What follows belongs to an exercise in optimizing a design on an open flow for small area, a short achievable clock period and few clock cycles; a production flow would make more cautious choices.
In this exercise RTL edits were held to simulation tests only and were not proved equivalent to the original.
Not every run is shown, and edits may drop behaviour that the tests do not exercise.
No activity file was given, so power comes from the tool's default toggle rates.

Run 1, metal 1:
Bar = 200 microns. Supply wires on this layer in gray. Cells faint in the background.
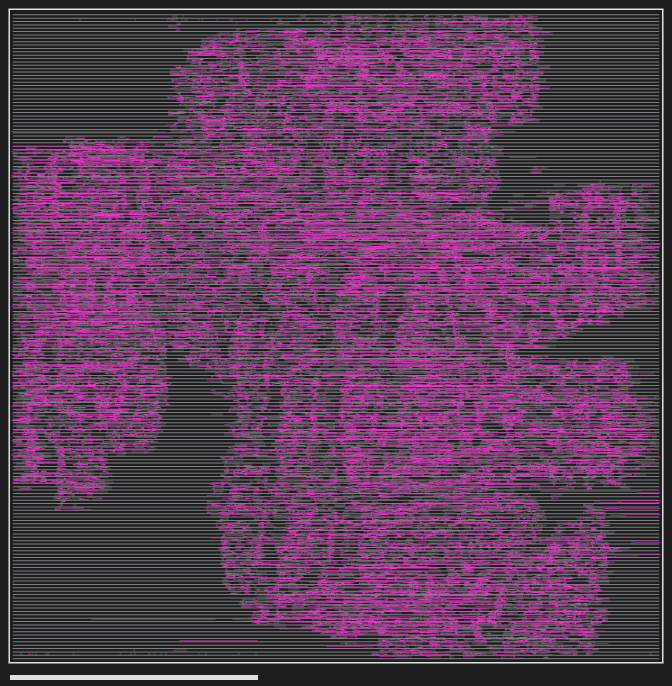
Run 1, clock nets:
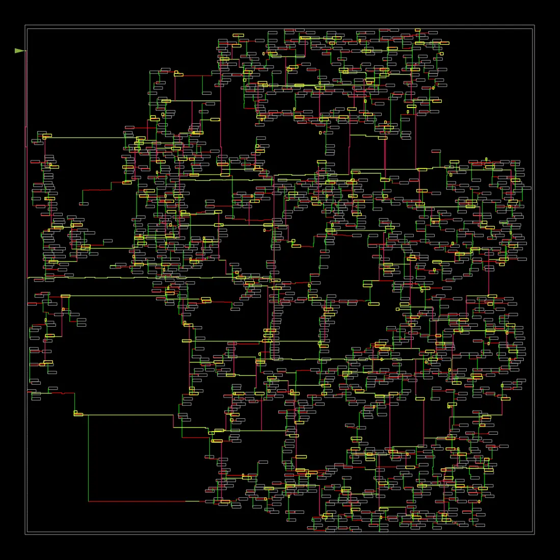
Run 1, nets reached from selected ports:
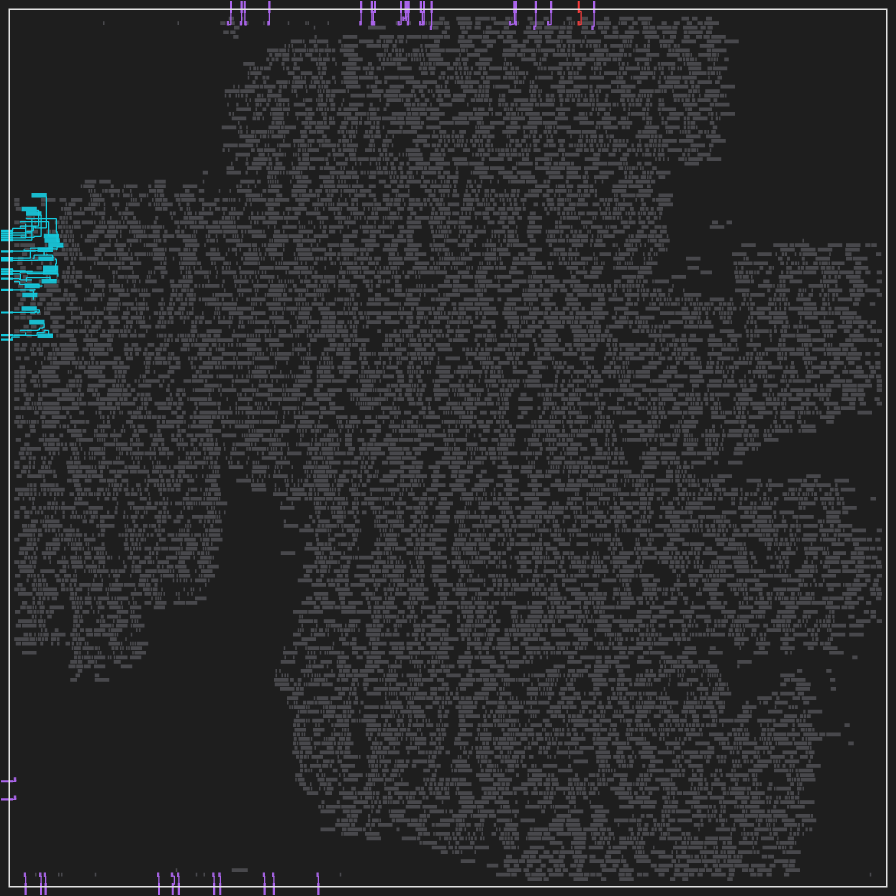
## design/flow/config.mk

```make
export PLATFORM = sky130hd
export DESIGN_NAME = TPU
export DESIGN_NICKNAME = TPU
export VERILOG_FILES = /design/flow/design.v
export SDC_FILE = /design/flow/constraint.sdc
export NUM_CORES = 4
export LEC_CHECK = 0
export CAP_MARGIN = 20
export CORE_MARGIN = 2
export CORE_UTILIZATION = 40
export SLEW_MARGIN = 20
```

## design/flow/constraint.sdc

```tcl
create_clock -name core_clock -period 10.0 [get_ports {clk}]
set_input_delay 2.0000 -clock core_clock [delete_from_list [all_inputs] [get_ports {clk}]]
set_output_delay 2.0000 -clock core_clock [all_outputs]
set_load 0.01 [all_outputs]
```

## design/flow/design.v

```verilog
module PE(
    input           clk,
    input           rst_n,
    input           done,
    input [7:0]     west_in,
    input [7:0]     north_in,
    output reg [7:0]    east_out,
    output reg [7:0]    south_out,
    output reg [31:0]   result
);
reg [31:0] mult_res;
always @(negedge clk or negedge rst_n) begin
    if(!rst_n) begin
        east_out <= 8'b0;
        south_out <= 8'b0;
        result <= 32'b0;
        mult_res <= 32'b0;
    end
    else if(done) begin
        mult_res <= 32'b0;
        result <= 32'b0;
    end
    else begin
        mult_res <= west_in * north_in;
        result <= result + mult_res;
        east_out <= west_in;
        south_out <= north_in;
    end
end
endmodule
module TPU(
    clk,
    rst_n,
    in_valid,
    K,
    M,
    N,
    busy,
    A_wr_en,
    A_index,
    A_data_in,
    A_data_out,
    B_wr_en,
    B_index,
    B_data_in,
    B_data_out,
    C_wr_en,
    C_index,
    C_data_in,
    C_data_out
);
input               clk;
input               rst_n;
input               in_valid;
input [7:0]         K;
input [7:0]         M;
input [7:0]         N;
output reg          busy;
output reg          A_wr_en;
output reg [15:0]   A_index;
output reg [31:0]   A_data_in;
input      [31:0]   A_data_out;
output reg          B_wr_en;
output reg [15:0]   B_index;
output reg [31:0]   B_data_in;
input      [31:0]   B_data_out;
output reg          C_wr_en;
output reg [15:0]   C_index;
output reg [127:0]  C_data_in;
input      [127:0]  C_data_out;
integer i, j;
reg     done;
wire [7:0]      east_out[3:0][3:0];
wire [7:0]      south_out[3:0][3:0];
wire [127:0]    result[3:0];
reg [7:0]   A_data_reg [3:0][3:0];
reg [7:0]   B_data_reg [3:0][3:0];
reg [15:0]  counter;
reg [7:0]   K_reg, M_per_compute, M_reg, N_per_compute, N_reg;
reg [7:0]   M_div, M_mod, N_div, N_mod;
reg [7:0]   row_grp, col_grp;
PE P00(clk, rst_n, done, A_data_reg[0][0], B_data_reg[0][0], east_out[0][0], south_out[0][0], result[0][127:96]);
PE P01(clk, rst_n, done, east_out[0][0], B_data_reg[1][0], east_out[0][1], south_out[0][1], result[0][95:64]);
PE P02(clk, rst_n, done, east_out[0][1], B_data_reg[2][0], east_out[0][2], south_out[0][2], result[0][63:32]);
PE P03(clk, rst_n, done, east_out[0][2], B_data_reg[3][0], east_out[0][3], south_out[0][3], result[0][31:0]);
PE P10(clk, rst_n, done, A_data_reg[1][0], south_out[0][0], east_out[1][0], south_out[1][0], result[1][127:96]);
PE P11(clk, rst_n, done, east_out[1][0], south_out[0][1], east_out[1][1], south_out[1][1], result[1][95:64]);
PE P12(clk, rst_n, done, east_out[1][1], south_out[0][2], east_out[1][2], south_out[1][2], result[1][63:32]);
PE P13(clk, rst_n, done, east_out[1][2], south_out[0][3], east_out[1][3], south_out[1][3], result[1][31:0]);
PE P20(clk, rst_n, done, A_data_reg[2][0], south_out[1][0], east_out[2][0], south_out[2][0], result[2][127:96]);
PE P21(clk, rst_n, done, east_out[2][0], south_out[1][1], east_out[2][1], south_out[2][1], result[2][95:64]);
PE P22(clk, rst_n, done, east_out[2][1], south_out[1][2], east_out[2][2], south_out[2][2], result[2][63:32]);
PE P23(clk, rst_n, done, east_out[2][2], south_out[1][3], east_out[2][3], south_out[2][3], result[2][31:0]);
PE P30(clk, rst_n, done, A_data_reg[3][0], south_out[2][0], east_out[3][0], south_out[3][0], result[3][127:96]);
PE P31(clk, rst_n, done, east_out[3][0], south_out[2][1], east_out[3][1], south_out[3][1], result[3][95:64]);
PE P32(clk, rst_n, done, east_out[3][1], south_out[2][2], east_out[3][2], south_out[3][2], result[3][63:32]);
PE P33(clk, rst_n, done, east_out[3][2], south_out[2][3], east_out[3][3], south_out[3][3], result[3][31:0]);
always @ (posedge clk or negedge rst_n) begin
    if(!rst_n) begin
        busy <= 1'b0;
        done <= 1'b0;
        A_wr_en <= 1'b0;
        A_index <= 16'b0;
        A_data_in <= 32'b0;
        B_wr_en <= 1'b0;
        B_index <= 16'b0;
        B_data_in <= 32'b0;
        C_wr_en <= 1'b0;
        C_index <= 16'b0;
        C_data_in <= 128'b0;
        counter <= 16'b0;
        K_reg <= 8'b0;
        M_reg <= 8'b0;
        N_reg <= 8'b0;
        for(i=0; i<4; i=i+1) begin
            for(j=0; j<4; j=j+1) begin
                A_data_reg[i][j] <= 8'b0;
                B_data_reg[i][j] <= 8'b0;
            end
        end
    end
    else if(in_valid) begin
        busy <= 1'b1;
        done <= 1'b0;
        M_reg <= M;
        K_reg <= K;
        N_reg <= N;
        M_mod = M % 4;
        N_mod = N % 4;
        M_div = (M_mod == 0 ? M/4 : M/4 + 1);
        N_div = (N_mod == 0 ? N/4 : N/4 + 1);
        col_grp <= 8'b0;
        row_grp <= 8'b0;
    end
    else if(busy) begin
        done = 1'b0;
        N_per_compute = (col_grp+1 == N_div && N_mod != 0 ? N_mod : 4);
        M_per_compute = (row_grp+1 == M_div && M_mod != 0 ? M_mod : 4);
        for(i=0; i<4; i=i+1) begin
            A_data_reg[i][0] = A_data_reg[i][1];
            A_data_reg[i][1] = A_data_reg[i][2];
            A_data_reg[i][2] = A_data_reg[i][3];
            A_data_reg[i][3] = 8'b0;
            B_data_reg[i][0] = B_data_reg[i][1];
            B_data_reg[i][1] = B_data_reg[i][2];
            B_data_reg[i][2] = B_data_reg[i][3];
            B_data_reg[i][3] = 8'b0;
        end
        if(counter < K_reg) begin
            A_data_reg[0][0] = A_data_out[31: 24];
            A_data_reg[1][1] = A_data_out[23: 16];
            A_data_reg[2][2] = A_data_out[15: 8];
            A_data_reg[3][3] = A_data_out[7: 0];
            B_data_reg[0][0] = B_data_out[31: 24];
            B_data_reg[1][1] = B_data_out[23: 16];
            B_data_reg[2][2] = B_data_out[15: 8];
            B_data_reg[3][3] = B_data_out[7: 0];
        end
        if(counter < K_reg) begin
            A_index = A_index + 1;
            B_index = B_index + 1;
        end
        else begin
            A_index = (row_grp+1 == M_div ? 16'b0 : K_reg * (row_grp + 1));
            B_index = (row_grp+1 == M_div ? K_reg * (col_grp + 1) : K_reg * col_grp);
        end
        if(counter >= K_reg + N_per_compute) begin
            C_wr_en = 1'b1;
            C_index = col_grp * M_reg + row_grp * 4 + counter - K_reg - N_per_compute;
            C_data_in = result[counter - K_reg - N_per_compute];
        end
        else begin
            C_wr_en = 1'b0;
            C_index = 16'b0;
        end
        counter <= counter + 1;
        if(counter == K_reg + M_per_compute + N_per_compute) begin
            if(row_grp+1 == M_div && col_grp+1 == N_div) begin
                busy <= 1'b0;
                A_index = 16'b0;
                B_index = 16'b0;
            end
            else if(row_grp+1 < M_div) begin
                row_grp = row_grp + 1;
            end
            else if(row_grp+1 == M_div) begin
                col_grp = col_grp + 1;
                row_grp = 0;
            end
            done = 1'b1;
            counter <= 8'b0;
        end
    end
end
endmodule
```

## design/flow/run.sh

```bash
#!/bin/bash
# synth_recipe.tcl (not shown) runs the flow's synth.tcl, then flattens the netlist and writes it again
# the make line also repeats each setting of config.mk as NAME=value (left out here)
make -C /OpenROAD-flow-scripts/flow DESIGN_CONFIG=/design/flow/config.mk WORK_HOME=/design/flow/orfs CLKGATE_MAP_FILE= SYNTH_SCRIPT=/design/flow/synth_recipe.tcl finish
```

==> reports/qor.txt, run 1 <==
status - complete, no violations
met2 track utilization from global routing - 31.6%
critical hold path startpoint - B_data_reg[6][6]
Placer Congestion - 0.899
WL/cell - 18.9 microns
Root Driver - clkbuf_16
most common cell in the netlist - nand2_1
GR Util met3 - 3.19%
crit path DAT - 5.44 ns
Slew @ Worst Pin - 1.15 ns
Final Hold Fails - 0
Critical Path Fanout Max - 6
worst-skew pair later-pin latency - 0.86 ns
die area - 277000 sq um
Yosys warnings - 6
Synth area leaders - dfrtn_1, fa_1, ha_1, dfrtp_1, nand2_1
layout cells sized above 1 - 8.66%
Worst path max stage delay - 0.53 ns
Cell Area, Placed - 115000 sq um
share of the synthesized area in the top cell type - 22.0%
#FFs+latches synth - 1365
WL final - 283000 microns
hpwl dp - 215000 microns
Most Crowded Layer GR - met2
GR Util All Layers - 20.4%
CTS clk-pin slew, worst paths - 0.06 ns
fin. max-slew vios - 0
P&R area growth vs syn - 11.3%
critical path type - reg -> reg
Resized Gates After CTS - 0
gr ovfl total - 0
DRT Pass-1 Iters - 6
Setup TNS - 0 ns
chip width - 526 microns
hold endpoint - B_data_reg[7][6]
vias in the first global route - 81500
Post-synth EDFFs - 34
top post-synthesis cells by count - nand2_1, inv_1, ha_1, dfrtn_1, nor2_1
Req. time, crit path - 5.66 ns
ys flop type - dfrtn_1
DRC - 0
Crit-path slowest cell - fa_1
area of the mapped netlist - 109000 sq um
crit-path cells - and2_1 > fa_1 > fa_1 > inv_1 > fa_1 > inv_1 > fa_1 > ha_1 > a21oi_1 > nor2b_1 > o21a_1 > o41ai_1 > o21ai_0 > a31oi_1 > mux2_2
Post-Syn Instances - 11100
R2R cell count - 15
CTS Buffer Depth - 4
htree depth - 4
Max-slew headroom - 22.4%
WHS - 0.444 ns
leakage power - 59.2 nW
skew final - 0.0749 ns
setup violators final - 0
Testbench counts for the RTL of run 1, summed over its fixed seeds: cycles 469,779.
Notes on 'metal 1' above:
main direction: horizontal
longest straight run: 199 microns

Notes on 'clock nets' above:
CTS buffer count: 172
Clk. pwr: 6.40 mW
Num Clock Sinks: 1365

Notes on 'nets reached from selected ports' above:
| port | color | direction | end cells | buffers | wire |
|---|---|---|---|---|---|
| B_data_in | purple | output | 32 | 0 | 242 microns |
| B_wr_en | red | output | 1 | 0 | 10.8 microns |
| C_index | cyan | output | 16 | 16 | 587 microns |

run 1: layout by cell type, fill, tap and decap left out, types with 327 or more instances in the layout:
| master | instances |
|---|---|
| a21oi_1 | 372 |
| and2_1 | 635 |
| dfrtn_1 | 960 |
| dfrtp_1 | 369 |
| fa_1 | 787 |
| ha_1 | 1025 |
| inv_1 | 1143 |
| mux2_2 | 385 |
| nand2_1 | 1392 |
| nor2_1 | 792 |
| o21ai_0 | 327 |
run 1: worst max-delay path by stage:
stage                      startpoint                to  slack, ns  cells past startpoint
finish              B_data_reg[11][2]  P01.mult_res[15]       0.21                     15
global route        A_data_reg[11][1]  P10.mult_res[15]      0.004                     15
CTS                  B_data_reg[3][2]  P03.mult_res[15]       0.08                     15
detailed placement   B_data_reg[3][2]  P03.mult_res[15]       0.13                     15
global placement     A_data_reg[3][3]  P30.mult_res[15]       0.20                     15
floorplan           A_data_reg[11][5]  P10.mult_res[15]       0.39                     16
run 1: worst register-to-register path: stages, from the launching register on:
cell     delay [ns]
dfrtp_1        0.43
and2_1         0.20
fa_1           0.44
fa_1           0.50
inv_1          0.06
fa_1           0.53
inv_1          0.05
fa_1           0.43
ha_1           0.30
a21oi_1        0.22
nor2b_1        0.08
o21a_1         0.18
o41ai_1        0.37
o21ai_0        0.25
a31oi_1        0.23
mux2_2         0.35
run 1: metrics by stage:
step	util (%)	instances	setup slack (ns)
after floorplan	-	11200	0.386
after global placement	42.6	14700	0.203
after detailed placement	42.6	14700	0.129
after CTS	44.7	15000	0.0776
after global routing	44.8	15000	0.00418
final	44.8	15000	0.214
run 1: per-layer routing:
| metal | share of wire [%] | vias to the layer above |
|---|---|---|
| li1 | - | 37000 |
| met1 | 47 | 39800 |
| met2 | 44 | 1986 |
| met3 | 5.8 | 392 |
| met4 | 2.2 | 16 |
| met5 | 0.045 | - |
run 1: cells by family after synthesis:
group                      Yosys count  share of synthesized area [%]
AOI/OAI and AO/OA                 1398                           8.19
xor gates and xnor gates           602                           4.88
adders and majority gates         1812                           26.2
buffers and inverters             1685                           6.13
DFF                               1365                           31.5
muxes                              516                           6.65
other                                1                        0.00344
and+or+nand+nor                   3769                           16.5
run 1: power by group:
part	internal (mW)	switching [mW]
clock	3.85	2.55
combinational	8.56	10.9
sequential	7.47	2.12
run 1: cell type report:
cell class,count,area [sq um],area share [%]
tap,3570,4470,3.68
clock inverter,64,778,0.641
clock buffer,243,4970,4.09
timing repair buffer,409,4030,3.32
inverter,1144,4290,3.54
antenna,14,35.0,0.0289
sequential,1365,34300,28.3
multi-input combinational,8164,68400,56.4
Run 1, placement density heat map:
26 x 26 tiles, from black (low) to pale yellow (high), 0 to 100% covered.
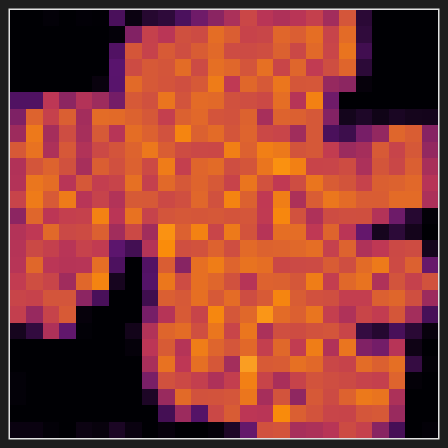

## Run 2: files that changed since run 1, shown whole
==> design/flow/design.v <==
module PE(
    input               clk,
    input               clr,
    input      [7:0]    a,
    input      [7:0]    b,
    output reg [23:0]   acc
);
wire [23:0] q = clr ? 24'd0 : acc;
wire s1, c2, s3, c4, s5, c6, s7, c8, s9, c10, s11, c12;
wire s13, c14, s15, c16, s17, c18, s19, c20, s21, c22, s23, c24;
wire s25, c26, s27, c28, s29, c30, s31, c32, s33, c34, s35, c36;
wire s37, c38, s39, c40, s41, c42, s43, c44, s45, c46, s47, c48;
wire s49, c50, s51, c52, s53, c54, s55, c56, s57, c58, s59, c60;
wire s61, c62, s63, c64, s65, c66, s67, c68, s69, c70, s71, c72;
wire s73, c74, s75, c76, s77, c78, s79, c80, s81, c82, s83, c84;
wire s85, c86, s87, c88, s89, c90, s91, c92, s93, c94, s95, c96;
wire s97, c98, s99, c100, s101, c102, s103, c104, s105, c106, s107, c108;
wire s109, c110, s111, c112;
assign {c2, s1} = (a[0]&b[5]) + (a[1]&b[4]);
assign {c4, s3} = (a[0]&b[6]) + (a[1]&b[5]) + (a[2]&b[4]);
assign {c6, s5} = (a[3]&b[3]) + (a[4]&b[2]);
assign {c8, s7} = (a[0]&b[7]) + (a[1]&b[6]) + (a[2]&b[5]);
assign {c10, s9} = (a[3]&b[4]) + (a[4]&b[3]) + (a[5]&b[2]);
assign {c12, s11} = (a[6]&b[1]) + (a[7]&b[0]);
assign {c14, s13} = (a[1]&b[7]) + (a[2]&b[6]) + (a[3]&b[5]);
assign {c16, s15} = (a[4]&b[4]) + (a[5]&b[3]) + (a[6]&b[2]);
assign {c18, s17} = (a[7]&b[1]) + q[8];
assign {c20, s19} = (a[2]&b[7]) + (a[3]&b[6]) + (a[4]&b[5]);
assign {c22, s21} = (a[5]&b[4]) + (a[6]&b[3]) + (a[7]&b[2]);
assign {c24, s23} = (a[3]&b[7]) + (a[4]&b[6]) + (a[5]&b[5]);
assign {c26, s25} = (a[0]&b[3]) + (a[1]&b[2]);
assign {c28, s27} = (a[0]&b[4]) + (a[1]&b[3]) + (a[2]&b[2]);
assign {c30, s29} = (a[3]&b[1]) + (a[4]&b[0]);
assign {c32, s31} = s1 + (a[2]&b[3]) + (a[3]&b[2]);
assign {c34, s33} = (a[4]&b[1]) + (a[5]&b[0]) + q[5];
assign {c36, s35} = s3 + s5 + (a[5]&b[1]);
assign {c38, s37} = (a[6]&b[0]) + q[6] + c2;
assign {c40, s39} = s7 + s9 + s11;
assign {c42, s41} = q[7] + c4 + c6;
assign {c44, s43} = s13 + s15 + s17;
assign {c46, s45} = c8 + c10 + c12;
assign {c48, s47} = s19 + s21 + q[9];
assign {c50, s49} = c14 + c16 + c18;
assign {c52, s51} = s23 + (a[6]&b[4]) + (a[7]&b[3]);
assign {c54, s53} = q[10] + c20 + c22;
assign {c56, s55} = (a[4]&b[7]) + (a[5]&b[6]) + (a[6]&b[5]);
assign {c58, s57} = (a[7]&b[4]) + q[11] + c24;
assign {c60, s59} = (a[5]&b[7]) + (a[6]&b[6]) + (a[7]&b[5]);
assign {c62, s61} = (a[0]&b[2]) + (a[1]&b[1]);
assign {c64, s63} = s25 + (a[2]&b[1]) + (a[3]&b[0]);
assign {c66, s65} = s27 + s29 + q[4];
assign {c68, s67} = s31 + s33 + c28;
assign {c70, s69} = s35 + s37 + c32;
assign {c72, s71} = s39 + s41 + c36;
assign {c74, s73} = s43 + s45 + c40;
assign {c76, s75} = s47 + s49 + c44;
assign {c78, s77} = s51 + s53 + c48;
assign {c80, s79} = s55 + s57 + c52;
assign {c82, s81} = s59 + q[12] + c56;
assign {c84, s83} = (a[6]&b[7]) + (a[7]&b[6]) + q[13];
assign {c86, s85} = (a[0]&b[1]) + (a[1]&b[0]);
assign {c88, s87} = s61 + (a[2]&b[0]) + q[2];
assign {c90, s89} = s63 + q[3] + c62;
assign {c92, s91} = s65 + c26 + c64;
assign {c94, s93} = s67 + c30 + c66;
assign {c96, s95} = s69 + c34 + c68;
assign {c98, s97} = s71 + c38 + c70;
assign {c100, s99} = s73 + c42 + c72;
assign {c102, s101} = s75 + c46 + c74;
assign {c104, s103} = s77 + c50 + c76;
assign {c106, s105} = s79 + c54 + c78;
assign {c108, s107} = s81 + c58 + c80;
assign {c110, s109} = s83 + c60 + c82;
assign {c112, s111} = (a[7]&b[7]) + q[14] + c84;
wire [23:0] x = {q[23], q[22], q[21], q[20], q[19], q[18], q[17], q[16], q[15], s111, s109, s107, s105, s103, s101, s99, s97, s95, s93, s91, s89, s87, s85, (a[0]&b[0])};
wire [23:0] y = {1'b0, 1'b0, 1'b0, 1'b0, 1'b0, 1'b0, 1'b0, 1'b0, c112, c110, c108, c106, c104, c102, c100, c98, c96, c94, c92, c90, c88, c86, q[1], q[0]};
always @(posedge clk)
    acc <= x + y;
endmodule
module TPU(
    clk,
    rst_n,
    in_valid,
    K,
    M,
    N,
    busy,
    A_wr_en,
    A_index,
    A_data_in,
    A_data_out,
    B_wr_en,
    B_index,
    B_data_in,
    B_data_out,
    C_wr_en,
    C_index,
    C_data_in,
    C_data_out
);
input               clk;
input               rst_n;
input               in_valid;
input [7:0]         K;
input [7:0]         M;
input [7:0]         N;
output reg          busy;
output              A_wr_en;
output [15:0]       A_index;
output [31:0]       A_data_in;
input  [31:0]       A_data_out;
output              B_wr_en;
output [15:0]       B_index;
output [31:0]       B_data_in;
input  [31:0]       B_data_out;
output reg          C_wr_en;
output [15:0]       C_index;
output [127:0]      C_data_in;
input  [127:0]      C_data_out;
assign A_wr_en   = 1'b0;
assign B_wr_en   = 1'b0;
assign A_data_in = 32'd0;
assign B_data_in = 32'd0;
reg [7:0]   km1;         
reg [5:0]   mgm1;        
reg [1:0]   mlast;       
reg         iss;         
reg         first;       
reg [1:0]   stall;       
reg [7:0]   kdown;       
reg [5:0]   gdown;       
reg [5:0]   hdown;       
reg [13:0]  a_idx, b_idx, b_base;
assign A_index = {2'b00, a_idx};
assign B_index = {2'b00, b_idx};
wire        v      = iss & (stall == 2'd0);
wire        k_last = (kdown == 8'd0);
wire        g_last = (gdown == 6'd0);
wire        h_last = (hdown == 6'd0);
wire [1:0]  rows_m1 = g_last ? mlast : 2'd3;
reg [7:0]   a_op [0:3];
reg [7:0]   b_op [0:3];
reg         f1, l1, j1;
reg [1:0]   r1;
reg [1:0]   wr_row, wr_left;
reg         wr_job_last;
reg [13:0]  c_idx;
assign C_index = {2'b00, c_idx};
always @(posedge clk or negedge rst_n) begin
    if (!rst_n) begin
        busy    <= 1'b0;
        iss     <= 1'b0;
        first   <= 1'b0;
        stall   <= 2'd0;
        kdown   <= 8'd0;
        gdown   <= 6'd0;
        hdown   <= 6'd0;
        km1     <= 8'd0;
        mgm1    <= 6'd0;
        mlast   <= 2'd0;
        a_idx   <= 14'd0;
        b_idx   <= 14'd0;
        b_base  <= 14'd0;
        f1      <= 1'b0;
        l1      <= 1'b0;
        j1      <= 1'b0;
        r1      <= 2'd0;
        C_wr_en <= 1'b0;
        wr_row  <= 2'd0;
        wr_left <= 2'd0;
        wr_job_last <= 1'b0;
        c_idx   <= 14'd0;
    end else begin
        if (in_valid) begin
            busy   <= 1'b1;
            iss    <= 1'b1;
            first  <= 1'b1;
            stall  <= 2'd0;
            km1    <= K - 8'd1;
            kdown  <= K - 8'd1;
            mgm1   <= (M - 8'd1) >> 2;
            gdown  <= (M - 8'd1) >> 2;
            hdown  <= (N - 8'd1) >> 2;
            mlast  <= M[1:0] - 2'd1;
            a_idx  <= 14'd0;
            b_idx  <= 14'd0;
            b_base <= 14'd0;
            c_idx  <= 14'd0;
        end else if (iss) begin
            if (stall != 2'd0) begin
                stall <= stall - 2'd1;
            end else begin
                first <= 1'b0;
                if (!k_last) begin
                    kdown <= kdown - 8'd1;
                    a_idx <= a_idx + 14'd1;
                    b_idx <= b_idx + 14'd1;
                end else begin
                    kdown <= km1;
                    first <= 1'b1;
                    stall <= rows_m1;
                    if (!g_last) begin
                        gdown <= gdown - 6'd1;
                        a_idx <= a_idx + 14'd1;
                        b_idx <= b_base;
                    end else if (!h_last) begin
                        gdown  <= mgm1;
                        hdown  <= hdown - 6'd1;
                        a_idx  <= 14'd0;
                        b_idx  <= b_idx + 14'd1;
                        b_base <= b_idx + 14'd1;
                    end else begin
                        iss   <= 1'b0;
                        stall <= 2'd0;
                        a_idx <= 14'd0;
                        b_idx <= 14'd0;
                    end
                end
            end
        end
        f1 <= v & first;
        l1 <= v & k_last;
        j1 <= v & k_last & g_last & h_last;
        r1 <= rows_m1;
        if (l1) begin
            C_wr_en     <= 1'b1;
            wr_row      <= 2'd0;
            wr_left     <= r1;
            wr_job_last <= j1;
        end else if (C_wr_en && wr_left != 2'd0) begin
            wr_row  <= wr_row + 2'd1;
            wr_left <= wr_left - 2'd1;
        end else begin
            C_wr_en <= 1'b0;
        end
        if (C_wr_en) begin
            c_idx <= c_idx + 14'd1;
            if (wr_left == 2'd0 && wr_job_last)
                busy <= 1'b0;
        end
        if (in_valid)
            c_idx <= 14'd0;
    end
end
integer i;
always @(posedge clk) begin
    for (i = 0; i < 4; i = i + 1) begin
        a_op[i] <= v ? A_data_out[31-8*i -: 8] : 8'd0;
        b_op[i] <= B_data_out[31-8*i -: 8];
    end
end
wire [23:0] acc [0:15];
genvar r, c;
generate
    for (r = 0; r < 4; r = r + 1) begin : row
        for (c = 0; c < 4; c = c + 1) begin : col
            PE pe(
                .clk(clk),
                .clr(f1),
                .a(a_op[r]),
                .b(b_op[c]),
                .acc(acc[4*r+c])
            );
        end
    end
endgenerate
reg [95:0] wr_data;
always @(*) begin
    case (wr_row)
        2'd0: wr_data = {acc[0],  acc[1],  acc[2],  acc[3]};
        2'd1: wr_data = {acc[4],  acc[5],  acc[6],  acc[7]};
        2'd2: wr_data = {acc[8],  acc[9],  acc[10], acc[11]};
        default: wr_data = {acc[12], acc[13], acc[14], acc[15]};
    endcase
end
assign C_data_in = {8'd0, wr_data[95:72], 8'd0, wr_data[71:48],
                    8'd0, wr_data[47:24], 8'd0, wr_data[23:0]};
endmodule
Run 2, placement density heat map:
39 x 39 tiles, from black (low) to pale yellow (high), 0 to 100% covered.
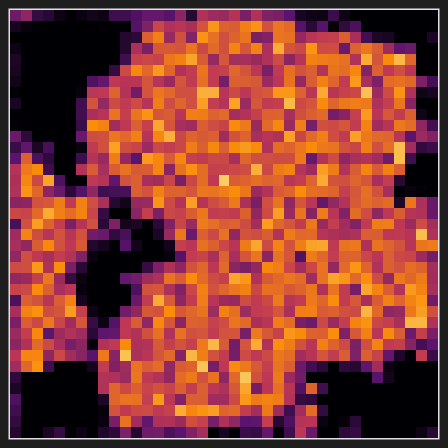
fullest tile: 89%
nearly empty tiles: 18%
tiles over 75% full: 5.7%
emptiest ninth of the die: upper left
mean over tiles: 42%

Run 2, wire density map:
39 x 39 tiles, from black (low) to pale yellow (high), scaled to the fullest tile. Values are wire area over tile area, all layers added.
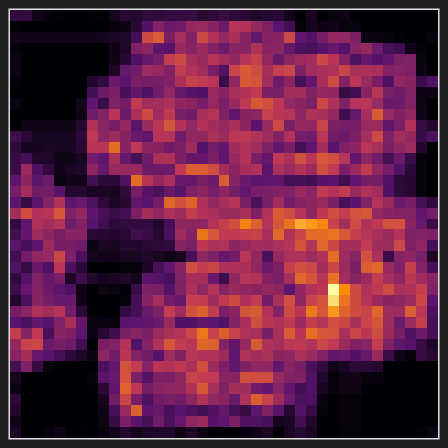
mean over tiles: 0.18
fullest tile: 0.64
nearly empty tiles: 14%

Run 2, clock nets:
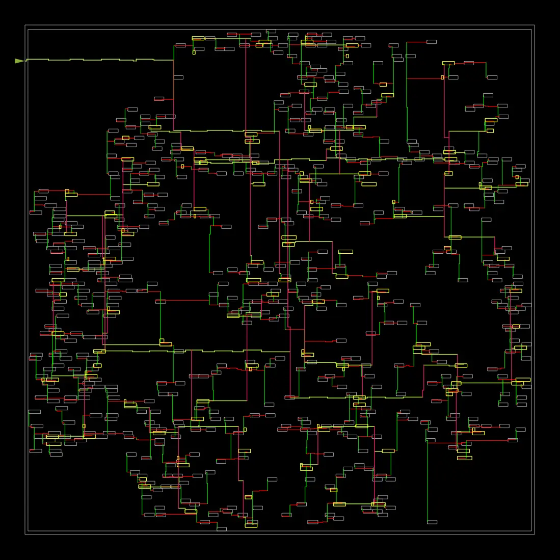
Clock buffer cells: 107
FF+latch count: 556

==> run 2 against run 1 <==
Critical path type is now reg -> out; clock-buffer cell count fell by 136; critical endpoint is now C_data_in[73]; via count fell by 41%; worst setup slack improved by 3.4 ns; combinational power fell by 35%; sequential cell count fell by 809; critical path depth fell by 9; wire length fell by 40%; first-iteration DRC count fell by 38%; still clean on timing, DRC and antenna; global-route usage rose by 2.2 points.
==> reports/qor.txt, run 2 <==
status - complete, no violations
Max Fclk - 0.157 GHz
area of the mapped netlist - 59500 sq um (-45%)
gr ovfl total - 0 (unchanged)
fin. max-slew vios - 0 (unchanged)
Die Ht - 390 microns
DRC - 0 (unchanged)
die area - 152000 sq um (-45%)
vias in the first global route - 48300 (-41%)
fillcell total - 14400
first-pass GRT wire length - 271000 microns
post-synth top area cell - fa_1
Cell Area, Placed - 63300 sq um (-45%)
top post-synthesis cells by count - nand2_1, inv_1, fa_1, dfxtp_1, ha_1
RSZ-0062 raised after global routing - false
most common cell after layout, fill and taps aside - nand2_1
WHS - 0.461 ns (+0.0176 ns)
CTS buffer count - 79 (-54%)
dpl ws - 3.89 ns (+3.76 ns)
Final Hold Fails - 0 (unchanged)
DRT Pass-1 Iters - 9 (+3)
R2R cell count - 14 (-1)
leakage power - 29.8 nW (-50%)
critical path type - reg -> out
Post-synth EDFFs - 0 (-100%)
starting density of the core - 40.3%
Placer Congestion - 0.868 (-3.4%)
Yosys cell types - 100
Port-buffer cells - 230
WL final - 168000 microns (-40%)
setup violators final - 0 (unchanged)
Post-synth ARST share - 19.4%
Synth area leaders - fa_1, dfxtp_1, ha_1, nand2_1, inv_1
IO Count - 463
ys flop type - dfxtp_1
startpoint types - flop
Final WS setup - 3.63 ns (+3.42 ns)
htree depth - 3 (-1)
Final Cell Area - 66000 sq um
routed vias - 47000
Setup TNS - 0 ns (unchanged)
hpwl dp - 118000 microns (-45%)
Critical Path Fanout Max - 49 (+43)
CTS clk-pin slew, worst paths - 0.06 ns (about the same)
core area - 148000 sq um
fin crit period - 6.37 ns
register area share after synthesis - 19.6%
Syn Area/Cell - 8.71 sq um
GR Util All Layers - 22.6% (+2.2 points)
crit path DAT - 4.37 ns (-1.07 ns)
# rows - 141
most common cell in the netlist - nand2_1
Tot Pwr - 19.0 mW
vias per cell - 5.28
Max Cap Violations - 0
Post-Syn Instances - 6829 (-39%)
Final nets - 8301
Req. time, crit path - 8.00 ns (+2.34 ns)
Hold Path Depth - 2
layout cells sized above 1 - 4.37% (-4.3 points)
crit end category - primary output
ANT nets after route - 0
largest net degree at the start of global routing - 72
highest-count cells in the layout ignoring fill and taps - nand2_1, inv_1, fa_1
Max-slew headroom - 31.4% (+9.0 points)
skew final - 0.0385 ns (-0.0364 ns)
CTS tree - yes
#FFs+latches synth - 556 (-59%)
Final Cycle Share - 63.7%
Yosys warnings - 6 (unchanged)
WL/cell - 18.9 microns (+0.26%)
max reg flops - 384
initial DRC count - 3263
worst-skew pair later-pin latency - 0.71 ns (-0.15 ns)
chip width - 390 microns (-26%)
Num Clock Sinks - 556 (-59%)
Resized Gates After CTS - 0 (unchanged)
Root Driver - clkbuf_16
P&R area growth vs syn - 11.0%
Slew @ Worst Pin - 1.03 ns (-0.126 ns)
IR drop worst, VDD - 0.000174 V
Worst Hold Class - reg -> reg
CTS Buffer Depth - 3 (-1)
share of the synthesized area in the top cell type - 26.4% (+4.3 points)
initial antenna violation count - 5
pwr dens - 288 nW/um^2
Post-CTS Setup Bufs - 0
cts hold-fix bufs - 0
Testbench counts for the RTL of run 2, summed over its fixed seeds: cycles 423,546.
## run 2: cell types whose count changed after synthesis, sizes merged, moves of 128 or more
cell    change
dfrtn     -960
ha        -627
nor2      -482
dfxtp     +448
mux2      -364
nand2     -362
and2      -264
dfrtp     -263
xor2      -161
o21ai     -154
clkbuf    -146
xnor2     -139
mux4      -128
## run 2: per-layer routing
layer  vias up  wire [microns]  track usage [%]
met3       236           13200             4.34
li1      21900               -                -
met2      1457           76300             36.4
met1     23400           74200             30.9
met5         -              11                0
met4         2            4760             6.59
## run 2: final timing paths
check	start	end	slack, ns
min reg2reg	r1[0]	wr_left[0]	0.46
min in group asynchronous	rst_n	mgm1[0]	1.33
max	wr_row[0]	C_data_in[73]	3.63
max in group asynchronous	rst_n	a_idx[9]	7.46
max reg2reg	f1	row[3].col[0].pe.acc[23]	3.91
min	r1[0]	wr_left[0]	0.46
## run 2: critical path, cell delays in order (launching register included)
cell	delay, ns
dfrtp_1	0.44
inv_1	0.22
ha_4	0.62
buf_4	0.71
a222oi_1	0.24
mux2i_1	0.68
clkdlybuf4s50_1	0.74
## run 2: final cells by class
type / instances / area [sq um] / share of cell area, %
clock inverter: 33 / 463 / 0.701
inverter: 1023 / 3840 / 5.83
antenna: 3 / 7.51 / 0.0114
multi-input combinational: 4929 / 42400 / 64.3
sequential: 556 / 11700 / 17.7
clock buffer: 107 / 2230 / 3.38
timing repair buffer: 311 / 2920 / 4.42
tap: 1930 / 2410 / 3.66
## run 2: metrics by stage
step | utilization (%) | std cells
2_1_floorplan | - | 6932
3_3_place_gp | 42.9 | 8749
3_5_place_dp | 42.9 | 8749
4_1_cts | 44.7 | 8889
5_1_grt | 44.7 | 8889
6_report | 44.7 | 8892
## run 2: report_power, final
| part | internal (mW) | leakage, nW | total (mW) | switching [mW] |
|---|---|---|---|---|
| sequential | 3.00 | 5.12 | 3.42 | 0.426 |
| combinational | 5.36 | 23.4 | 12.6 | 7.24 |
| clock | 1.80 | 1.33 | 3.01 | 1.21 |
## run 2: cells by family (layout without fill, tap and decap cells)
| family | count (synthesis) | after routing | synth area share, % |
|---|---|---|---|
| fa+ha+maj | 1182 | 1182 | 34.8 |
| simple gates | 2213 | 2213 | 17.6 |
| mux | 134 | 134 | 2.31 |
| buf+inv | 1447 | 1474 | 9.80 |
| compound gates | 997 | 997 | 11.5 |
| other cells | 1 | 107 | 0.00630 |
| flops | 556 | 556 | 19.6 |
| xor+xnor | 299 | 299 | 4.40 |
Run 2, nets reached from selected ports:
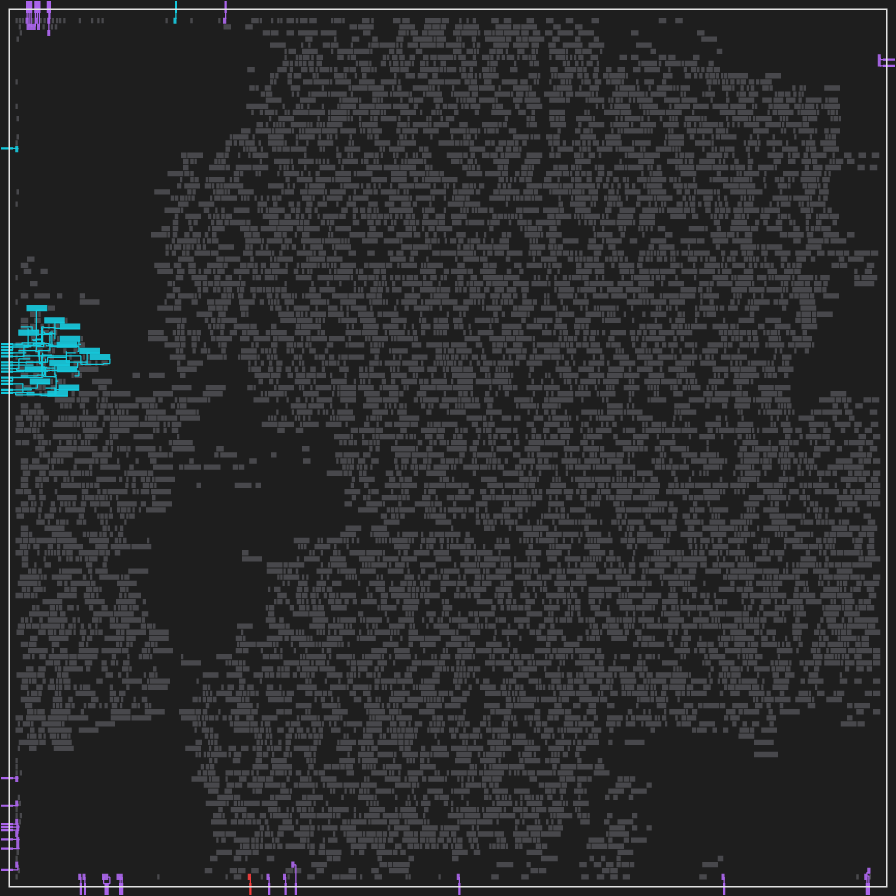

==> run 3: a larger rewrite; changed files in full <==
==> design/flow/design.v <==
module PE(
    input               clk,
    input               clr,
    input      [7:0]    a,
    input      [7:0]    b,
    output reg [23:0]   acc
);
wire s1, c2, s3, c4, s5, c6, s7, c8, s9, c10, s11, c12;
wire s13, c14, s15, c16, s17, c18, s19, c20, s21, c22, s23, c24;
wire s25, c26, s27, c28, s29, c30, s31, c32, s33, c34, s35, c36;
wire s37, c38, s39, c40, s41, c42, s43, c44, s45, c46, s47, c48;
wire s49, c50, s51, c52, s53, c54, s55, c56, s57, c58, s59, c60;
wire s61, c62, s63, c64, s65, c66, s67, c68, s69, c70, s71, c72;
wire s73, c74, s75, c76, s77, c78, s79, c80, s81, c82, s83, c84;
wire s85, c86, s87, c88, s89, c90, s91, c92, s93, c94, s95, c96;
wire s97, c98, s99, c100, s101, c102, s103, c104, s105, c106, s107, c108;
wire s109, c110, s111, c112;
reg p0_0, p0_1, p1_1, p0_2, p1_2, p0_3, p1_3, p0_4, p1_4, p0_5, p1_5, p0_6, p1_6, p0_7, p1_7, p0_8, p1_8, p0_9, p1_9, p0_10, p1_10, p0_11, p1_11, p0_12, p1_12, p0_13, p1_13, p0_14, p1_14;
wire [23:0] q = clr ? 24'd0 : acc;
assign s1 = (a[0]&b[6]) ^ (a[1]&b[5]);
assign c2 = (a[0]&b[6]) & (a[1]&b[5]);
assign s3 = (a[0]&b[7]) ^ (a[1]&b[6]) ^ (a[2]&b[5]);
assign c4 = ((a[0]&b[7]) & (a[1]&b[6])) | ((a[0]&b[7]) & (a[2]&b[5])) | ((a[1]&b[6]) & (a[2]&b[5]));
assign s5 = (a[3]&b[4]) ^ (a[4]&b[3]);
assign c6 = (a[3]&b[4]) & (a[4]&b[3]);
assign s7 = (a[1]&b[7]) ^ (a[2]&b[6]) ^ (a[3]&b[5]);
assign c8 = ((a[1]&b[7]) & (a[2]&b[6])) | ((a[1]&b[7]) & (a[3]&b[5])) | ((a[2]&b[6]) & (a[3]&b[5]));
assign s9 = (a[4]&b[4]) ^ (a[5]&b[3]);
assign c10 = (a[4]&b[4]) & (a[5]&b[3]);
assign s11 = (a[2]&b[7]) ^ (a[3]&b[6]) ^ (a[4]&b[5]);
assign c12 = ((a[2]&b[7]) & (a[3]&b[6])) | ((a[2]&b[7]) & (a[4]&b[5])) | ((a[3]&b[6]) & (a[4]&b[5]));
assign s13 = (a[0]&b[4]) ^ (a[1]&b[3]);
assign c14 = (a[0]&b[4]) & (a[1]&b[3]);
assign s15 = (a[0]&b[5]) ^ (a[1]&b[4]) ^ (a[2]&b[3]);
assign c16 = ((a[0]&b[5]) & (a[1]&b[4])) | ((a[0]&b[5]) & (a[2]&b[3])) | ((a[1]&b[4]) & (a[2]&b[3]));
assign s17 = (a[3]&b[2]) ^ (a[4]&b[1]);
assign c18 = (a[3]&b[2]) & (a[4]&b[1]);
assign s19 = s1 ^ (a[2]&b[4]) ^ (a[3]&b[3]);
assign c20 = (s1 & (a[2]&b[4])) | (s1 & (a[3]&b[3])) | ((a[2]&b[4]) & (a[3]&b[3]));
assign s21 = (a[4]&b[2]) ^ (a[5]&b[1]) ^ (a[6]&b[0]);
assign c22 = ((a[4]&b[2]) & (a[5]&b[1])) | ((a[4]&b[2]) & (a[6]&b[0])) | ((a[5]&b[1]) & (a[6]&b[0]));
assign s23 = s3 ^ s5 ^ (a[5]&b[2]);
assign c24 = (s3 & s5) | (s3 & (a[5]&b[2])) | (s5 & (a[5]&b[2]));
assign s25 = (a[6]&b[1]) ^ (a[7]&b[0]) ^ c2;
assign c26 = ((a[6]&b[1]) & (a[7]&b[0])) | ((a[6]&b[1]) & c2) | ((a[7]&b[0]) & c2);
assign s27 = s7 ^ s9 ^ (a[6]&b[2]);
assign c28 = (s7 & s9) | (s7 & (a[6]&b[2])) | (s9 & (a[6]&b[2]));
assign s29 = (a[7]&b[1]) ^ c4 ^ c6;
assign c30 = ((a[7]&b[1]) & c4) | ((a[7]&b[1]) & c6) | (c4 & c6);
assign s31 = s11 ^ (a[5]&b[4]) ^ (a[6]&b[3]);
assign c32 = (s11 & (a[5]&b[4])) | (s11 & (a[6]&b[3])) | ((a[5]&b[4]) & (a[6]&b[3]));
assign s33 = (a[7]&b[2]) ^ c8 ^ c10;
assign c34 = ((a[7]&b[2]) & c8) | ((a[7]&b[2]) & c10) | (c8 & c10);
assign s35 = (a[3]&b[7]) ^ (a[4]&b[6]) ^ (a[5]&b[5]);
assign c36 = ((a[3]&b[7]) & (a[4]&b[6])) | ((a[3]&b[7]) & (a[5]&b[5])) | ((a[4]&b[6]) & (a[5]&b[5]));
assign s37 = (a[6]&b[4]) ^ (a[7]&b[3]) ^ c12;
assign c38 = ((a[6]&b[4]) & (a[7]&b[3])) | ((a[6]&b[4]) & c12) | ((a[7]&b[3]) & c12);
assign s39 = (a[4]&b[7]) ^ (a[5]&b[6]) ^ (a[6]&b[5]);
assign c40 = ((a[4]&b[7]) & (a[5]&b[6])) | ((a[4]&b[7]) & (a[6]&b[5])) | ((a[5]&b[6]) & (a[6]&b[5]));
assign s41 = (a[0]&b[3]) ^ (a[1]&b[2]);
assign c42 = (a[0]&b[3]) & (a[1]&b[2]);
assign s43 = s13 ^ (a[2]&b[2]) ^ (a[3]&b[1]);
assign c44 = (s13 & (a[2]&b[2])) | (s13 & (a[3]&b[1])) | ((a[2]&b[2]) & (a[3]&b[1]));
assign s45 = s15 ^ s17 ^ (a[5]&b[0]);
assign c46 = (s15 & s17) | (s15 & (a[5]&b[0])) | (s17 & (a[5]&b[0]));
assign s47 = s19 ^ s21 ^ c16;
assign c48 = (s19 & s21) | (s19 & c16) | (s21 & c16);
assign s49 = s23 ^ s25 ^ c20;
assign c50 = (s23 & s25) | (s23 & c20) | (s25 & c20);
assign s51 = s27 ^ s29 ^ c24;
assign c52 = (s27 & s29) | (s27 & c24) | (s29 & c24);
assign s53 = s31 ^ s33 ^ c28;
assign c54 = (s31 & s33) | (s31 & c28) | (s33 & c28);
assign s55 = s35 ^ s37 ^ c32;
assign c56 = (s35 & s37) | (s35 & c32) | (s37 & c32);
assign s57 = s39 ^ (a[7]&b[4]) ^ c36;
assign c58 = (s39 & (a[7]&b[4])) | (s39 & c36) | ((a[7]&b[4]) & c36);
assign s59 = (a[5]&b[7]) ^ (a[6]&b[6]) ^ (a[7]&b[5]);
assign c60 = ((a[5]&b[7]) & (a[6]&b[6])) | ((a[5]&b[7]) & (a[7]&b[5])) | ((a[6]&b[6]) & (a[7]&b[5]));
assign s61 = (a[0]&b[2]) ^ (a[1]&b[1]);
assign c62 = (a[0]&b[2]) & (a[1]&b[1]);
assign s63 = s41 ^ (a[2]&b[1]) ^ (a[3]&b[0]);
assign c64 = (s41 & (a[2]&b[1])) | (s41 & (a[3]&b[0])) | ((a[2]&b[1]) & (a[3]&b[0]));
assign s65 = s43 ^ (a[4]&b[0]) ^ c42;
assign c66 = (s43 & (a[4]&b[0])) | (s43 & c42) | ((a[4]&b[0]) & c42);
assign s67 = s45 ^ c14 ^ c44;
assign c68 = (s45 & c14) | (s45 & c44) | (c14 & c44);
assign s69 = s47 ^ c18 ^ c46;
assign c70 = (s47 & c18) | (s47 & c46) | (c18 & c46);
assign s71 = s49 ^ c22 ^ c48;
assign c72 = (s49 & c22) | (s49 & c48) | (c22 & c48);
assign s73 = s51 ^ c26 ^ c50;
assign c74 = (s51 & c26) | (s51 & c50) | (c26 & c50);
assign s75 = s53 ^ c30 ^ c52;
assign c76 = (s53 & c30) | (s53 & c52) | (c30 & c52);
assign s77 = s55 ^ c34 ^ c54;
assign c78 = (s55 & c34) | (s55 & c54) | (c34 & c54);
assign s79 = s57 ^ c38 ^ c56;
assign c80 = (s57 & c38) | (s57 & c56) | (c38 & c56);
assign s81 = s59 ^ c40 ^ c58;
assign c82 = (s59 & c40) | (s59 & c58) | (c40 & c58);
assign s83 = (a[6]&b[7]) ^ (a[7]&b[6]) ^ c60;
assign c84 = ((a[6]&b[7]) & (a[7]&b[6])) | ((a[6]&b[7]) & c60) | ((a[7]&b[6]) & c60);
assign s85 = p0_1 ^ p1_1;
assign c86 = p0_1 & p1_1;
assign s87 = p0_2 ^ p1_2 ^ q[2];
assign c88 = (p0_2 & p1_2) | (p0_2 & q[2]) | (p1_2 & q[2]);
assign s89 = p0_3 ^ p1_3 ^ q[3];
assign c90 = (p0_3 & p1_3) | (p0_3 & q[3]) | (p1_3 & q[3]);
assign s91 = p0_4 ^ p1_4 ^ q[4];
assign c92 = (p0_4 & p1_4) | (p0_4 & q[4]) | (p1_4 & q[4]);
assign s93 = p0_5 ^ p1_5 ^ q[5];
assign c94 = (p0_5 & p1_5) | (p0_5 & q[5]) | (p1_5 & q[5]);
assign s95 = p0_6 ^ p1_6 ^ q[6];
assign c96 = (p0_6 & p1_6) | (p0_6 & q[6]) | (p1_6 & q[6]);
assign s97 = p0_7 ^ p1_7 ^ q[7];
assign c98 = (p0_7 & p1_7) | (p0_7 & q[7]) | (p1_7 & q[7]);
assign s99 = p0_8 ^ p1_8 ^ q[8];
assign c100 = (p0_8 & p1_8) | (p0_8 & q[8]) | (p1_8 & q[8]);
assign s101 = p0_9 ^ p1_9 ^ q[9];
assign c102 = (p0_9 & p1_9) | (p0_9 & q[9]) | (p1_9 & q[9]);
assign s103 = p0_10 ^ p1_10 ^ q[10];
assign c104 = (p0_10 & p1_10) | (p0_10 & q[10]) | (p1_10 & q[10]);
assign s105 = p0_11 ^ p1_11 ^ q[11];
assign c106 = (p0_11 & p1_11) | (p0_11 & q[11]) | (p1_11 & q[11]);
assign s107 = p0_12 ^ p1_12 ^ q[12];
assign c108 = (p0_12 & p1_12) | (p0_12 & q[12]) | (p1_12 & q[12]);
assign s109 = p0_13 ^ p1_13 ^ q[13];
assign c110 = (p0_13 & p1_13) | (p0_13 & q[13]) | (p1_13 & q[13]);
assign s111 = p0_14 ^ p1_14 ^ q[14];
assign c112 = (p0_14 & p1_14) | (p0_14 & q[14]) | (p1_14 & q[14]);
wire [23:0] x = {q[23], q[22], q[21], q[20], q[19], q[18], q[17], q[16], q[15], s111, s109, s107, s105, s103, s101, s99, s97, s95, s93, s91, s89, s87, s85, p0_0};
wire [23:0] y = {1'b0, 1'b0, 1'b0, 1'b0, 1'b0, 1'b0, 1'b0, 1'b0, c112, c110, c108, c106, c104, c102, c100, c98, c96, c94, c92, c90, c88, c86, q[1], q[0]};
always @(posedge clk) begin
    p0_0 <= (a[0]&b[0]);
    p0_1 <= (a[0]&b[1]);
    p1_1 <= (a[1]&b[0]);
    p0_2 <= s61;
    p1_2 <= (a[2]&b[0]);
    p0_3 <= s63;
    p1_3 <= c62;
    p0_4 <= s65;
    p1_4 <= c64;
    p0_5 <= s67;
    p1_5 <= c66;
    p0_6 <= s69;
    p1_6 <= c68;
    p0_7 <= s71;
    p1_7 <= c70;
    p0_8 <= s73;
    p1_8 <= c72;
    p0_9 <= s75;
    p1_9 <= c74;
    p0_10 <= s77;
    p1_10 <= c76;
    p0_11 <= s79;
    p1_11 <= c78;
    p0_12 <= s81;
    p1_12 <= c80;
    p0_13 <= s83;
    p1_13 <= c82;
    p0_14 <= (a[7]&b[7]);
    p1_14 <= c84;
    acc <= x + y;
end
endmodule
module TPU(
    clk,
    rst_n,
    in_valid,
    K,
    M,
    N,
    busy,
    A_wr_en,
    A_index,
    A_data_in,
    A_data_out,
    B_wr_en,
    B_index,
    B_data_in,
    B_data_out,
    C_wr_en,
    C_index,
    C_data_in,
    C_data_out
);
input               clk;
input               rst_n;
input               in_valid;
input [7:0]         K;
input [7:0]         M;
input [7:0]         N;
output reg          busy;
output              A_wr_en;
output [15:0]       A_index;
output [31:0]       A_data_in;
input  [31:0]       A_data_out;
output              B_wr_en;
output [15:0]       B_index;
output [31:0]       B_data_in;
input  [31:0]       B_data_out;
output reg          C_wr_en;
output [15:0]       C_index;
output [127:0]      C_data_in;
input  [127:0]      C_data_out;
assign A_wr_en   = 1'b0;
assign B_wr_en   = 1'b0;
assign A_data_in = 32'd0;
assign B_data_in = 32'd0;
reg [7:0]   k_r, m_r, n_r;
wire [7:0]  km1   = k_r - 8'd1;
wire [7:0]  mm1   = m_r - 8'd1;
wire [5:0]  mgm1  = mm1[7:2];    
wire [1:0]  mlast = mm1[1:0];    
wire [7:0]  nm1   = n_r - 8'd1;
reg         setup;       
reg         iss;         
reg         first;       
reg [1:0]   stall;       
reg [7:0]   kdown;       
reg [5:0]   gdown;       
reg [5:0]   hdown;       
reg [13:0]  a_idx, b_idx, b_base;
assign A_index = {2'b00, a_idx};
assign B_index = {2'b00, b_idx};
wire        v      = iss & (stall == 2'd0);
wire        k_last = (kdown == 8'd0);
wire        g_last = (gdown == 6'd0);
wire        h_last = (hdown == 6'd0);
wire [1:0]  rows_m1 = g_last ? mlast : 2'd3;
reg [7:0]   a_op [0:3];
reg [7:0]   b_op [0:3];
reg         f1, l1, j1;
reg [1:0]   r1;
reg         f2, l2, j2;
reg [1:0]   r2;
reg         rd_act, rd_job_last;
reg [1:0]   rd_row, rd_left;
reg         wr_job_last;
reg [13:0]  c_idx;
reg [95:0]  wr_data;
assign C_index = {2'b00, c_idx};
always @(posedge clk or negedge rst_n) begin
    if (!rst_n) begin
        k_r     <= 8'd0;
        m_r     <= 8'd0;
        n_r     <= 8'd0;
        busy    <= 1'b0;
        setup   <= 1'b0;
        iss     <= 1'b0;
        first   <= 1'b0;
        stall   <= 2'd0;
        kdown   <= 8'd0;
        gdown   <= 6'd0;
        hdown   <= 6'd0;
        a_idx   <= 14'd0;
        b_idx   <= 14'd0;
        b_base  <= 14'd0;
        f1      <= 1'b0;
        l1      <= 1'b0;
        j1      <= 1'b0;
        r1      <= 2'd0;
        f2      <= 1'b0;
        l2      <= 1'b0;
        j2      <= 1'b0;
        r2      <= 2'd0;
        rd_act  <= 1'b0;
        rd_job_last <= 1'b0;
        rd_row  <= 2'd0;
        rd_left <= 2'd0;
        C_wr_en <= 1'b0;
        wr_job_last <= 1'b0;
        c_idx   <= 14'd0;
    end else begin
        if (in_valid) begin
            k_r  <= K;
            m_r  <= M;
            n_r  <= N;
            busy <= 1'b1;
        end
        setup <= in_valid;
        if (setup) begin
            iss    <= 1'b1;
            first  <= 1'b1;
            stall  <= 2'd0;
            kdown  <= km1;
            gdown  <= mgm1;
            hdown  <= nm1[7:2];
            a_idx  <= 14'd0;
            b_idx  <= 14'd0;
            b_base <= 14'd0;
        end else if (iss) begin
            if (stall != 2'd0) begin
                stall <= stall - 2'd1;
            end else begin
                first <= 1'b0;
                if (!k_last) begin
                    kdown <= kdown - 8'd1;
                    a_idx <= a_idx + 14'd1;
                    b_idx <= b_idx + 14'd1;
                end else begin
                    kdown <= km1;
                    first <= 1'b1;
                    stall <= rows_m1;
                    if (!g_last) begin
                        gdown <= gdown - 6'd1;
                        a_idx <= a_idx + 14'd1;
                        b_idx <= b_base;
                    end else if (!h_last) begin
                        gdown  <= mgm1;
                        hdown  <= hdown - 6'd1;
                        a_idx  <= 14'd0;
                        b_idx  <= b_idx + 14'd1;
                        b_base <= b_idx + 14'd1;
                    end else begin
                        iss   <= 1'b0;
                        stall <= 2'd0;
                    end
                end
            end
        end
        f1 <= v & first;
        l1 <= v & k_last;
        j1 <= v & k_last & g_last & h_last;
        r1 <= rows_m1;
        f2 <= f1;
        l2 <= l1;
        j2 <= j1;
        r2 <= r1;
        if (l2) begin
            rd_act      <= 1'b1;
            rd_row      <= 2'd0;
            rd_left     <= r2;
            rd_job_last <= j2;
        end else if (rd_act && rd_left != 2'd0) begin
            rd_row  <= rd_row + 2'd1;
            rd_left <= rd_left - 2'd1;
        end else begin
            rd_act  <= 1'b0;
        end
        C_wr_en     <= rd_act;
        wr_job_last <= rd_act & (rd_left == 2'd0) & rd_job_last;
        if (setup)
            c_idx <= 14'd0;
        else if (C_wr_en)
            c_idx <= c_idx + 14'd1;
        if (C_wr_en && wr_job_last)
            busy <= 1'b0;
    end
end
integer i;
always @(posedge clk) begin
    for (i = 0; i < 4; i = i + 1) begin
        a_op[i] <= v ? A_data_out[31-8*i -: 8] : 8'd0;
        b_op[i] <= B_data_out[31-8*i -: 8];
    end
end
wire [23:0] acc [0:15];
genvar r, c;
generate
    for (r = 0; r < 4; r = r + 1) begin : row
        for (c = 0; c < 4; c = c + 1) begin : col
            PE pe(
                .clk(clk),
                .clr(f2),
                .a(a_op[r]),
                .b(b_op[c]),
                .acc(acc[4*r+c])
            );
        end
    end
endgenerate
always @(posedge clk) begin
    case (rd_row)
        2'd0: wr_data <= {acc[0],  acc[1],  acc[2],  acc[3]};
        2'd1: wr_data <= {acc[4],  acc[5],  acc[6],  acc[7]};
        2'd2: wr_data <= {acc[8],  acc[9],  acc[10], acc[11]};
        default: wr_data <= {acc[12], acc[13], acc[14], acc[15]};
    endcase
end
assign C_data_in = {8'd0, wr_data[95:72], 8'd0, wr_data[71:48],
                    8'd0, wr_data[47:24], 8'd0, wr_data[23:0]};
endmodule
Run 3, nets reached from selected ports:
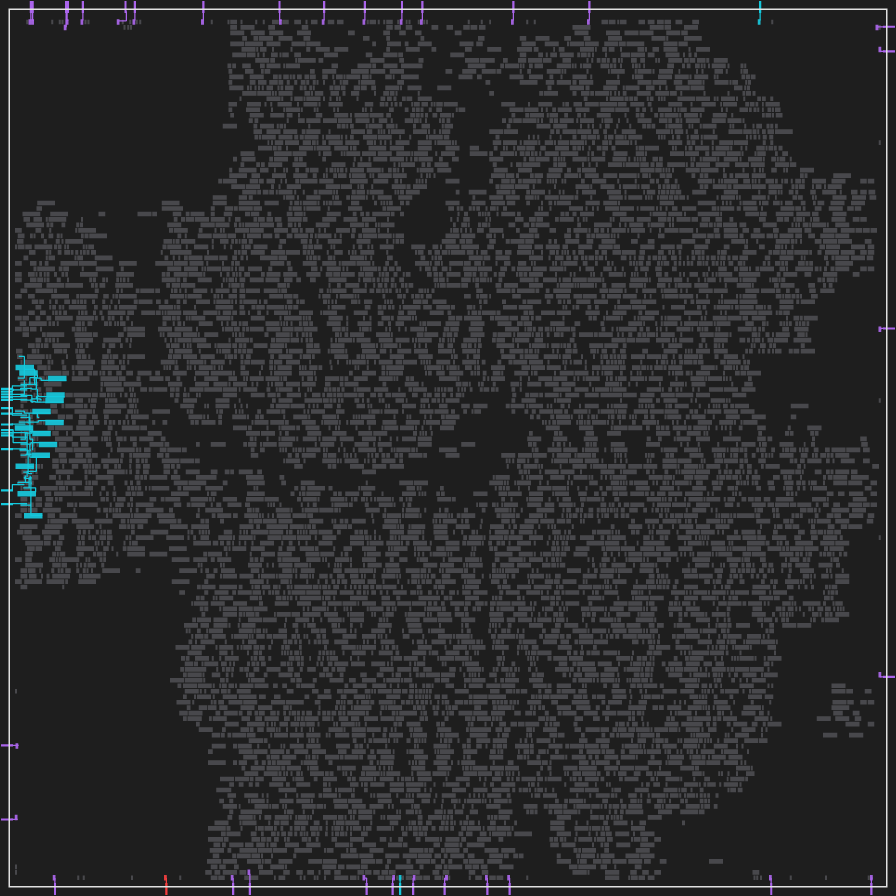
| port | color | direction | end cells | buffers | wire |
|---|---|---|---|---|---|
| B_wr_en | red | output | 1 | 0 | 3.60 microns |
| C_index | cyan | output | 16 | 14 | 516 microns |
| B_data_in | purple | output | 32 | 0 | 148 microns |

Run 3, placement density heat map:
22 x 22 tiles, from black (low) to pale yellow (high), 0 to 100% covered.
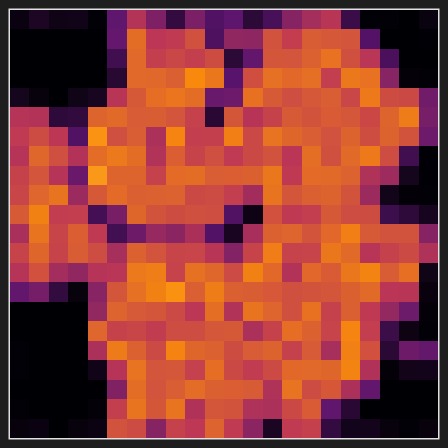
emptiest ninth of the die: lower left
fullest tile: 78%
mean over tiles: 43%
tiles over 75% full: 0.60%
nearly empty tiles: 16%

Run 3, wire density map:
22 x 22 tiles, from black (low) to pale yellow (high), scaled to the fullest tile. Values are wire area over tile area, all layers added.
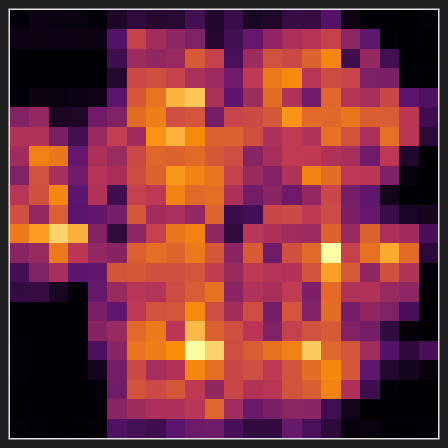
nearly empty tiles: 16%
emptiest ninth of the die: lower left
tiles over half the peak: 35%
mean over tiles: 0.17
fullest tile: 0.45

==> run 3 against run 2 <==
Register-to-register slack better by 0.79 ns; synthesized cell count increased by 17%; clock skew is 0.0049 ns higher; area after synthesis is 25% higher; non-clock buffer count is 9 lower; largest cell class unchanged; global-route usage down 2.3 points; first-iteration DRC count up 8.0%.
==> reports/qor.txt, run 3 <==
DRT Pass-1 Iters - 7 (-2)
Critical Path Fanout Max - 125 (+160%)
hpwl dp - 132000 microns (+12%)
ys flop type - dfxtp_1
WL final - 190000 microns (+13%)
GR Util All Layers - 20.3% (-2.3 points)
hold endpoint - r2[0]
Die Ht - 434 microns (+11%)
startpoint types - flop
Req. time, crit path - 10.71 ns (+2.71 ns)
status - complete, no violations
vias in the first global route - 54800 (+13%)
IO Count - 463 (unchanged)
Hold Path Depth - 0 (-2)
reg-to-reg slack, setup - 4.70 ns (+0.79 ns)
worst reg2reg endpoint - row[3].col[2].pe.acc[18]
R2R cell count - 13 (-1)
top post-synthesis cells by count - inv_1, dfxtp_1, fa_1, and2_1, nand2_1
starting density of the core - 40.4% (+0.087 points)
dpl ws - 4.56 ns (+0.674 ns)
Crit-path slowest cell - o31ai_1
Sw Share - 40.0% (-6.6 points)
core area - 183000 sq um (+24%)
Placer Congestion - 0.850 (-2.1%)
post-synth top area cell - dfxtp_1
Cell Area, Placed - 78400 sq um (+24%)
CTS clk-pin slew, worst paths - 0.06 ns (about the same)
pwr dens - 274 nW/um^2 (-4.9%)
worst-skew pair later-pin latency - 0.81 ns (+0.10 ns)
skew final - 0.0434 ns (+0.00491 ns)
initial DRC count - 3525 (+8.0%)
crit path DAT - 6.01 ns (+1.64 ns)
Num Clock Sinks - 1132 (+100%)
CTS tree - yes
Root Driver - clkbuf_16
Yosys cell types - 81 (-19%)
most used cell, CP - a21oi_1
internal power - 13.7 mW (+35%)
Final nets - 9521 (+15%)
CTS Buffer Depth - 3 (unchanged)
Top Family by Delay on Critical Path - compound AO/OA/AOI/OAI gates
Setup TNS - 0 ns (unchanged)
leakage power - 39.3 nW (+32%)
Final WS setup - 4.70 ns (+1.06 ns)
layout cells sized above 1 - 4.86% (+0.49 points)
switching pwr - 9.15 mW (+3.2%)
register area share after synthesis - 31.4% (+12 points)
initial antenna violation count - 32 (+27)
Syn Area/Cell - 9.25 sq um (+6.2%)
highest-count cells in the layout ignoring fill and taps - inv_1, dfxtp_1, fa_1
WL/cell - 17.7 microns (-6.5%)
Synth area leaders - dfxtp_1, fa_1, inv_1, ha_1, and2_1
WP buf/inv - 3 (unchanged)
most common cell after layout, fill and taps aside - inv_1
critical path type - reg -> reg
area of the mapped netlist - 74100 sq um (+25%)
setup violators final - 0 (unchanged)
ANT nets after route - 0 (unchanged)
fin. max-slew vios - 0 (unchanged)
Max-slew headroom - 31.3% (-0.14 points)
# rows - 157 (+11%)
share of the synthesized area in the top cell type - 27.2% (+0.86 points)
Yosys warnings - 6 (unchanged)
Clock power frac - 23.5% (+7.7 points)
cts hold-fix bufs - 0 (unchanged)
first-pass GRT wire length - 301000 microns (+11%)
chip width - 434 microns (+11%)
Worst path max stage delay - 0.71 ns (-0.03 ns)
Tot Pwr - 22.9 mW (+20%)
Max Fclk - 0.189 GHz (+20%)
fin crit period - 5.30 ns (-1.06 ns)
Post-CTS Setup Bufs - 0 (unchanged)
Post-Syn Instances - 8007 (+17%)
vias per cell - 4.98 (-5.6%)
Seq pwr share - 28.7% (+11 points)
Max Cap Violations - 0 (unchanged)
Final Cell Area - 83400 sq um (+26%)
Post-synth EDFFs - 0 (unchanged)
Slew @ Worst Pin - 1.03 ns (-0.00168 ns)
max reg flops - 384 (unchanged)
Worst Hold Class - reg -> reg
part of the power in combinational logic - 47.8% (-18 points)
Port-buffer cells - 230 (unchanged)
Final Hold Fails - 0 (unchanged)
Resized Gates After CTS - 0 (unchanged)
#FFs+latches synth - 1132 (+100%)
crit-path cells - inv_8 > buf_12 > nand2_1 > fa_1 > inv_1 > ha_1 > a211oi_1 > o21ai_0 > a21oi_1 > o31ai_1 > a31oi_1 > or3_1 > a21oi_1
placed cell count - 10400 (+19%)
most common cell in the netlist - inv_1
die area - 189000 sq um (+24%)
DRC - 0 (unchanged)
IR drop worst, VDD - 0.000163 V (-6.5%)
critical hold path startpoint - r1[0]
routed vias - 53300 (+14%)
worst r2r src - f2
Final Cycle Share - 53.0% (-11 points)
gr ovfl total - 0 (unchanged)
P&R area growth vs syn - 12.6%
CTS buffer count - 142 (+80%)
Post-synth ARST share - 11.0% (-8.5 points)
RSZ-0062 raised after global routing - false
Testbench counts for the RTL of run 3, summed over its fixed seeds: cycles 424,122.
==> run 3: cell count changes in the layout (fill, tap and decap cells not counted), sizes merged, moves of 63 or more <==
| cell | before | now |
|---|---|---|
| inv | 1025 | 1532 |
| o21ai | 181 | 252 |
| nor2b | 152 | 89 |
| clkbuf | 107 | 185 |
| nand2 | 1031 | 742 |
| and2 | 371 | 747 |
| dfxtp | 448 | 1008 |
==> run 3: area by class of cell <==
type                            count  area (sq um)
Fill cell                       17700        100000
Inverter                         1523          5720
Antenna cell                        6          15.0
Tap cell                         2464          3080
Clock inverter                     72           953
Timing Repair Buffer              302          2860
Multi-Input combinational cell   5019         43500
Clock buffer                      185          3980
Sequential cell                  1132         23300
==> run 3: per-layer routing <==
metal	part of all wire, %	GRT usage (%)
met5	0.078	0
met4	4.0	8.44
met3	6.5	4.18
met2	47	33.4
met1	43	25.9
==> run 3: cells by family (layout without fill, tap and decap cells) <==
group / after synthesis / count (layout) / synth area share [%]
AND/OR/NAND/NOR: 2257 / 2257 / 15.4
buffers and inverters: 1959 / 2082 / 10.5
adder cells (fa/ha/maj): 1182 / 1182 / 27.9
flip-flops: 1132 / 1132 / 31.4
AO/OA/AOI/OAI: 1020 / 1020 / 9.03
XOR/XNOR: 301 / 301 / 3.56
multiplexers: 155 / 155 / 2.16
other: 1 / 110 / 0.00506
==> run 3: per-stage QoR <==
stage          hold WS, ns  util, %
2_1_floorplan        0.331        -
3_3_place_gp         0.333     42.8
3_5_place_dp         0.339     42.8
4_1_cts              0.352     45.4
5_1_grt              0.350     45.5
6_report             0.349     45.5
==> run 3: power groups by stage <==
stage	Sequential, mW	Combinational [mW]	Clock (mW)
3_3_place_gp	6.66	10.6	0
3_5_place_dp	6.67	10.9	0
4_1_cts	6.58	11.0	5.52
6_report	6.57	10.9	5.38
2_1_floorplan	6.42	8.20	0
5_1_grt	6.68	12.5	5.70
==> run 3: worst max path at each step <==
stage,start,depth (start not counted),end,slack [ns]
CTS,f2,13,row[3].col[2].pe.acc[18],4.52
detailed placement,f2,13,row[3].col[2].pe.acc[18],4.56
global placement,f2,13,row[3].col[2].pe.acc[22],4.57
floorplan,f2,15,row[0].col[0].pe.acc[19],5.97
global route,f2,13,row[3].col[2].pe.acc[22],4.17
finish,f2,13,row[3].col[2].pe.acc[18],4.70
Run 3, IR drop over the die:
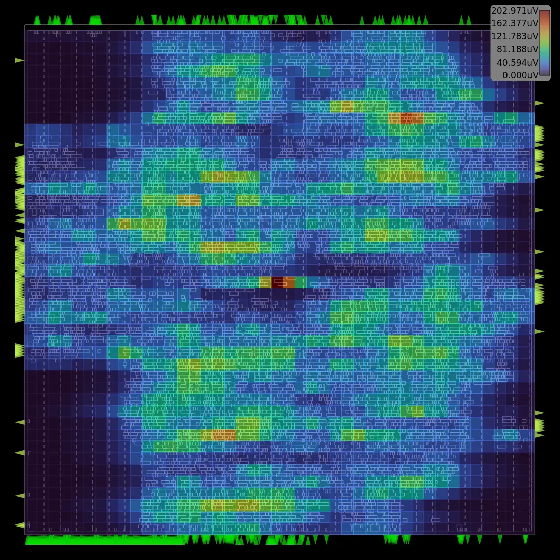

==> run 4: a larger rewrite; changed files in full <==
==> design/flow/design.v <==
module PE(
    input               clk,
    input               clr,
    input      [11:0]   s,
    input      [7:0]    b,
    input      [9:0]    b3,
    output reg [15:0]   acc_lo,
    output reg [7:0]    acc_hi,
    output reg          cy
);
wire pp0_0, pp0_1, pp0_2, pp0_3, pp0_4, pp0_5, pp0_6, pp0_7, pp0_8, pp0_9;
wire pp1_0, pp1_1, pp1_2, pp1_3, pp1_4, pp1_5, pp1_6, pp1_7, pp1_8, pp1_9;
wire pp2_0, pp2_1, pp2_2, pp2_3, pp2_4, pp2_5, pp2_6, pp2_7, pp2_8, pp2_9;
wire pp3_0, pp3_1, pp3_2, pp3_3, pp3_4, pp3_5, pp3_6, pp3_7, pp3_8, pp3_9;
wire s1, c2, s3, c4, s5, c6, s7, c8, s9, c10, s11, c12;
wire s13, c14, s15, c16, s17, c18, s19, c20, s21, c22, s23, c24;
wire s25, c26, s27, c28, s29, c30, s31, c32, s33, c34, s35, c36;
wire s37, c38, s39, c40, s41, c42, s43, c44, s45, c46, s47, c48;
wire s49, c50, s51, c52, s53, c54, s55, c56, s57, c58, s59, c60;
reg p0_0, p0_1, p0_2, p1_2, p0_3, p1_3, p0_4, p1_4, p0_5, p1_5, p0_6, p1_6, p0_7, p1_7, p0_8, p1_8, p0_9, p1_9, p0_10, p1_10, p0_11, p1_11, p0_12, p1_12, p0_13, p1_13, p0_14, p1_14, p0_15;
wire [15:0] q = clr ? 16'd0 : acc_lo;
assign pp0_0 = ((s[0] & b[0]) | (s[2] & b3[0]));
assign pp0_1 = ((s[0] & b[1]) | (s[1] & b[0]) | (s[2] & b3[1]));
assign pp0_2 = ((s[0] & b[2]) | (s[1] & b[1]) | (s[2] & b3[2]));
assign pp0_3 = ((s[0] & b[3]) | (s[1] & b[2]) | (s[2] & b3[3]));
assign pp0_4 = ((s[0] & b[4]) | (s[1] & b[3]) | (s[2] & b3[4]));
assign pp0_5 = ((s[0] & b[5]) | (s[1] & b[4]) | (s[2] & b3[5]));
assign pp0_6 = ((s[0] & b[6]) | (s[1] & b[5]) | (s[2] & b3[6]));
assign pp0_7 = ((s[0] & b[7]) | (s[1] & b[6]) | (s[2] & b3[7]));
assign pp0_8 = ((s[1] & b[7]) | (s[2] & b3[8]));
assign pp0_9 = ((s[2] & b3[9]));
assign pp1_0 = ((s[3] & b[0]) | (s[5] & b3[0]));
assign pp1_1 = ((s[3] & b[1]) | (s[4] & b[0]) | (s[5] & b3[1]));
assign pp1_2 = ((s[3] & b[2]) | (s[4] & b[1]) | (s[5] & b3[2]));
assign pp1_3 = ((s[3] & b[3]) | (s[4] & b[2]) | (s[5] & b3[3]));
assign pp1_4 = ((s[3] & b[4]) | (s[4] & b[3]) | (s[5] & b3[4]));
assign pp1_5 = ((s[3] & b[5]) | (s[4] & b[4]) | (s[5] & b3[5]));
assign pp1_6 = ((s[3] & b[6]) | (s[4] & b[5]) | (s[5] & b3[6]));
assign pp1_7 = ((s[3] & b[7]) | (s[4] & b[6]) | (s[5] & b3[7]));
assign pp1_8 = ((s[4] & b[7]) | (s[5] & b3[8]));
assign pp1_9 = ((s[5] & b3[9]));
assign pp2_0 = ((s[6] & b[0]) | (s[8] & b3[0]));
assign pp2_1 = ((s[6] & b[1]) | (s[7] & b[0]) | (s[8] & b3[1]));
assign pp2_2 = ((s[6] & b[2]) | (s[7] & b[1]) | (s[8] & b3[2]));
assign pp2_3 = ((s[6] & b[3]) | (s[7] & b[2]) | (s[8] & b3[3]));
assign pp2_4 = ((s[6] & b[4]) | (s[7] & b[3]) | (s[8] & b3[4]));
assign pp2_5 = ((s[6] & b[5]) | (s[7] & b[4]) | (s[8] & b3[5]));
assign pp2_6 = ((s[6] & b[6]) | (s[7] & b[5]) | (s[8] & b3[6]));
assign pp2_7 = ((s[6] & b[7]) | (s[7] & b[6]) | (s[8] & b3[7]));
assign pp2_8 = ((s[7] & b[7]) | (s[8] & b3[8]));
assign pp2_9 = ((s[8] & b3[9]));
assign pp3_0 = ((s[9] & b[0]) | (s[11] & b3[0]));
assign pp3_1 = ((s[9] & b[1]) | (s[10] & b[0]) | (s[11] & b3[1]));
assign pp3_2 = ((s[9] & b[2]) | (s[10] & b[1]) | (s[11] & b3[2]));
assign pp3_3 = ((s[9] & b[3]) | (s[10] & b[2]) | (s[11] & b3[3]));
assign pp3_4 = ((s[9] & b[4]) | (s[10] & b[3]) | (s[11] & b3[4]));
assign pp3_5 = ((s[9] & b[5]) | (s[10] & b[4]) | (s[11] & b3[5]));
assign pp3_6 = ((s[9] & b[6]) | (s[10] & b[5]) | (s[11] & b3[6]));
assign pp3_7 = ((s[9] & b[7]) | (s[10] & b[6]) | (s[11] & b3[7]));
assign pp3_8 = ((s[10] & b[7]) | (s[11] & b3[8]));
assign pp3_9 = ((s[11] & b3[9]));
assign s1 = pp0_6 ^ pp1_4;
assign c2 = pp0_6 & pp1_4;
assign s3 = pp0_7 ^ pp1_5 ^ pp2_3;
assign c4 = (pp0_7 & pp1_5) | (pp0_7 & pp2_3) | (pp1_5 & pp2_3);
assign s5 = pp0_8 ^ pp1_6 ^ pp2_4;
assign c6 = (pp0_8 & pp1_6) | (pp0_8 & pp2_4) | (pp1_6 & pp2_4);
assign s7 = pp0_9 ^ pp1_7 ^ pp2_5;
assign c8 = (pp0_9 & pp1_7) | (pp0_9 & pp2_5) | (pp1_7 & pp2_5);
assign s9 = pp1_8 ^ pp2_6;
assign c10 = pp1_8 & pp2_6;
assign s11 = pp1_9 ^ pp2_7;
assign c12 = pp1_9 & pp2_7;
assign s13 = pp0_4 ^ pp1_2;
assign c14 = pp0_4 & pp1_2;
assign s15 = pp0_5 ^ pp1_3 ^ pp2_1;
assign c16 = (pp0_5 & pp1_3) | (pp0_5 & pp2_1) | (pp1_3 & pp2_1);
assign s17 = s1 ^ pp2_2 ^ pp3_0;
assign c18 = (s1 & pp2_2) | (s1 & pp3_0) | (pp2_2 & pp3_0);
assign s19 = s3 ^ pp3_1 ^ c2;
assign c20 = (s3 & pp3_1) | (s3 & c2) | (pp3_1 & c2);
assign s21 = s5 ^ pp3_2 ^ c4;
assign c22 = (s5 & pp3_2) | (s5 & c4) | (pp3_2 & c4);
assign s23 = s7 ^ pp3_3 ^ c6;
assign c24 = (s7 & pp3_3) | (s7 & c6) | (pp3_3 & c6);
assign s25 = s9 ^ pp3_4 ^ c8;
assign c26 = (s9 & pp3_4) | (s9 & c8) | (pp3_4 & c8);
assign s27 = s11 ^ pp3_5 ^ c10;
assign c28 = (s11 & pp3_5) | (s11 & c10) | (pp3_5 & c10);
assign s29 = pp2_8 ^ pp3_6 ^ c12;
assign c30 = (pp2_8 & pp3_6) | (pp2_8 & c12) | (pp3_6 & c12);
assign s31 = pp2_9 ^ pp3_7;
assign c32 = pp2_9 & pp3_7;
assign s33 = p0_2 ^ p1_2;
assign c34 = p0_2 & p1_2;
assign s35 = p0_3 ^ p1_3 ^ q[3];
assign c36 = (p0_3 & p1_3) | (p0_3 & q[3]) | (p1_3 & q[3]);
assign s37 = p0_4 ^ p1_4 ^ q[4];
assign c38 = (p0_4 & p1_4) | (p0_4 & q[4]) | (p1_4 & q[4]);
assign s39 = p0_5 ^ p1_5 ^ q[5];
assign c40 = (p0_5 & p1_5) | (p0_5 & q[5]) | (p1_5 & q[5]);
assign s41 = p0_6 ^ p1_6 ^ q[6];
assign c42 = (p0_6 & p1_6) | (p0_6 & q[6]) | (p1_6 & q[6]);
assign s43 = p0_7 ^ p1_7 ^ q[7];
assign c44 = (p0_7 & p1_7) | (p0_7 & q[7]) | (p1_7 & q[7]);
assign s45 = p0_8 ^ p1_8 ^ q[8];
assign c46 = (p0_8 & p1_8) | (p0_8 & q[8]) | (p1_8 & q[8]);
assign s47 = p0_9 ^ p1_9 ^ q[9];
assign c48 = (p0_9 & p1_9) | (p0_9 & q[9]) | (p1_9 & q[9]);
assign s49 = p0_10 ^ p1_10 ^ q[10];
assign c50 = (p0_10 & p1_10) | (p0_10 & q[10]) | (p1_10 & q[10]);
assign s51 = p0_11 ^ p1_11 ^ q[11];
assign c52 = (p0_11 & p1_11) | (p0_11 & q[11]) | (p1_11 & q[11]);
assign s53 = p0_12 ^ p1_12 ^ q[12];
assign c54 = (p0_12 & p1_12) | (p0_12 & q[12]) | (p1_12 & q[12]);
assign s55 = p0_13 ^ p1_13 ^ q[13];
assign c56 = (p0_13 & p1_13) | (p0_13 & q[13]) | (p1_13 & q[13]);
assign s57 = p0_14 ^ p1_14 ^ q[14];
assign c58 = (p0_14 & p1_14) | (p0_14 & q[14]) | (p1_14 & q[14]);
assign s59 = p0_15 ^ q[15];
assign c60 = p0_15 & q[15];
wire [16:0] x = {c60, s59, s57, s55, s53, s51, s49, s47, s45, s43, s41, s39, s37, s35, s33, p0_1, p0_0};
wire [16:0] y = {1'b0, c58, c56, c54, c52, c50, c48, c46, c44, c42, c40, c38, c36, c34, q[2], q[1], q[0]};
always @(posedge clk) begin
    p0_0 <= pp0_0;
    p0_1 <= pp0_1;
    p0_2 <= pp0_2;
    p1_2 <= pp1_0;
    p0_3 <= pp0_3;
    p1_3 <= pp1_1;
    p0_4 <= s13;
    p1_4 <= pp2_0;
    p0_5 <= s15;
    p1_5 <= c14;
    p0_6 <= s17;
    p1_6 <= c16;
    p0_7 <= s19;
    p1_7 <= c18;
    p0_8 <= s21;
    p1_8 <= c20;
    p0_9 <= s23;
    p1_9 <= c22;
    p0_10 <= s25;
    p1_10 <= c24;
    p0_11 <= s27;
    p1_11 <= c26;
    p0_12 <= s29;
    p1_12 <= c28;
    p0_13 <= s31;
    p1_13 <= c30;
    p0_14 <= pp3_8;
    p1_14 <= c32;
    p0_15 <= pp3_9;
    {cy, acc_lo} <= x + y;
    acc_hi <= clr ? 8'd0 : acc_hi + cy;
end
endmodule
module TPU(
    clk,
    rst_n,
    in_valid,
    K,
    M,
    N,
    busy,
    A_wr_en,
    A_index,
    A_data_in,
    A_data_out,
    B_wr_en,
    B_index,
    B_data_in,
    B_data_out,
    C_wr_en,
    C_index,
    C_data_in,
    C_data_out
);
input               clk;
input               rst_n;
input               in_valid;
input [7:0]         K;
input [7:0]         M;
input [7:0]         N;
output reg          busy;
output              A_wr_en;
output [15:0]       A_index;
output [31:0]       A_data_in;
input  [31:0]       A_data_out;
output              B_wr_en;
output [15:0]       B_index;
output [31:0]       B_data_in;
input  [31:0]       B_data_out;
output reg          C_wr_en;
output [15:0]       C_index;
output [127:0]      C_data_in;
input  [127:0]      C_data_out;
assign A_wr_en   = 1'b0;
assign B_wr_en   = 1'b0;
assign A_data_in = 32'd0;
assign B_data_in = 32'd0;
reg [7:0]   k_r, m_r, n_r;
wire [7:0]  km1   = k_r - 8'd1;
wire [7:0]  mm1   = m_r - 8'd1;
wire [5:0]  mgm1  = mm1[7:2];    
wire [1:0]  mlast = mm1[1:0];    
wire [7:0]  nm1   = n_r - 8'd1;
reg         setup;       
reg         iss;         
reg         first;       
reg [1:0]   stall;       
reg [7:0]   kdown;       
reg [5:0]   gdown;       
reg [5:0]   hdown;       
reg [13:0]  a_idx, b_idx, b_base;
assign A_index = {2'b00, a_idx};
assign B_index = {2'b00, b_idx};
wire        v      = iss & (stall == 2'd0);
wire        k_last = (kdown == 8'd0);
wire        g_last = (gdown == 6'd0);
wire        h_last = (hdown == 6'd0);
wire [1:0]  rows_m1 = g_last ? mlast : 2'd3;
reg [11:0]  a_op [0:3];      
reg [7:0]   b_op [0:3];
reg [9:0]   b3_op [0:3];     
reg         f1, l1, j1;
reg [1:0]   r1;
reg         f2, l2, j2;
reg [1:0]   r2;
reg         rd_act, rd_job_last;
reg [1:0]   rd_row, rd_left;
reg         wr_job_last;
reg [13:0]  c_idx;
reg [95:0]  wr_data;
assign C_index = {2'b00, c_idx};
always @(posedge clk) begin
    if (in_valid) begin
        k_r <= K;
        m_r <= M;
        n_r <= N;
    end
    if (setup) begin
        kdown  <= km1;
        gdown  <= mgm1;
        hdown  <= nm1[7:2];
        a_idx  <= 14'd0;
        b_idx  <= 14'd0;
        b_base <= 14'd0;
    end else if (v) begin
        if (!k_last) begin
            kdown <= kdown - 8'd1;
            a_idx <= a_idx + 14'd1;
            b_idx <= b_idx + 14'd1;
        end else begin
            kdown <= km1;
            if (!g_last) begin
                gdown <= gdown - 6'd1;
                a_idx <= a_idx + 14'd1;
                b_idx <= b_base;
            end else if (!h_last) begin
                gdown  <= mgm1;
                hdown  <= hdown - 6'd1;
                a_idx  <= 14'd0;
                b_idx  <= b_idx + 14'd1;
                b_base <= b_idx + 14'd1;
            end
        end
    end
    if (setup)
        c_idx <= 14'd0;
    else if (C_wr_en)
        c_idx <= c_idx + 14'd1;
    f2 <= f1;
end
always @(posedge clk or negedge rst_n) begin
    if (!rst_n) begin
        busy    <= 1'b0;
        setup   <= 1'b0;
        iss     <= 1'b0;
        first   <= 1'b0;
        stall   <= 2'd0;
        f1      <= 1'b0;
        l1      <= 1'b0;
        j1      <= 1'b0;
        r1      <= 2'd0;
        l2      <= 1'b0;
        j2      <= 1'b0;
        r2      <= 2'd0;
        rd_act  <= 1'b0;
        rd_job_last <= 1'b0;
        rd_row  <= 2'd0;
        rd_left <= 2'd0;
        C_wr_en <= 1'b0;
        wr_job_last <= 1'b0;
    end else begin
        if (in_valid)
            busy <= 1'b1;
        setup <= in_valid;
        if (setup) begin
            iss   <= 1'b1;
            first <= 1'b1;
            stall <= 2'd0;
        end else if (iss) begin
            if (stall != 2'd0) begin
                stall <= stall - 2'd1;
            end else begin
                first <= 1'b0;
                if (k_last) begin
                    first <= 1'b1;
                    stall <= rows_m1;
                    if (g_last && h_last) begin
                        iss   <= 1'b0;
                        stall <= 2'd0;
                    end
                end
            end
        end
        f1 <= v & first;
        l1 <= v & k_last;
        j1 <= v & k_last & g_last & h_last;
        r1 <= rows_m1;
        l2 <= l1;
        j2 <= j1;
        r2 <= r1;
        if (l2) begin
            rd_act      <= 1'b1;
            rd_row      <= 2'd0;
            rd_left     <= r2;
            rd_job_last <= j2;
        end else if (rd_act && rd_left != 2'd0) begin
            rd_row  <= rd_row + 2'd1;
            rd_left <= rd_left - 2'd1;
        end else begin
            rd_act  <= 1'b0;
        end
        C_wr_en     <= rd_act;
        wr_job_last <= rd_act & (rd_left == 2'd0) & rd_job_last;
        if (C_wr_en && wr_job_last)
            busy <= 1'b0;
    end
end
integer i, d;
always @(posedge clk) begin
    for (i = 0; i < 4; i = i + 1) begin
        for (d = 0; d < 4; d = d + 1) begin
            a_op[i][3*d]   <= v & (A_data_out[24-8*i+2*d +: 2] == 2'd1);
            a_op[i][3*d+1] <= v & (A_data_out[24-8*i+2*d +: 2] == 2'd2);
            a_op[i][3*d+2] <= v & (A_data_out[24-8*i+2*d +: 2] == 2'd3);
        end
        b_op[i]  <= B_data_out[31-8*i -: 8];
        b3_op[i] <= {2'b00, B_data_out[31-8*i -: 8]} + {1'b0, B_data_out[31-8*i -: 8], 1'b0};
    end
end
wire [15:0] acc_lo [0:15];
wire [7:0]  acc_hi [0:15];
wire        cy     [0:15];
genvar r, c;
generate
    for (r = 0; r < 4; r = r + 1) begin : row
        for (c = 0; c < 4; c = c + 1) begin : col
            PE pe(
                .clk(clk),
                .clr(f2),
                .s(a_op[r]),
                .b(b_op[c]),
                .b3(b3_op[c]),
                .acc_lo(acc_lo[4*r+c]),
                .acc_hi(acc_hi[4*r+c]),
                .cy(cy[4*r+c])
            );
        end
    end
endgenerate
integer l;
always @(posedge clk) begin
    for (l = 0; l < 4; l = l + 1)
        wr_data[95-24*l -: 24] <= {acc_hi[{rd_row, 2'b00} + l] + cy[{rd_row, 2'b00} + l],
                                   acc_lo[{rd_row, 2'b00} + l]};
end
assign C_data_in = {8'd0, wr_data[95:72], 8'd0, wr_data[71:48],
                    8'd0, wr_data[47:24], 8'd0, wr_data[23:0]};
endmodule
Run 4, IR drop over the die:
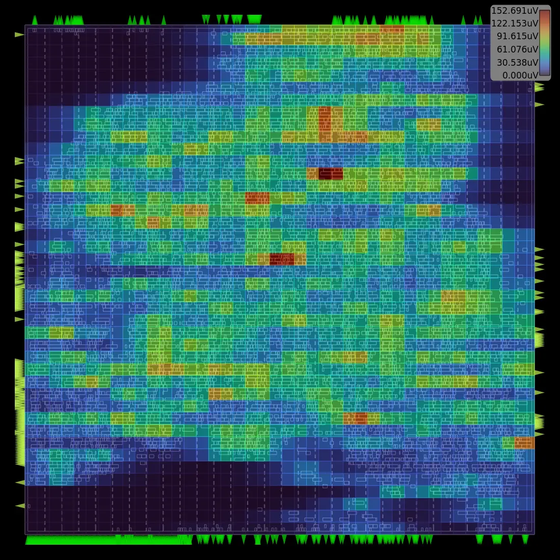
switching pwr: 8.34 mW
Tot Pwr: 21.7 mW
pwr dens: 282 nW/um^2
internal power: 13.4 mW

Run 4, wire density map:
21 x 21 tiles, from black (low) to pale yellow (high), scaled to the fullest tile. Values are wire area over tile area, all layers added.
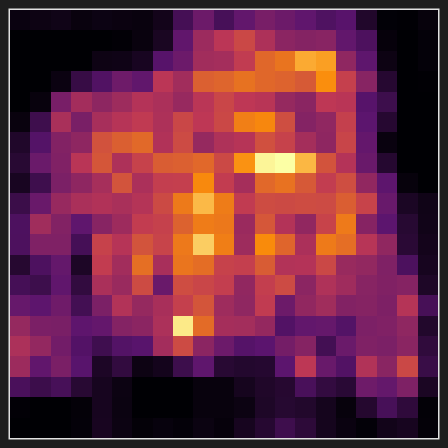
nearly empty tiles: 12%
mean over tiles: 0.21
tiles over half the peak: 23%
fullest tile: 0.68
densest ninth of the die: center

Run 4, metal 1:
Bar = 100 microns. Supply wires on this layer in gray. Cells faint in the background.
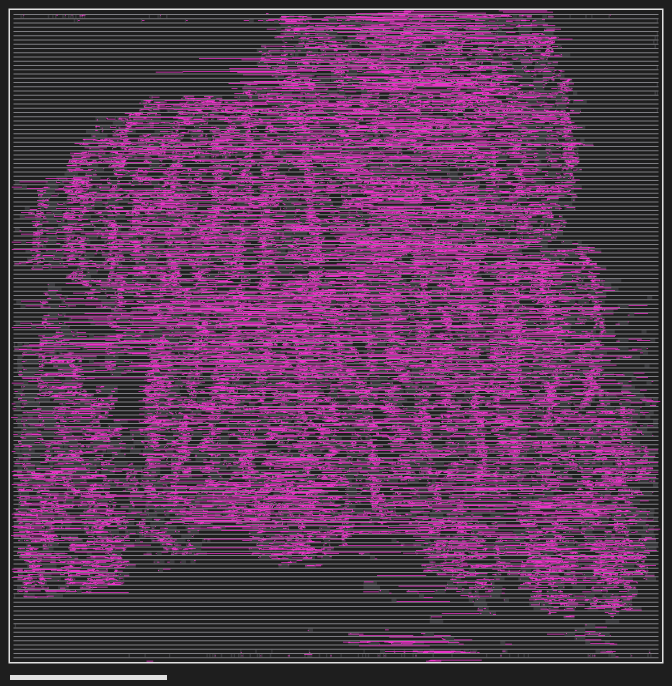
share of all routed wire: 39%
wire length on this layer: 84.6 mm
longest straight run: 150 microns
nets with wire on the layer: 7852

==> run 4 against run 3 <==
Die area fell by 8.1%; area after synthesis shrank 8.2%; synthesized cell count shrank 9.7%; sequential cell count rose by 68; worst setup slack better by 0.81 ns; non-clock buffer count grew 46; maximum frequency rose by 18%; critical path depth is the same.
==> reports/qor.txt, run 4 <==
status - complete, no violations
part of the power in combinational logic - 43.4% (-4.4 points)
Final Hold Fails - 0 (unchanged)
die area - 173000 sq um (-8.1%)
Hold Path Depth - 0 (unchanged)
worst reg2reg endpoint - row[2].col[3].pe.acc_lo[15]
Post-CTS Setup Bufs - 0 (unchanged)
gr ovfl total - 0 (unchanged)
CTS tree - yes
setup violators final - 0 (unchanged)
crit path DAT - 5.21 ns (-0.80 ns)
Slew @ Worst Pin - 1.18 ns (+0.152 ns)
Final Cycle Share - 45.0% (-8.1 points)
Max Fclk - 0.222 GHz (+18%)
WL final - 216000 microns (+14%)
GR Util met3 - 6.51% (+2.3 points)
core area - 169000 sq um (-7.8%)
vias in the first global route - 53300 (-2.7%)
GR Util All Layers - 24.3% (+4.1 points)
Sw Share - 38.4% (-1.6 points)
WHS - 0.343 ns (-0.00644 ns)
Num Clock Sinks - 1200 (+6.0%)
Yosys warnings - 8 (+2)
CTS buffer count - 140 (-1.4%)
Yosys cell types - 76 (-6.2%)
post-synth top area cell - dfxtp_1
Post-Syn Instances - 7232 (-9.7%)
ys flop type - dfxtp_1
startpoint types - flop
P&R area growth vs syn - 13.1%
Syn Area/Cell - 9.40 sq um (+1.6%)
WL/cell - 22.5 microns (+27%)
Max Cap Violations - 0 (unchanged)
hpwl dp - 146000 microns (+10%)
RSZ-0062 raised after global routing - false
Worst Hold Class - reg -> reg
cts hold-fix bufs - 0 (unchanged)
Post-synth EDFFs - 44 (+44)
Req. time, crit path - 10.72 ns (about the same)
most common cell after layout, fill and taps aside - inv_1
initial DRC count - 7409 (+110%)
Worst Setup SP - f2
max reg flops - 256 (-33%)
Placer Congestion - 0.915 (+7.7%)
leakage power - 36.3 nW (-7.5%)
area of the mapped netlist - 68000 sq um (-8.2%)
CTS Buffer Depth - 3 (unchanged)
Synth area leaders - dfxtp_1, fa_1, ha_1, inv_1, a222oi_1
Max-slew headroom - 21.3% (-10 points)
hold endpoint - f2
IR drop worst, VDD - 0.000188 V (+15%)
top post-synthesis cells by count - inv_1, dfxtp_1, a222oi_1, ha_1, clkbuf_1
first-pass GRT wire length - 323000 microns (+7.4%)
Final nets - 8345 (-12%)
initial antenna violation count - 25 (-22%)
GR Util met1 - 30.1% (+4.2 points)
worst-skew pair later-pin latency - 0.79 ns (-0.02 ns)
ANT nets after route - 0 (unchanged)
Critical Path Fanout Max - 176 (+41%)
register area share after synthesis - 36.2% (+4.7 points)
routed vias - 53600 (+0.44%)
Root Driver - clkbuf_16
vias per cell - 5.57 (+12%)
Die Ht - 416 microns (-4.2%)
highest-count cells in the layout ignoring fill and taps - inv_1, dfxtp_1, a222oi_1
Seq pwr share - 31.6% (+2.9 points)
worst r2r src - f2
chip width - 416 microns (-4.2%)
skew final - 0.0278 ns (-0.0156 ns)
#FFs+latches synth - 1200 (+6.0%)
DRC - 0 (unchanged)
Clock power frac - 25.0% (+1.5 points)
Most Crowded Layer GR - met2
most common cell in the netlist - inv_1
IO Count - 463 (unchanged)
Post-synth ARST share - 1.92% (-9.0 points)
critical hold path startpoint - f1
placed cell count - 9353 (-10%)
R2R cell count - 13 (unchanged)
fin crit period - 4.50 ns (-0.807 ns)
layout cells sized above 1 - 5.12% (+0.26 points)
Port-buffer cells - 230 (unchanged)
reg-to-reg slack, setup - 5.50 ns (+0.81 ns)
fin. max-slew vios - 0 (unchanged)
DRT Pass-1 Iters - 15 (+8)
Setup TNS - 0 ns (unchanged)
critical path type - reg -> reg
met2 track utilization from global routing - 40.0% (+6.6 points)
Resized Gates After CTS - 0 (unchanged)
starting density of the core - 40.2% (-0.17 points)
share of the synthesized area in the top cell type - 33.4% (+6.1 points)
# rows - 151 (-3.8%)
Testbench counts for the RTL of run 4, summed over its fixed seeds: cycles 424,122.
==> run 4: metrics by stage <==
| stage | area (sq um) | util (%) | setup WS [ns] | power [mW] |
|---|---|---|---|---|
| after floorplan | 68400 | - | 6.51 | 13.5 |
| after global placement | 72000 | 42.6 | 5.48 | 16.0 |
| after detailed placement | 72000 | 42.6 | 5.46 | 16.2 |
| after CTS | 76800 | 45.4 | 5.48 | 21.7 |
| after global routing | 76800 | 45.4 | 5.17 | 23.2 |
| final | 76900 | 45.5 | 5.50 | 21.7 |
==> run 4: area by class of cell <==
type / count / area (sq um)
fillers: 15900 / 92200
multi-input cells: 4292 / 36600
flip-flops and latches: 1200 / 24600
inverters: 1295 / 4860
clock buffers: 203 / 4190
repair buffers: 348 / 3200
well taps: 2218 / 2780
clock inverters: 47 / 661
diodes: 10 / 25.0
==> run 4: cell families (layout without fill, tap and decap cells) <==
family | count (synthesis) | count (layout) | share of synthesized area [%]
other | 1 | 114 | 0.00552
flip-flops | 1200 | 1200 | 36.2
AO/OA/AOI/OAI | 1449 | 1449 | 16.7
XOR/XNOR | 405 | 405 | 5.22
buffers and inverters | 1843 | 1893 | 10.8
multiplexers | 23 | 23 | 0.342
AND/OR/NAND/NOR | 1462 | 1462 | 11.0
adder cells (fa/ha/maj) | 849 | 849 | 19.9
==> run 4: routing by layer <==
metal	share of wire (%)	up-vias	wire (microns)
met5	0.12	-	249
met4	4.0	28	8600
met3	11	504	23300
met2	46	2652	99600
met1	39	25900	84600
li1	-	24400	-
==> run 4: worst max-delay path by stage <==
stage | endpoint | cells after the start | slack (ns)
floorplan | row[0].col[0].pe.acc_lo[15] | 14 | 6.51
global placement | row[2].col[3].pe.acc_lo[15] | 13 | 5.48
detailed placement | row[2].col[3].pe.acc_lo[15] | 13 | 5.46
CTS | row[2].col[3].pe.acc_lo[15] | 13 | 5.48
global route | row[2].col[3].pe.acc_lo[15] | 13 | 5.17
finish | row[2].col[3].pe.acc_lo[15] | 13 | 5.50
==> run 4: critical path, cell delays in order, from the launching register on <==
cell and delay (ns):
dfxtp_4 0.35, buf_12 0.49, buf_4 0.66, nand2b_1 0.21, fa_1 0.41, inv_1 0.07
ha_1 0.27, nor3_1 0.26, nor3_1 0.10, a21boi_0 0.53, a21oi_1 0.22, a311o_1 0.42
a21oi_1 0.19, xnor2_1 0.13
==> run 4: power by group through the flow <==
stage	registers, mW	clock network, mW	logic [mW]
after floorplan	6.64	0	6.82
after global placement	6.92	0	9.06
after detailed placement	6.93	0	9.30
after CTS	6.84	5.51	9.37
after global routing	6.95	5.70	10.5
final	6.85	5.43	9.43
Run 4, placement density heat map:
21 x 21 tiles, from black (low) to pale yellow (high), 0 to 100% covered.
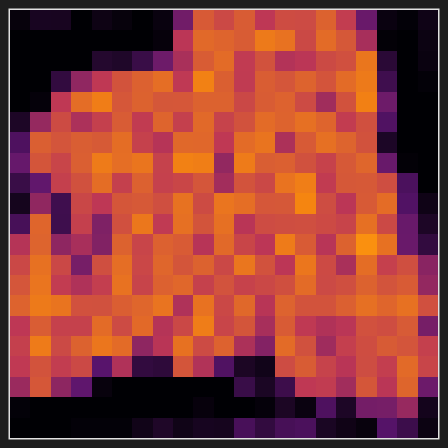

==> run 5: changes to the inputs <==
==> design/flow/flow/run.sh (new file) <==
#!/bin/bash
# Layout: the standard flow (standard.sh, unchanged synthesis), with the
# timing repair aimed at a shorter period than the 10 ns constraint, so that
# the layout's achieved period is pushed down. The make output goes to
# standard.log; ORFS keeps each step's own log under orfs/logs/.
set -euo pipefail
cd "$(dirname "${BASH_SOURCE[0]}")/.."
bash standard.sh SETUP_SLACK_MARGIN=6.5 finish > standard.log 2>&1
==> design/flow/standard.sh (new file) <==
#!/bin/bash
# synth_recipe.tcl (not shown) runs the flow's synth.tcl, then flattens the netlist and writes it again
# the make line also repeats each setting of config.mk as NAME=value (left out here)
make -C /OpenROAD-flow-scripts/flow DESIGN_CONFIG=/design/flow/config.mk WORK_HOME=/design/flow/orfs CLKGATE_MAP_FILE= SYNTH_SCRIPT=/design/flow/synth_recipe.tcl "${@:-finish}"
removed: design/flow/run.sh
Run 5, placement density heat map:
21 x 21 tiles, from black (low) to pale yellow (high), 0 to 100% covered.
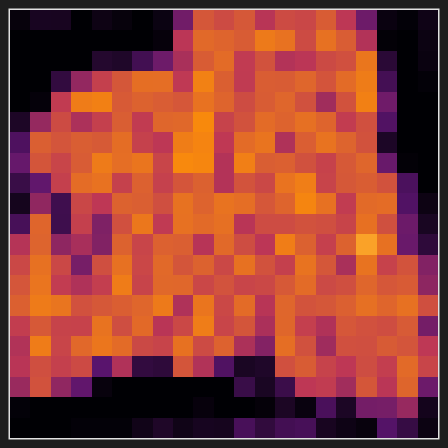
emptiest ninth of the die: upper left
fullest tile: 80%
mean over tiles: 43%
nearly empty tiles: 14%
tiles over 75% full: 0.20%

Run 5, IR drop over the die:
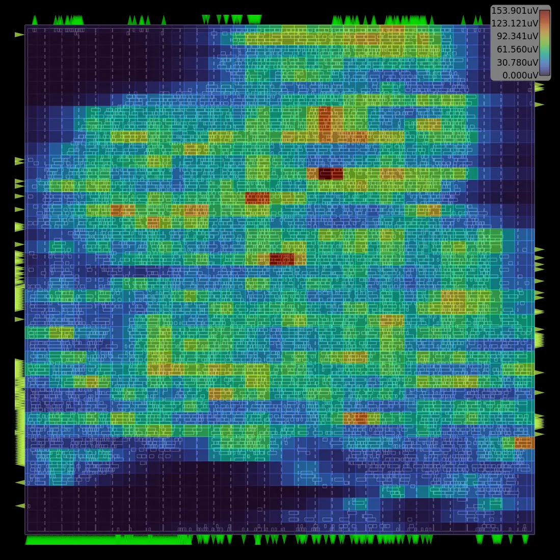
pwr dens: 283 nW/um^2
Tot Pwr: 22.0 mW
internal power: 13.5 mW
switching pwr: 8.57 mW

==> run 5 against run 4 <==
Via count rose by 1.0%; cell count is 0.33% higher; maximum frequency is 26% higher; non-clock buffer count up 34; hold slack is essentially flat; register-to-register slack better by 0.93 ns; sequential cell count did not move.
==> reports/qor.txt, run 5 <==
status - complete, no violations
hpwl dp - 146000 microns (unchanged)
worst r2r src - f2
post-synth top area cell - dfxtp_1
Cell Area, Placed - 72000 sq um (unchanged)
register area share after synthesis - 36.2% (unchanged)
Yosys warnings - 8 (unchanged)
R2R cell count - 12 (-1)
Max-slew headroom - 20.3% (-1.0 points)
Req. time, crit path - 10.68 ns (-0.04 ns)
Port-buffer cells - 230 (unchanged)
Worst Hold Class - reg -> reg
fillcell total - 15900 (-0.20%)
Final Hold Fails - 0 (unchanged)
fin crit period - 3.56 ns (-0.934 ns)
routed vias - 54100 (+1.0%)
DRC - 0 (unchanged)
IR drop worst, VDD - 0.000184 V (-2.4%)
Synth area leaders - dfxtp_1, fa_1, ha_1, inv_1, a222oi_1
CTS Buffer Depth - 3 (unchanged)
initial antenna violation count - 25 (unchanged)
Slew @ Worst Pin - 1.19 ns (+0.0153 ns)
cts hold-fix bufs - 0 (unchanged)
startpoint types - flop
# rows - 151 (unchanged)
reg-to-reg slack, setup - 6.44 ns (+0.93 ns)
most common cell in the netlist - inv_1
Yosys cell types - 76 (unchanged)
Placer Congestion - 0.915 (unchanged)
max reg flops - 256 (unchanged)
Final nets - 8379 (+0.41%)
Die Ht - 416 microns (unchanged)
crit path DAT - 4.24 ns (-0.97 ns)
DRT Pass-1 Iters - 14 (-1)
Post-synth ARST share - 1.92% (unchanged)
area occupied by multi-input gates - 37000 sq um (+1.2%)
first-pass GRT wire length - 329000 microns (+2.0%)
vias per cell - 5.61 (+0.69%)
skew final - 0.0293 ns (+0.00146 ns)
setup violators final - 0 (unchanged)
top post-synthesis cells by count - inv_1, dfxtp_1, a222oi_1, ha_1, clkbuf_1
Max Cap Violations - 0 (unchanged)
core area - 169000 sq um (unchanged)
Setup TNS - 0 ns (unchanged)
Worst path max stage delay - 0.51 ns (-0.15 ns)
vias in the first global route - 53700 (+0.68%)
IO Count - 463 (unchanged)
GR Util All Layers - 25.0% (+0.61 points)
#FFs+latches synth - 1200 (unchanged)
starting density of the core - 40.2% (unchanged)
placed cell count - 9353 (unchanged)
layout cells sized above 1 - 7.05% (+1.9 points)
Syn Area/Cell - 9.40 sq um (unchanged)
Post-synth EDFFs - 44 (unchanged)
Crit-path slowest cell - or4b_4
ys flop type - dfxtp_1
Sequential Area - 24600 sq um (+0.13%)
Hold Path Depth - 0 (unchanged)
RSZ-0062 raised after global routing - true
Final Cell Area - 77800 sq um (+1.2%)
fin. max-slew vios - 0 (unchanged)
crit-path cells - buf_4 > buf_16 > nand2b_4 > fa_1 > inv_1 > ha_4 > o21a_1 > nor2b_1 > o41a_1 > o311ai_4 > or4b_4 > o311ai_2
chip width - 416 microns (unchanged)
Max Fclk - 0.281 GHz (+26%)
WL/cell - 23.2 microns (+3.2%)
worst reg2reg endpoint - row[3].col[2].pe.cy
Post-Syn Instances - 7232 (unchanged)
fin util - 46.0% (+0.55 points)
die area - 173000 sq um (unchanged)
hold endpoint - f2
Root Driver - clkbuf_16
initial DRC count - 7687 (+3.8%)
Run 5, clock nets:
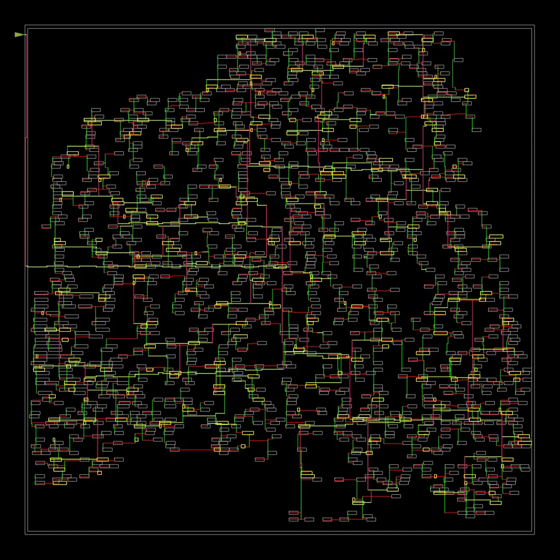
CTS buffer count: 140
worst-skew pair later-pin latency: 0.79 ns

## run 5: cell types whose count changed in the layout (fill, tap and decap cells not counted), sizes merged
cell	delta
buf	+29
bufbuf	+4
clkbuf	+10
clkdlybuf4s15	+25
clkdlybuf4s50	-141
diode	-2
dlygate4sd2	+106
dlymetal6s2s	+1
## run 5: layout make-up
cell class	count	share of cell area, %
diodes	8	0.0257
repair buffers	382	4.71
inverters	1295	6.25
flip-flops and latches	1200	31.7
clock buffers	203	5.38
well taps	2218	3.57
multi-input cells	4292	47.6
clock inverters	47	0.849
## run 5: report_power, final
group	switching, mW	leakage [nW]	internal (mW)
Sequential	0.742	10.1	6.11
Combinational	5.68	24.5	4.05
Clock	2.14	2.40	3.29
Total	8.57	37.1	13.5
## run 5: worst max-delay path by stage
stage | start | to | slack [ns] | depth (start not counted)
after floorplan | f2 | row[0].col[0].pe.acc_lo[15] | 6.51 | 14
after global placement | f2 | row[2].col[3].pe.acc_lo[15] | 5.48 | 13
after detailed placement | f2 | row[2].col[3].pe.acc_lo[15] | 5.46 | 13
after CTS | f2 | row[3].col[3].pe.acc_lo[15] | 6.46 | 14
after global routing | f2 | row[3].col[2].pe.acc_lo[15] | 6.39 | 13
final | f2 | row[3].col[2].pe.cy | 6.44 | 12
## run 5: metal layers
metal  global-route usage [%]  up-vias  wire length (microns)
met5                    0.111        -                    195
met4                     11.1       28                  10500
met3                     6.75      565                  24100
met2                     40.9     2715                 102000
met1                     30.7    26300                  86900
li1                         -    24500                      -
## run 5: kinds of logic after synthesis
logic type	count (synthesis)	synth area share [%]
flops	1200	36.2
compound gates	1449	16.7
mux	23	0.342
xor+xnor	405	5.22
buf+inv	1843	10.8
fa+ha+maj	849	19.9
other cells	1	0.00552
simple gates	1462	11.0
## run 5: critical path, delay by kind of cell (launching register included)
family | cells | cell delay, ns
flip-flops | 1 | 0.49
buffers and inverters | 3 | 0.48
AO/OA/AOI/OAI | 4 | 1.02
adder cells (fa/ha/maj) | 2 | 0.62
AND/OR/NAND/NOR | 3 | 0.83
## run 5: timing repair
item,4_1_cts,5_1_grt
pin swaps,5,16
buffers inserted,9,14
gates cloned,8,2
endpoints found under the setup margin,270,71
hold endpoints to repair,0,0
gates resized for setup,255,93
## run 5: through the flow
| step | setup WS, ns | total power [mW] | hold WS (ns) |
|---|---|---|---|
| floorplan | 6.51 | 13.5 | 0.324 |
| global placement | 5.48 | 16.0 | 0.328 |
| detailed placement | 5.46 | 16.2 | 0.334 |
| CTS | 6.46 | 21.7 | 0.347 |
| global route | 6.39 | 23.5 | 0.355 |
| finish | 6.44 | 22.0 | 0.343 |
Run 5, nets reached from selected ports:
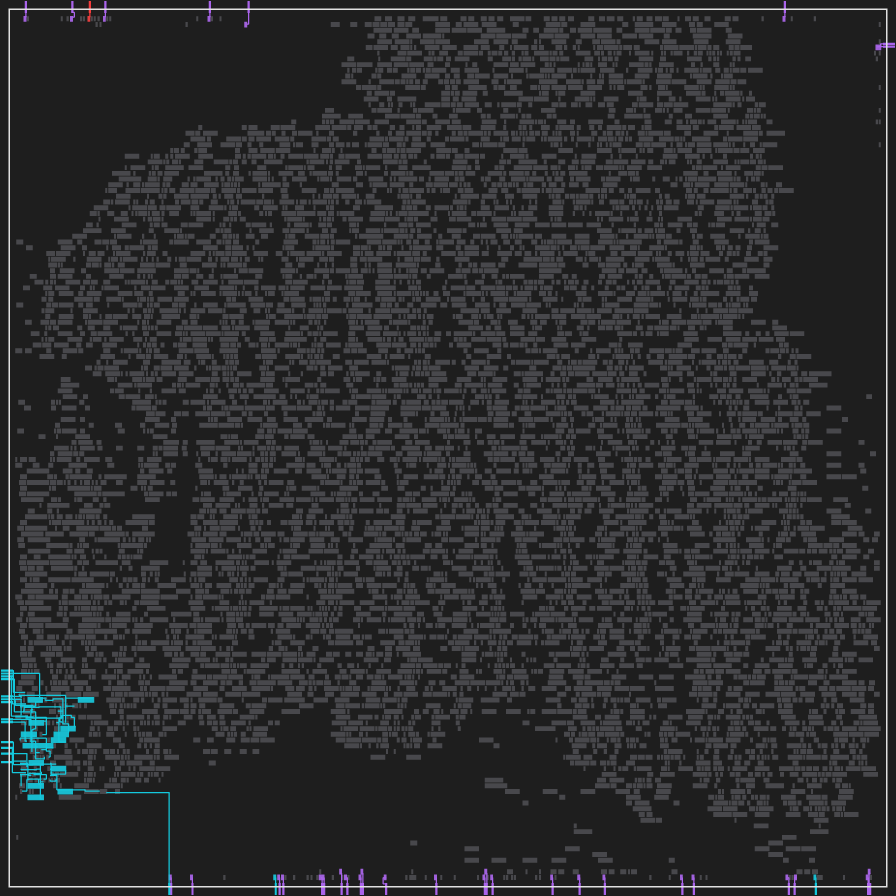

==> run 6: changes to the inputs <==
--- a/design/flow/design.v
+++ b/design/flow/design.v
@@ -19,5 +19,5 @@
 wire s49, c50, s51, c52, s53, c54, s55, c56, s57, c58, s59, c60;
 reg p0_0, p0_1, p0_2, p1_2, p0_3, p1_3, p0_4, p1_4, p0_5, p1_5, p0_6, p1_6, p0_7, p1_7, p0_8, p1_8, p0_9, p1_9, p0_10, p1_10, p0_11, p1_11, p0_12, p1_12, p0_13, p1_13, p0_14, p1_14, p0_15;
-wire [15:0] q = clr ? 16'd0 : acc_lo;
+wire [15:0] q = acc_lo;
 assign pp0_0 = ((s[0] & b[0]) | (s[2] & b3[0]));
 assign pp0_1 = ((s[0] & b[1]) | (s[1] & b[0]) | (s[2] & b3[1]));
@@ -152,5 +152,5 @@
     p1_14 <= c32;
     p0_15 <= pp3_9;
-    {cy, acc_lo} <= x + y;
+    {cy, acc_lo} <= clr ? 17'd0 : x + y;
     acc_hi <= clr ? 8'd0 : acc_hi + cy;
 end
@@ -208,6 +208,5 @@
 reg         setup;       
 reg         iss;         
-reg         first;       
-reg [1:0]   stall;       
+reg [2:0]   stall;       
 reg [7:0]   kdown;       
 reg [5:0]   gdown;       
@@ -216,5 +215,6 @@
 assign A_index = {2'b00, a_idx};
 assign B_index = {2'b00, b_idx};
-wire        v      = iss & (stall == 2'd0);
+wire        v      = iss & (stall == 3'd0);
+wire        cm     = setup | (iss & (stall == 3'd1));
 wire        k_last = (kdown == 8'd0);
 wire        g_last = (gdown == 6'd0);
@@ -224,7 +224,7 @@
 reg [7:0]   b_op [0:3];
 reg [9:0]   b3_op [0:3];     
-reg         f1, l1, j1;
+reg         c1, l1, j1;
 reg [1:0]   r1;
-reg         f2, l2, j2;
+reg         c2, l2, j2;
 reg [1:0]   r2;
 reg         rd_act, rd_job_last;
@@ -271,5 +271,5 @@
     else if (C_wr_en)
         c_idx <= c_idx + 14'd1;
-    f2 <= f1;
+    c2 <= c1;
 end
 always @(posedge clk or negedge rst_n) begin
@@ -278,7 +278,6 @@
         setup   <= 1'b0;
         iss     <= 1'b0;
-        first   <= 1'b0;
-        stall   <= 2'd0;
-        f1      <= 1'b0;
+        stall   <= 3'd0;
+        c1      <= 1'b0;
         l1      <= 1'b0;
         j1      <= 1'b0;
@@ -299,22 +298,19 @@
         if (setup) begin
             iss   <= 1'b1;
-            first <= 1'b1;
-            stall <= 2'd0;
+            stall <= 3'd0;
         end else if (iss) begin
-            if (stall != 2'd0) begin
-                stall <= stall - 2'd1;
+            if (stall != 3'd0) begin
+                stall <= stall - 3'd1;
             end else begin
-                first <= 1'b0;
                 if (k_last) begin
-                    first <= 1'b1;
-                    stall <= rows_m1;
+                    stall <= {1'b0, rows_m1} + 3'd1;
                     if (g_last && h_last) begin
                         iss   <= 1'b0;
-                        stall <= 2'd0;
+                        stall <= 3'd0;
                     end
                 end
             end
         end
-        f1 <= v & first;
+        c1 <= cm;
         l1 <= v & k_last;
         j1 <= v & k_last & g_last & h_last;
@@ -361,5 +357,5 @@
             PE pe(
                 .clk(clk),
-                .clr(f2),
+                .clr(c2),
                 .s(a_op[r]),
                 .b(b_op[c]),
Run 6, nets reached from selected ports:
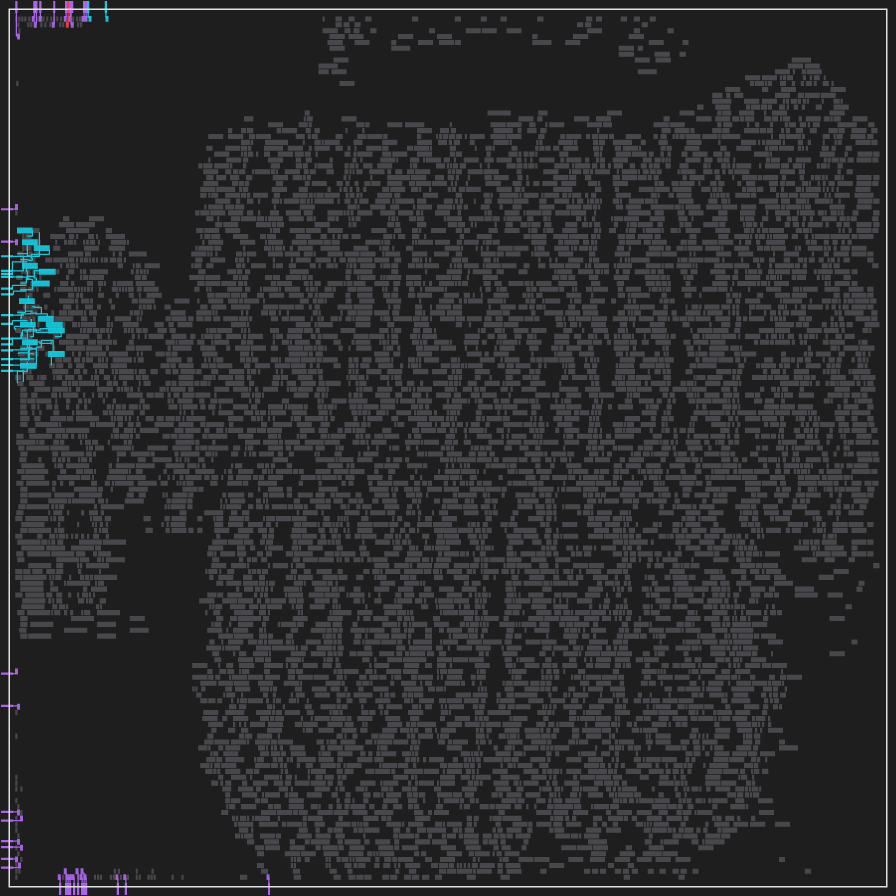
| port | color | direction | end cells | buffers | wire |
|---|---|---|---|---|---|
| B_data_in | purple | output | 32 | 0 | 144 microns |
| B_wr_en | red | output | 1 | 0 | 6.30 microns |
| C_index | cyan | output | 16 | 14 | 484 microns |

Run 6, placement density heat map:
20 x 20 tiles, from black (low) to pale yellow (high), 0 to 100% covered.
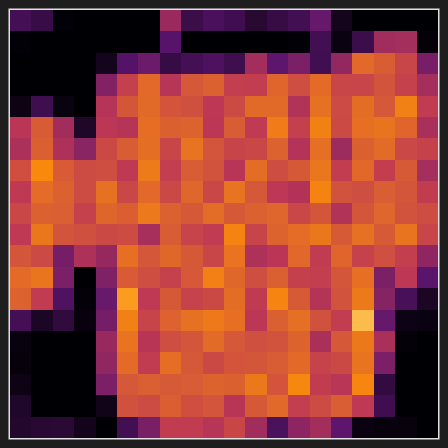
nearly empty tiles: 14%
mean over tiles: 43%
fullest tile: 85%
tiles over 75% full: 0.50%

==> run 6 against run 5 <==
Clock skew grew 0.0051 ns; still clean; hold slack gained 0.0042 ns; power grew 3.0%; cell count shrank 9.8%.
==> reports/qor.txt, run 6 <==
first-pass GRT wire length - 309000 microns (-6.0%)
chip width - 405 microns (-2.6%)
area of the mapped netlist - 64400 sq um
WP buf/inv - 1 (-2)
initial antenna violation count - 31 (+24%)
CTS buffer count - 139 (-0.71%)
fin util - 45.7% (-0.33 points)
pwr dens - 310 nW/um^2 (+9.5%)
#FFs+latches synth - 1200 (unchanged)
startpoint types - flop
htree depth - 4
worst-skew pair later-pin latency - 0.79 ns (about the same)
crit path DAT - 1.44 ns (-2.80 ns)
Post-Syn Instances - 6381 (-12%)
highest-count cells in the layout ignoring fill and taps - dfxtp_1, nor2_1, inv_1
Synth area leaders - dfxtp_1, fa_1, ha_1, a222oi_1, nor2_1
dpl ws - 5.74 ns (+0.280 ns)
layout cells sized above 1 - 6.72% (-0.33 points)
initial DRC count - 6801 (-12%)
Root Driver - clkbuf_16
P&R area growth vs syn - 13.6%
top post-synthesis cells by count - dfxtp_1, nor2_1, inv_1, a222oi_1, ha_1
GR Util All Layers - 24.8% (-0.11 points)
CTS tree - yes
Worst Setup SP - wr_data[26]
critical path type - reg -> out
Yosys cell types - 75 (-1.3%)
Worst path max stage delay - 0.37 ns (-0.14 ns)
vias in the first global route - 51600 (-3.8%)
Crit-path slowest cell - dfxtp_1
Post-synth EDFFs - 44 (unchanged)
most common cell in the netlist - dfxtp_1
CTS Buffer Depth - 3 (unchanged)
Num Clock Sinks - 1200
DRC - 0 (unchanged)
vias per cell - 5.84 (+4.1%)
starting density of the core - 40.2% (about the same)
Top Family by Delay on Critical Path - flip-flops
crit end category - primary output
critical hold path startpoint - l1
Setup TNS - 0 ns (unchanged)
Max Fclk - 0.291 GHz (+3.6%)
max reg flops - 256 (unchanged)
ANT nets after route - 0
Final Cycle Share - 34.4%
core area - 160000 sq um (-5.3%)
crit-path cells - dlygate4sd2_1
largest net degree at the start of global routing - 182
cts hold-fix bufs - 0 (unchanged)
IO Count - 463 (unchanged)
ys flop type - dfxtp_1
most common cell after layout, fill and taps aside - dfxtp_1
Req. time, crit path - 8.00 ns (-2.68 ns)
Yosys warnings - 8 (unchanged)
# rows - 147 (-2.6%)
share of the synthesized area in the top cell type - 35.2%
Syn Area/Cell - 10.1 sq um (+7.4%)
CTS clk-pin slew, worst paths - 0.06 ns
Post-synth ARST share - 1.92% (unchanged)
Worst Hold Class - reg -> reg
routed vias - 50800 (-6.2%)
Placer Congestion - 0.884 (-3.4%)
WL final - 207000 microns
reg-to-reg slack, setup - 6.64 ns (+0.20 ns)
WHS - 0.347 ns (+0.00424 ns)
status - complete, no violations
DRT Pass-1 Iters - 12 (-2)
skew final - 0.0343 ns (+0.00507 ns)
setup violators final - 0 (unchanged)
WL/cell - 23.9 microns (+2.8%)
Critical Path Fanout Max - 1
post-synth top area cell - dfxtp_1
Port-buffer cells - 230 (unchanged)
register area share after synthesis - 38.2% (+2.0 points)
IR drop worst, VDD - 0.000196 V (+6.8%)
Slew @ Worst Pin - 1.20 ns (+0.00843 ns)
fin. max-slew vios - 0 (unchanged)
RSZ-0062 raised after global routing - false
gr ovfl total - 0
hpwl dp - 134000 microns (-8.1%)
Final nets - 7489 (-11%)
die area - 164000 sq um (-5.2%)
leakage power - 34.1 nW
Die Ht - 405 microns (-2.6%)
Max Cap Violations - 0 (unchanged)
worst r2r src - row[3].col[2].pe.acc_lo[12]
fin crit period - 3.44 ns (-0.123 ns)
Final WS setup - 6.56 ns (+0.123 ns)
Max-slew headroom - 19.5% (-0.75 points)
Final Hold Fails - 0 (unchanged)
Testbench counts for the RTL of run 6, summed over its fixed seeds: cycles 431,998.
Run 6, wire density map:
20 x 20 tiles, from black (low) to pale yellow (high), scaled to the fullest tile. Values are wire area over tile area, all layers added.
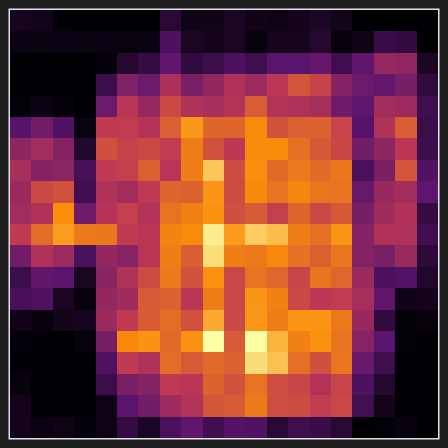
fullest tile: 0.59
mean over tiles: 0.22
densest ninth of the die: center

-- run 6: changes by cell type in the layout (fill, tap and decap cells not counted), sizes merged, moves of 30 or more --
cell	change
inv	-782
nand2b	-200
nor2	+173
xnor2	-78
xor2	+70
a21oi	-68
nor2b	-41
a21o	+37
buf	-31
nand2	-30
-- run 6: path summary, 6_finish.rpt --
check	to	cells past startpoint
max	C_data_in[34]	1
min	l2	0
max reg2reg	row[3].col[2].pe.cy	7
min reg2reg	l2	0
max in group asynchronous	rd_row[0]	2
min in group asynchronous	busy	1
-- run 6: report_power, final --
part	leakage [nW]	total, mW	switching, mW	internal [mW]
clock	2.39	5.43	2.17	3.26
sequential	10.0	7.02	0.922	6.09
combinational	21.7	10.2	6.14	4.09
-- run 6: logic make-up after synthesis --
logic type | after synthesis | synth area share, %
AOI/OAI and AO/OA | 1413 | 17.3
xor gates and xnor gates | 397 | 5.40
adders and majority gates | 853 | 21.1
buffers and inverters | 1065 | 6.84
DFF | 1200 | 38.2
muxes | 16 | 0.262
other | 1 | 0.00582
and+or+nand+nor | 1436 | 11.0
-- run 6: final cells by class --
type                    instances  area, sq um
repair buffers                346         3100
well taps                    2160         2700
inverters                     511         1920
flip-flops and latches       1200        24600
multi-input cells            4219        35900
diodes                          3         7.51
clock buffers                 197         4020
clock inverters                60          876
fillers                     15000        87000
-- run 6: timing repair --
action / in CTS / in global routing
buffers inserted: 2 / 1
resized for setup: 205 / 23
pin swaps: 0 / 1
setup endpoints to repair: 155 / 30
-- run 6: through the flow --
step                      instance area (sq um)  total power [mW]  cells
final                                     73200              22.7   8696
after global routing                      73200              24.3   8693
after CTS                                 73100              22.6   8692
after detailed placement                  68300              17.2   8433
after global placement                    68300              16.9   8432
after floorplan                           64800              14.1   6484
-- run 6: per-layer routing --
metal,wire length [microns],share of wire (%),vias to the layer above,global-route usage (%)
li1,-,-,22700,-
met1,78800,38,25000,29.8
met2,97200,47,2463,41.3
met3,20900,10,621,5.97
met4,10200,4.9,44,12.8
met5,291,0.14,-,0

==> screenshots <==
IR drop over the die.
(a)
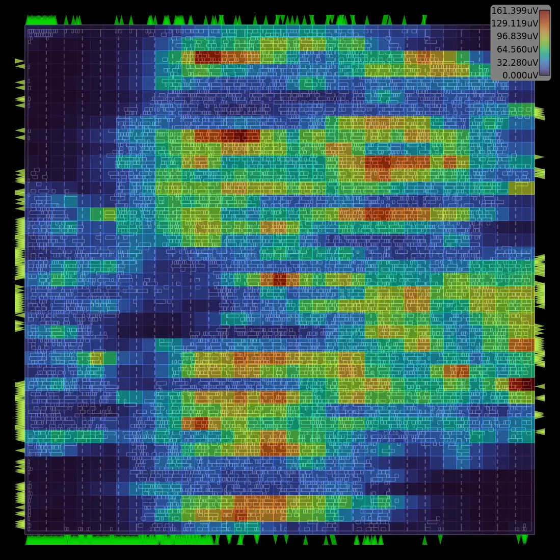
(b)
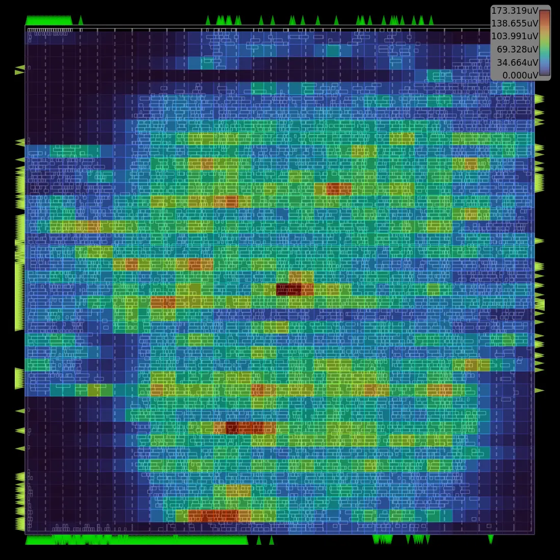
(c)
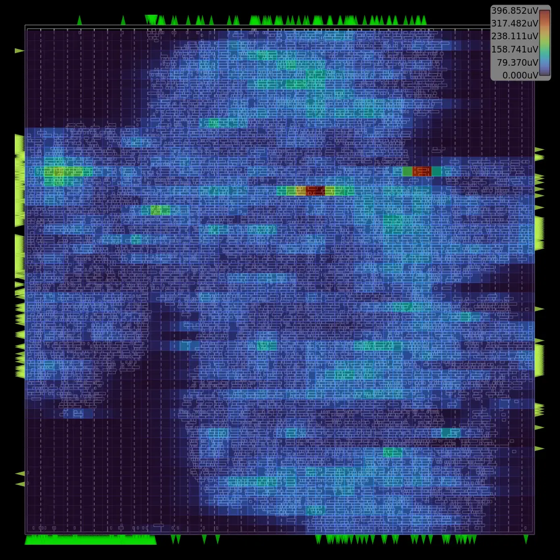
(b) comes from run 6.
(c) comes from run 1.
(a) comes from run 2.


==> screenshots <==
Clock nets.
shot_01.png
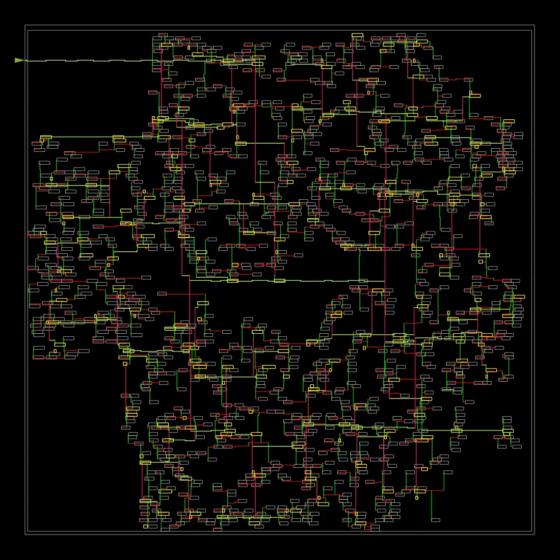
shot_02.png
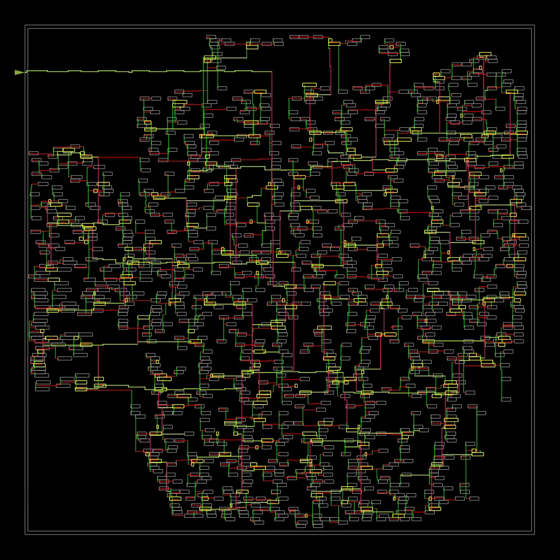
shot_03.png
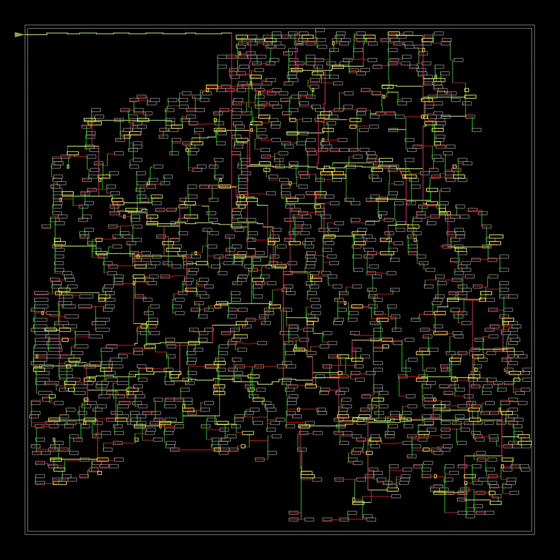
shot_01.png -> run 3
shot_02.png -> run 6
shot_03.png -> run 4

[what the ideal ports hide]
The results above use ideal ports. As a check the final layouts listed here were re-extracted and re-timed, cells and wires unchanged. Step 1 sets driving cells, clkbuf_16 on the clock port and buf_2 on the other inputs (assumed; they add their load-dependent delay and slew). Step 2 moves the port delays by t, midway between the first and last clock arrival at a register: inputs arrive t later, outputs are due t later. That takes back most of the time a late clock gives input paths. a / b / c = ideal / step 1 / step 2; a / b = the first two.
run	shift t [ns]	slack for setup (ns)	worst setup path after step 2
run 2	0.774	3.633 / 3.553 / 3.915	register to register
run 3	0.877	4.697 / 4.697 / 4.697	register to register
run 4	0.863	5.503 / 5.503 / 5.503	register to register
run 5	0.858	6.437 / 6.437 / 5.678	input to register
run 6	0.856	6.561 / 6.477 / 5.733	input to register
After both steps every run listed still meets setup and hold. For run 6, which loses most, drivers alone change the setup slack by -0.084 ns; drivers and shift together by -0.828 ns.
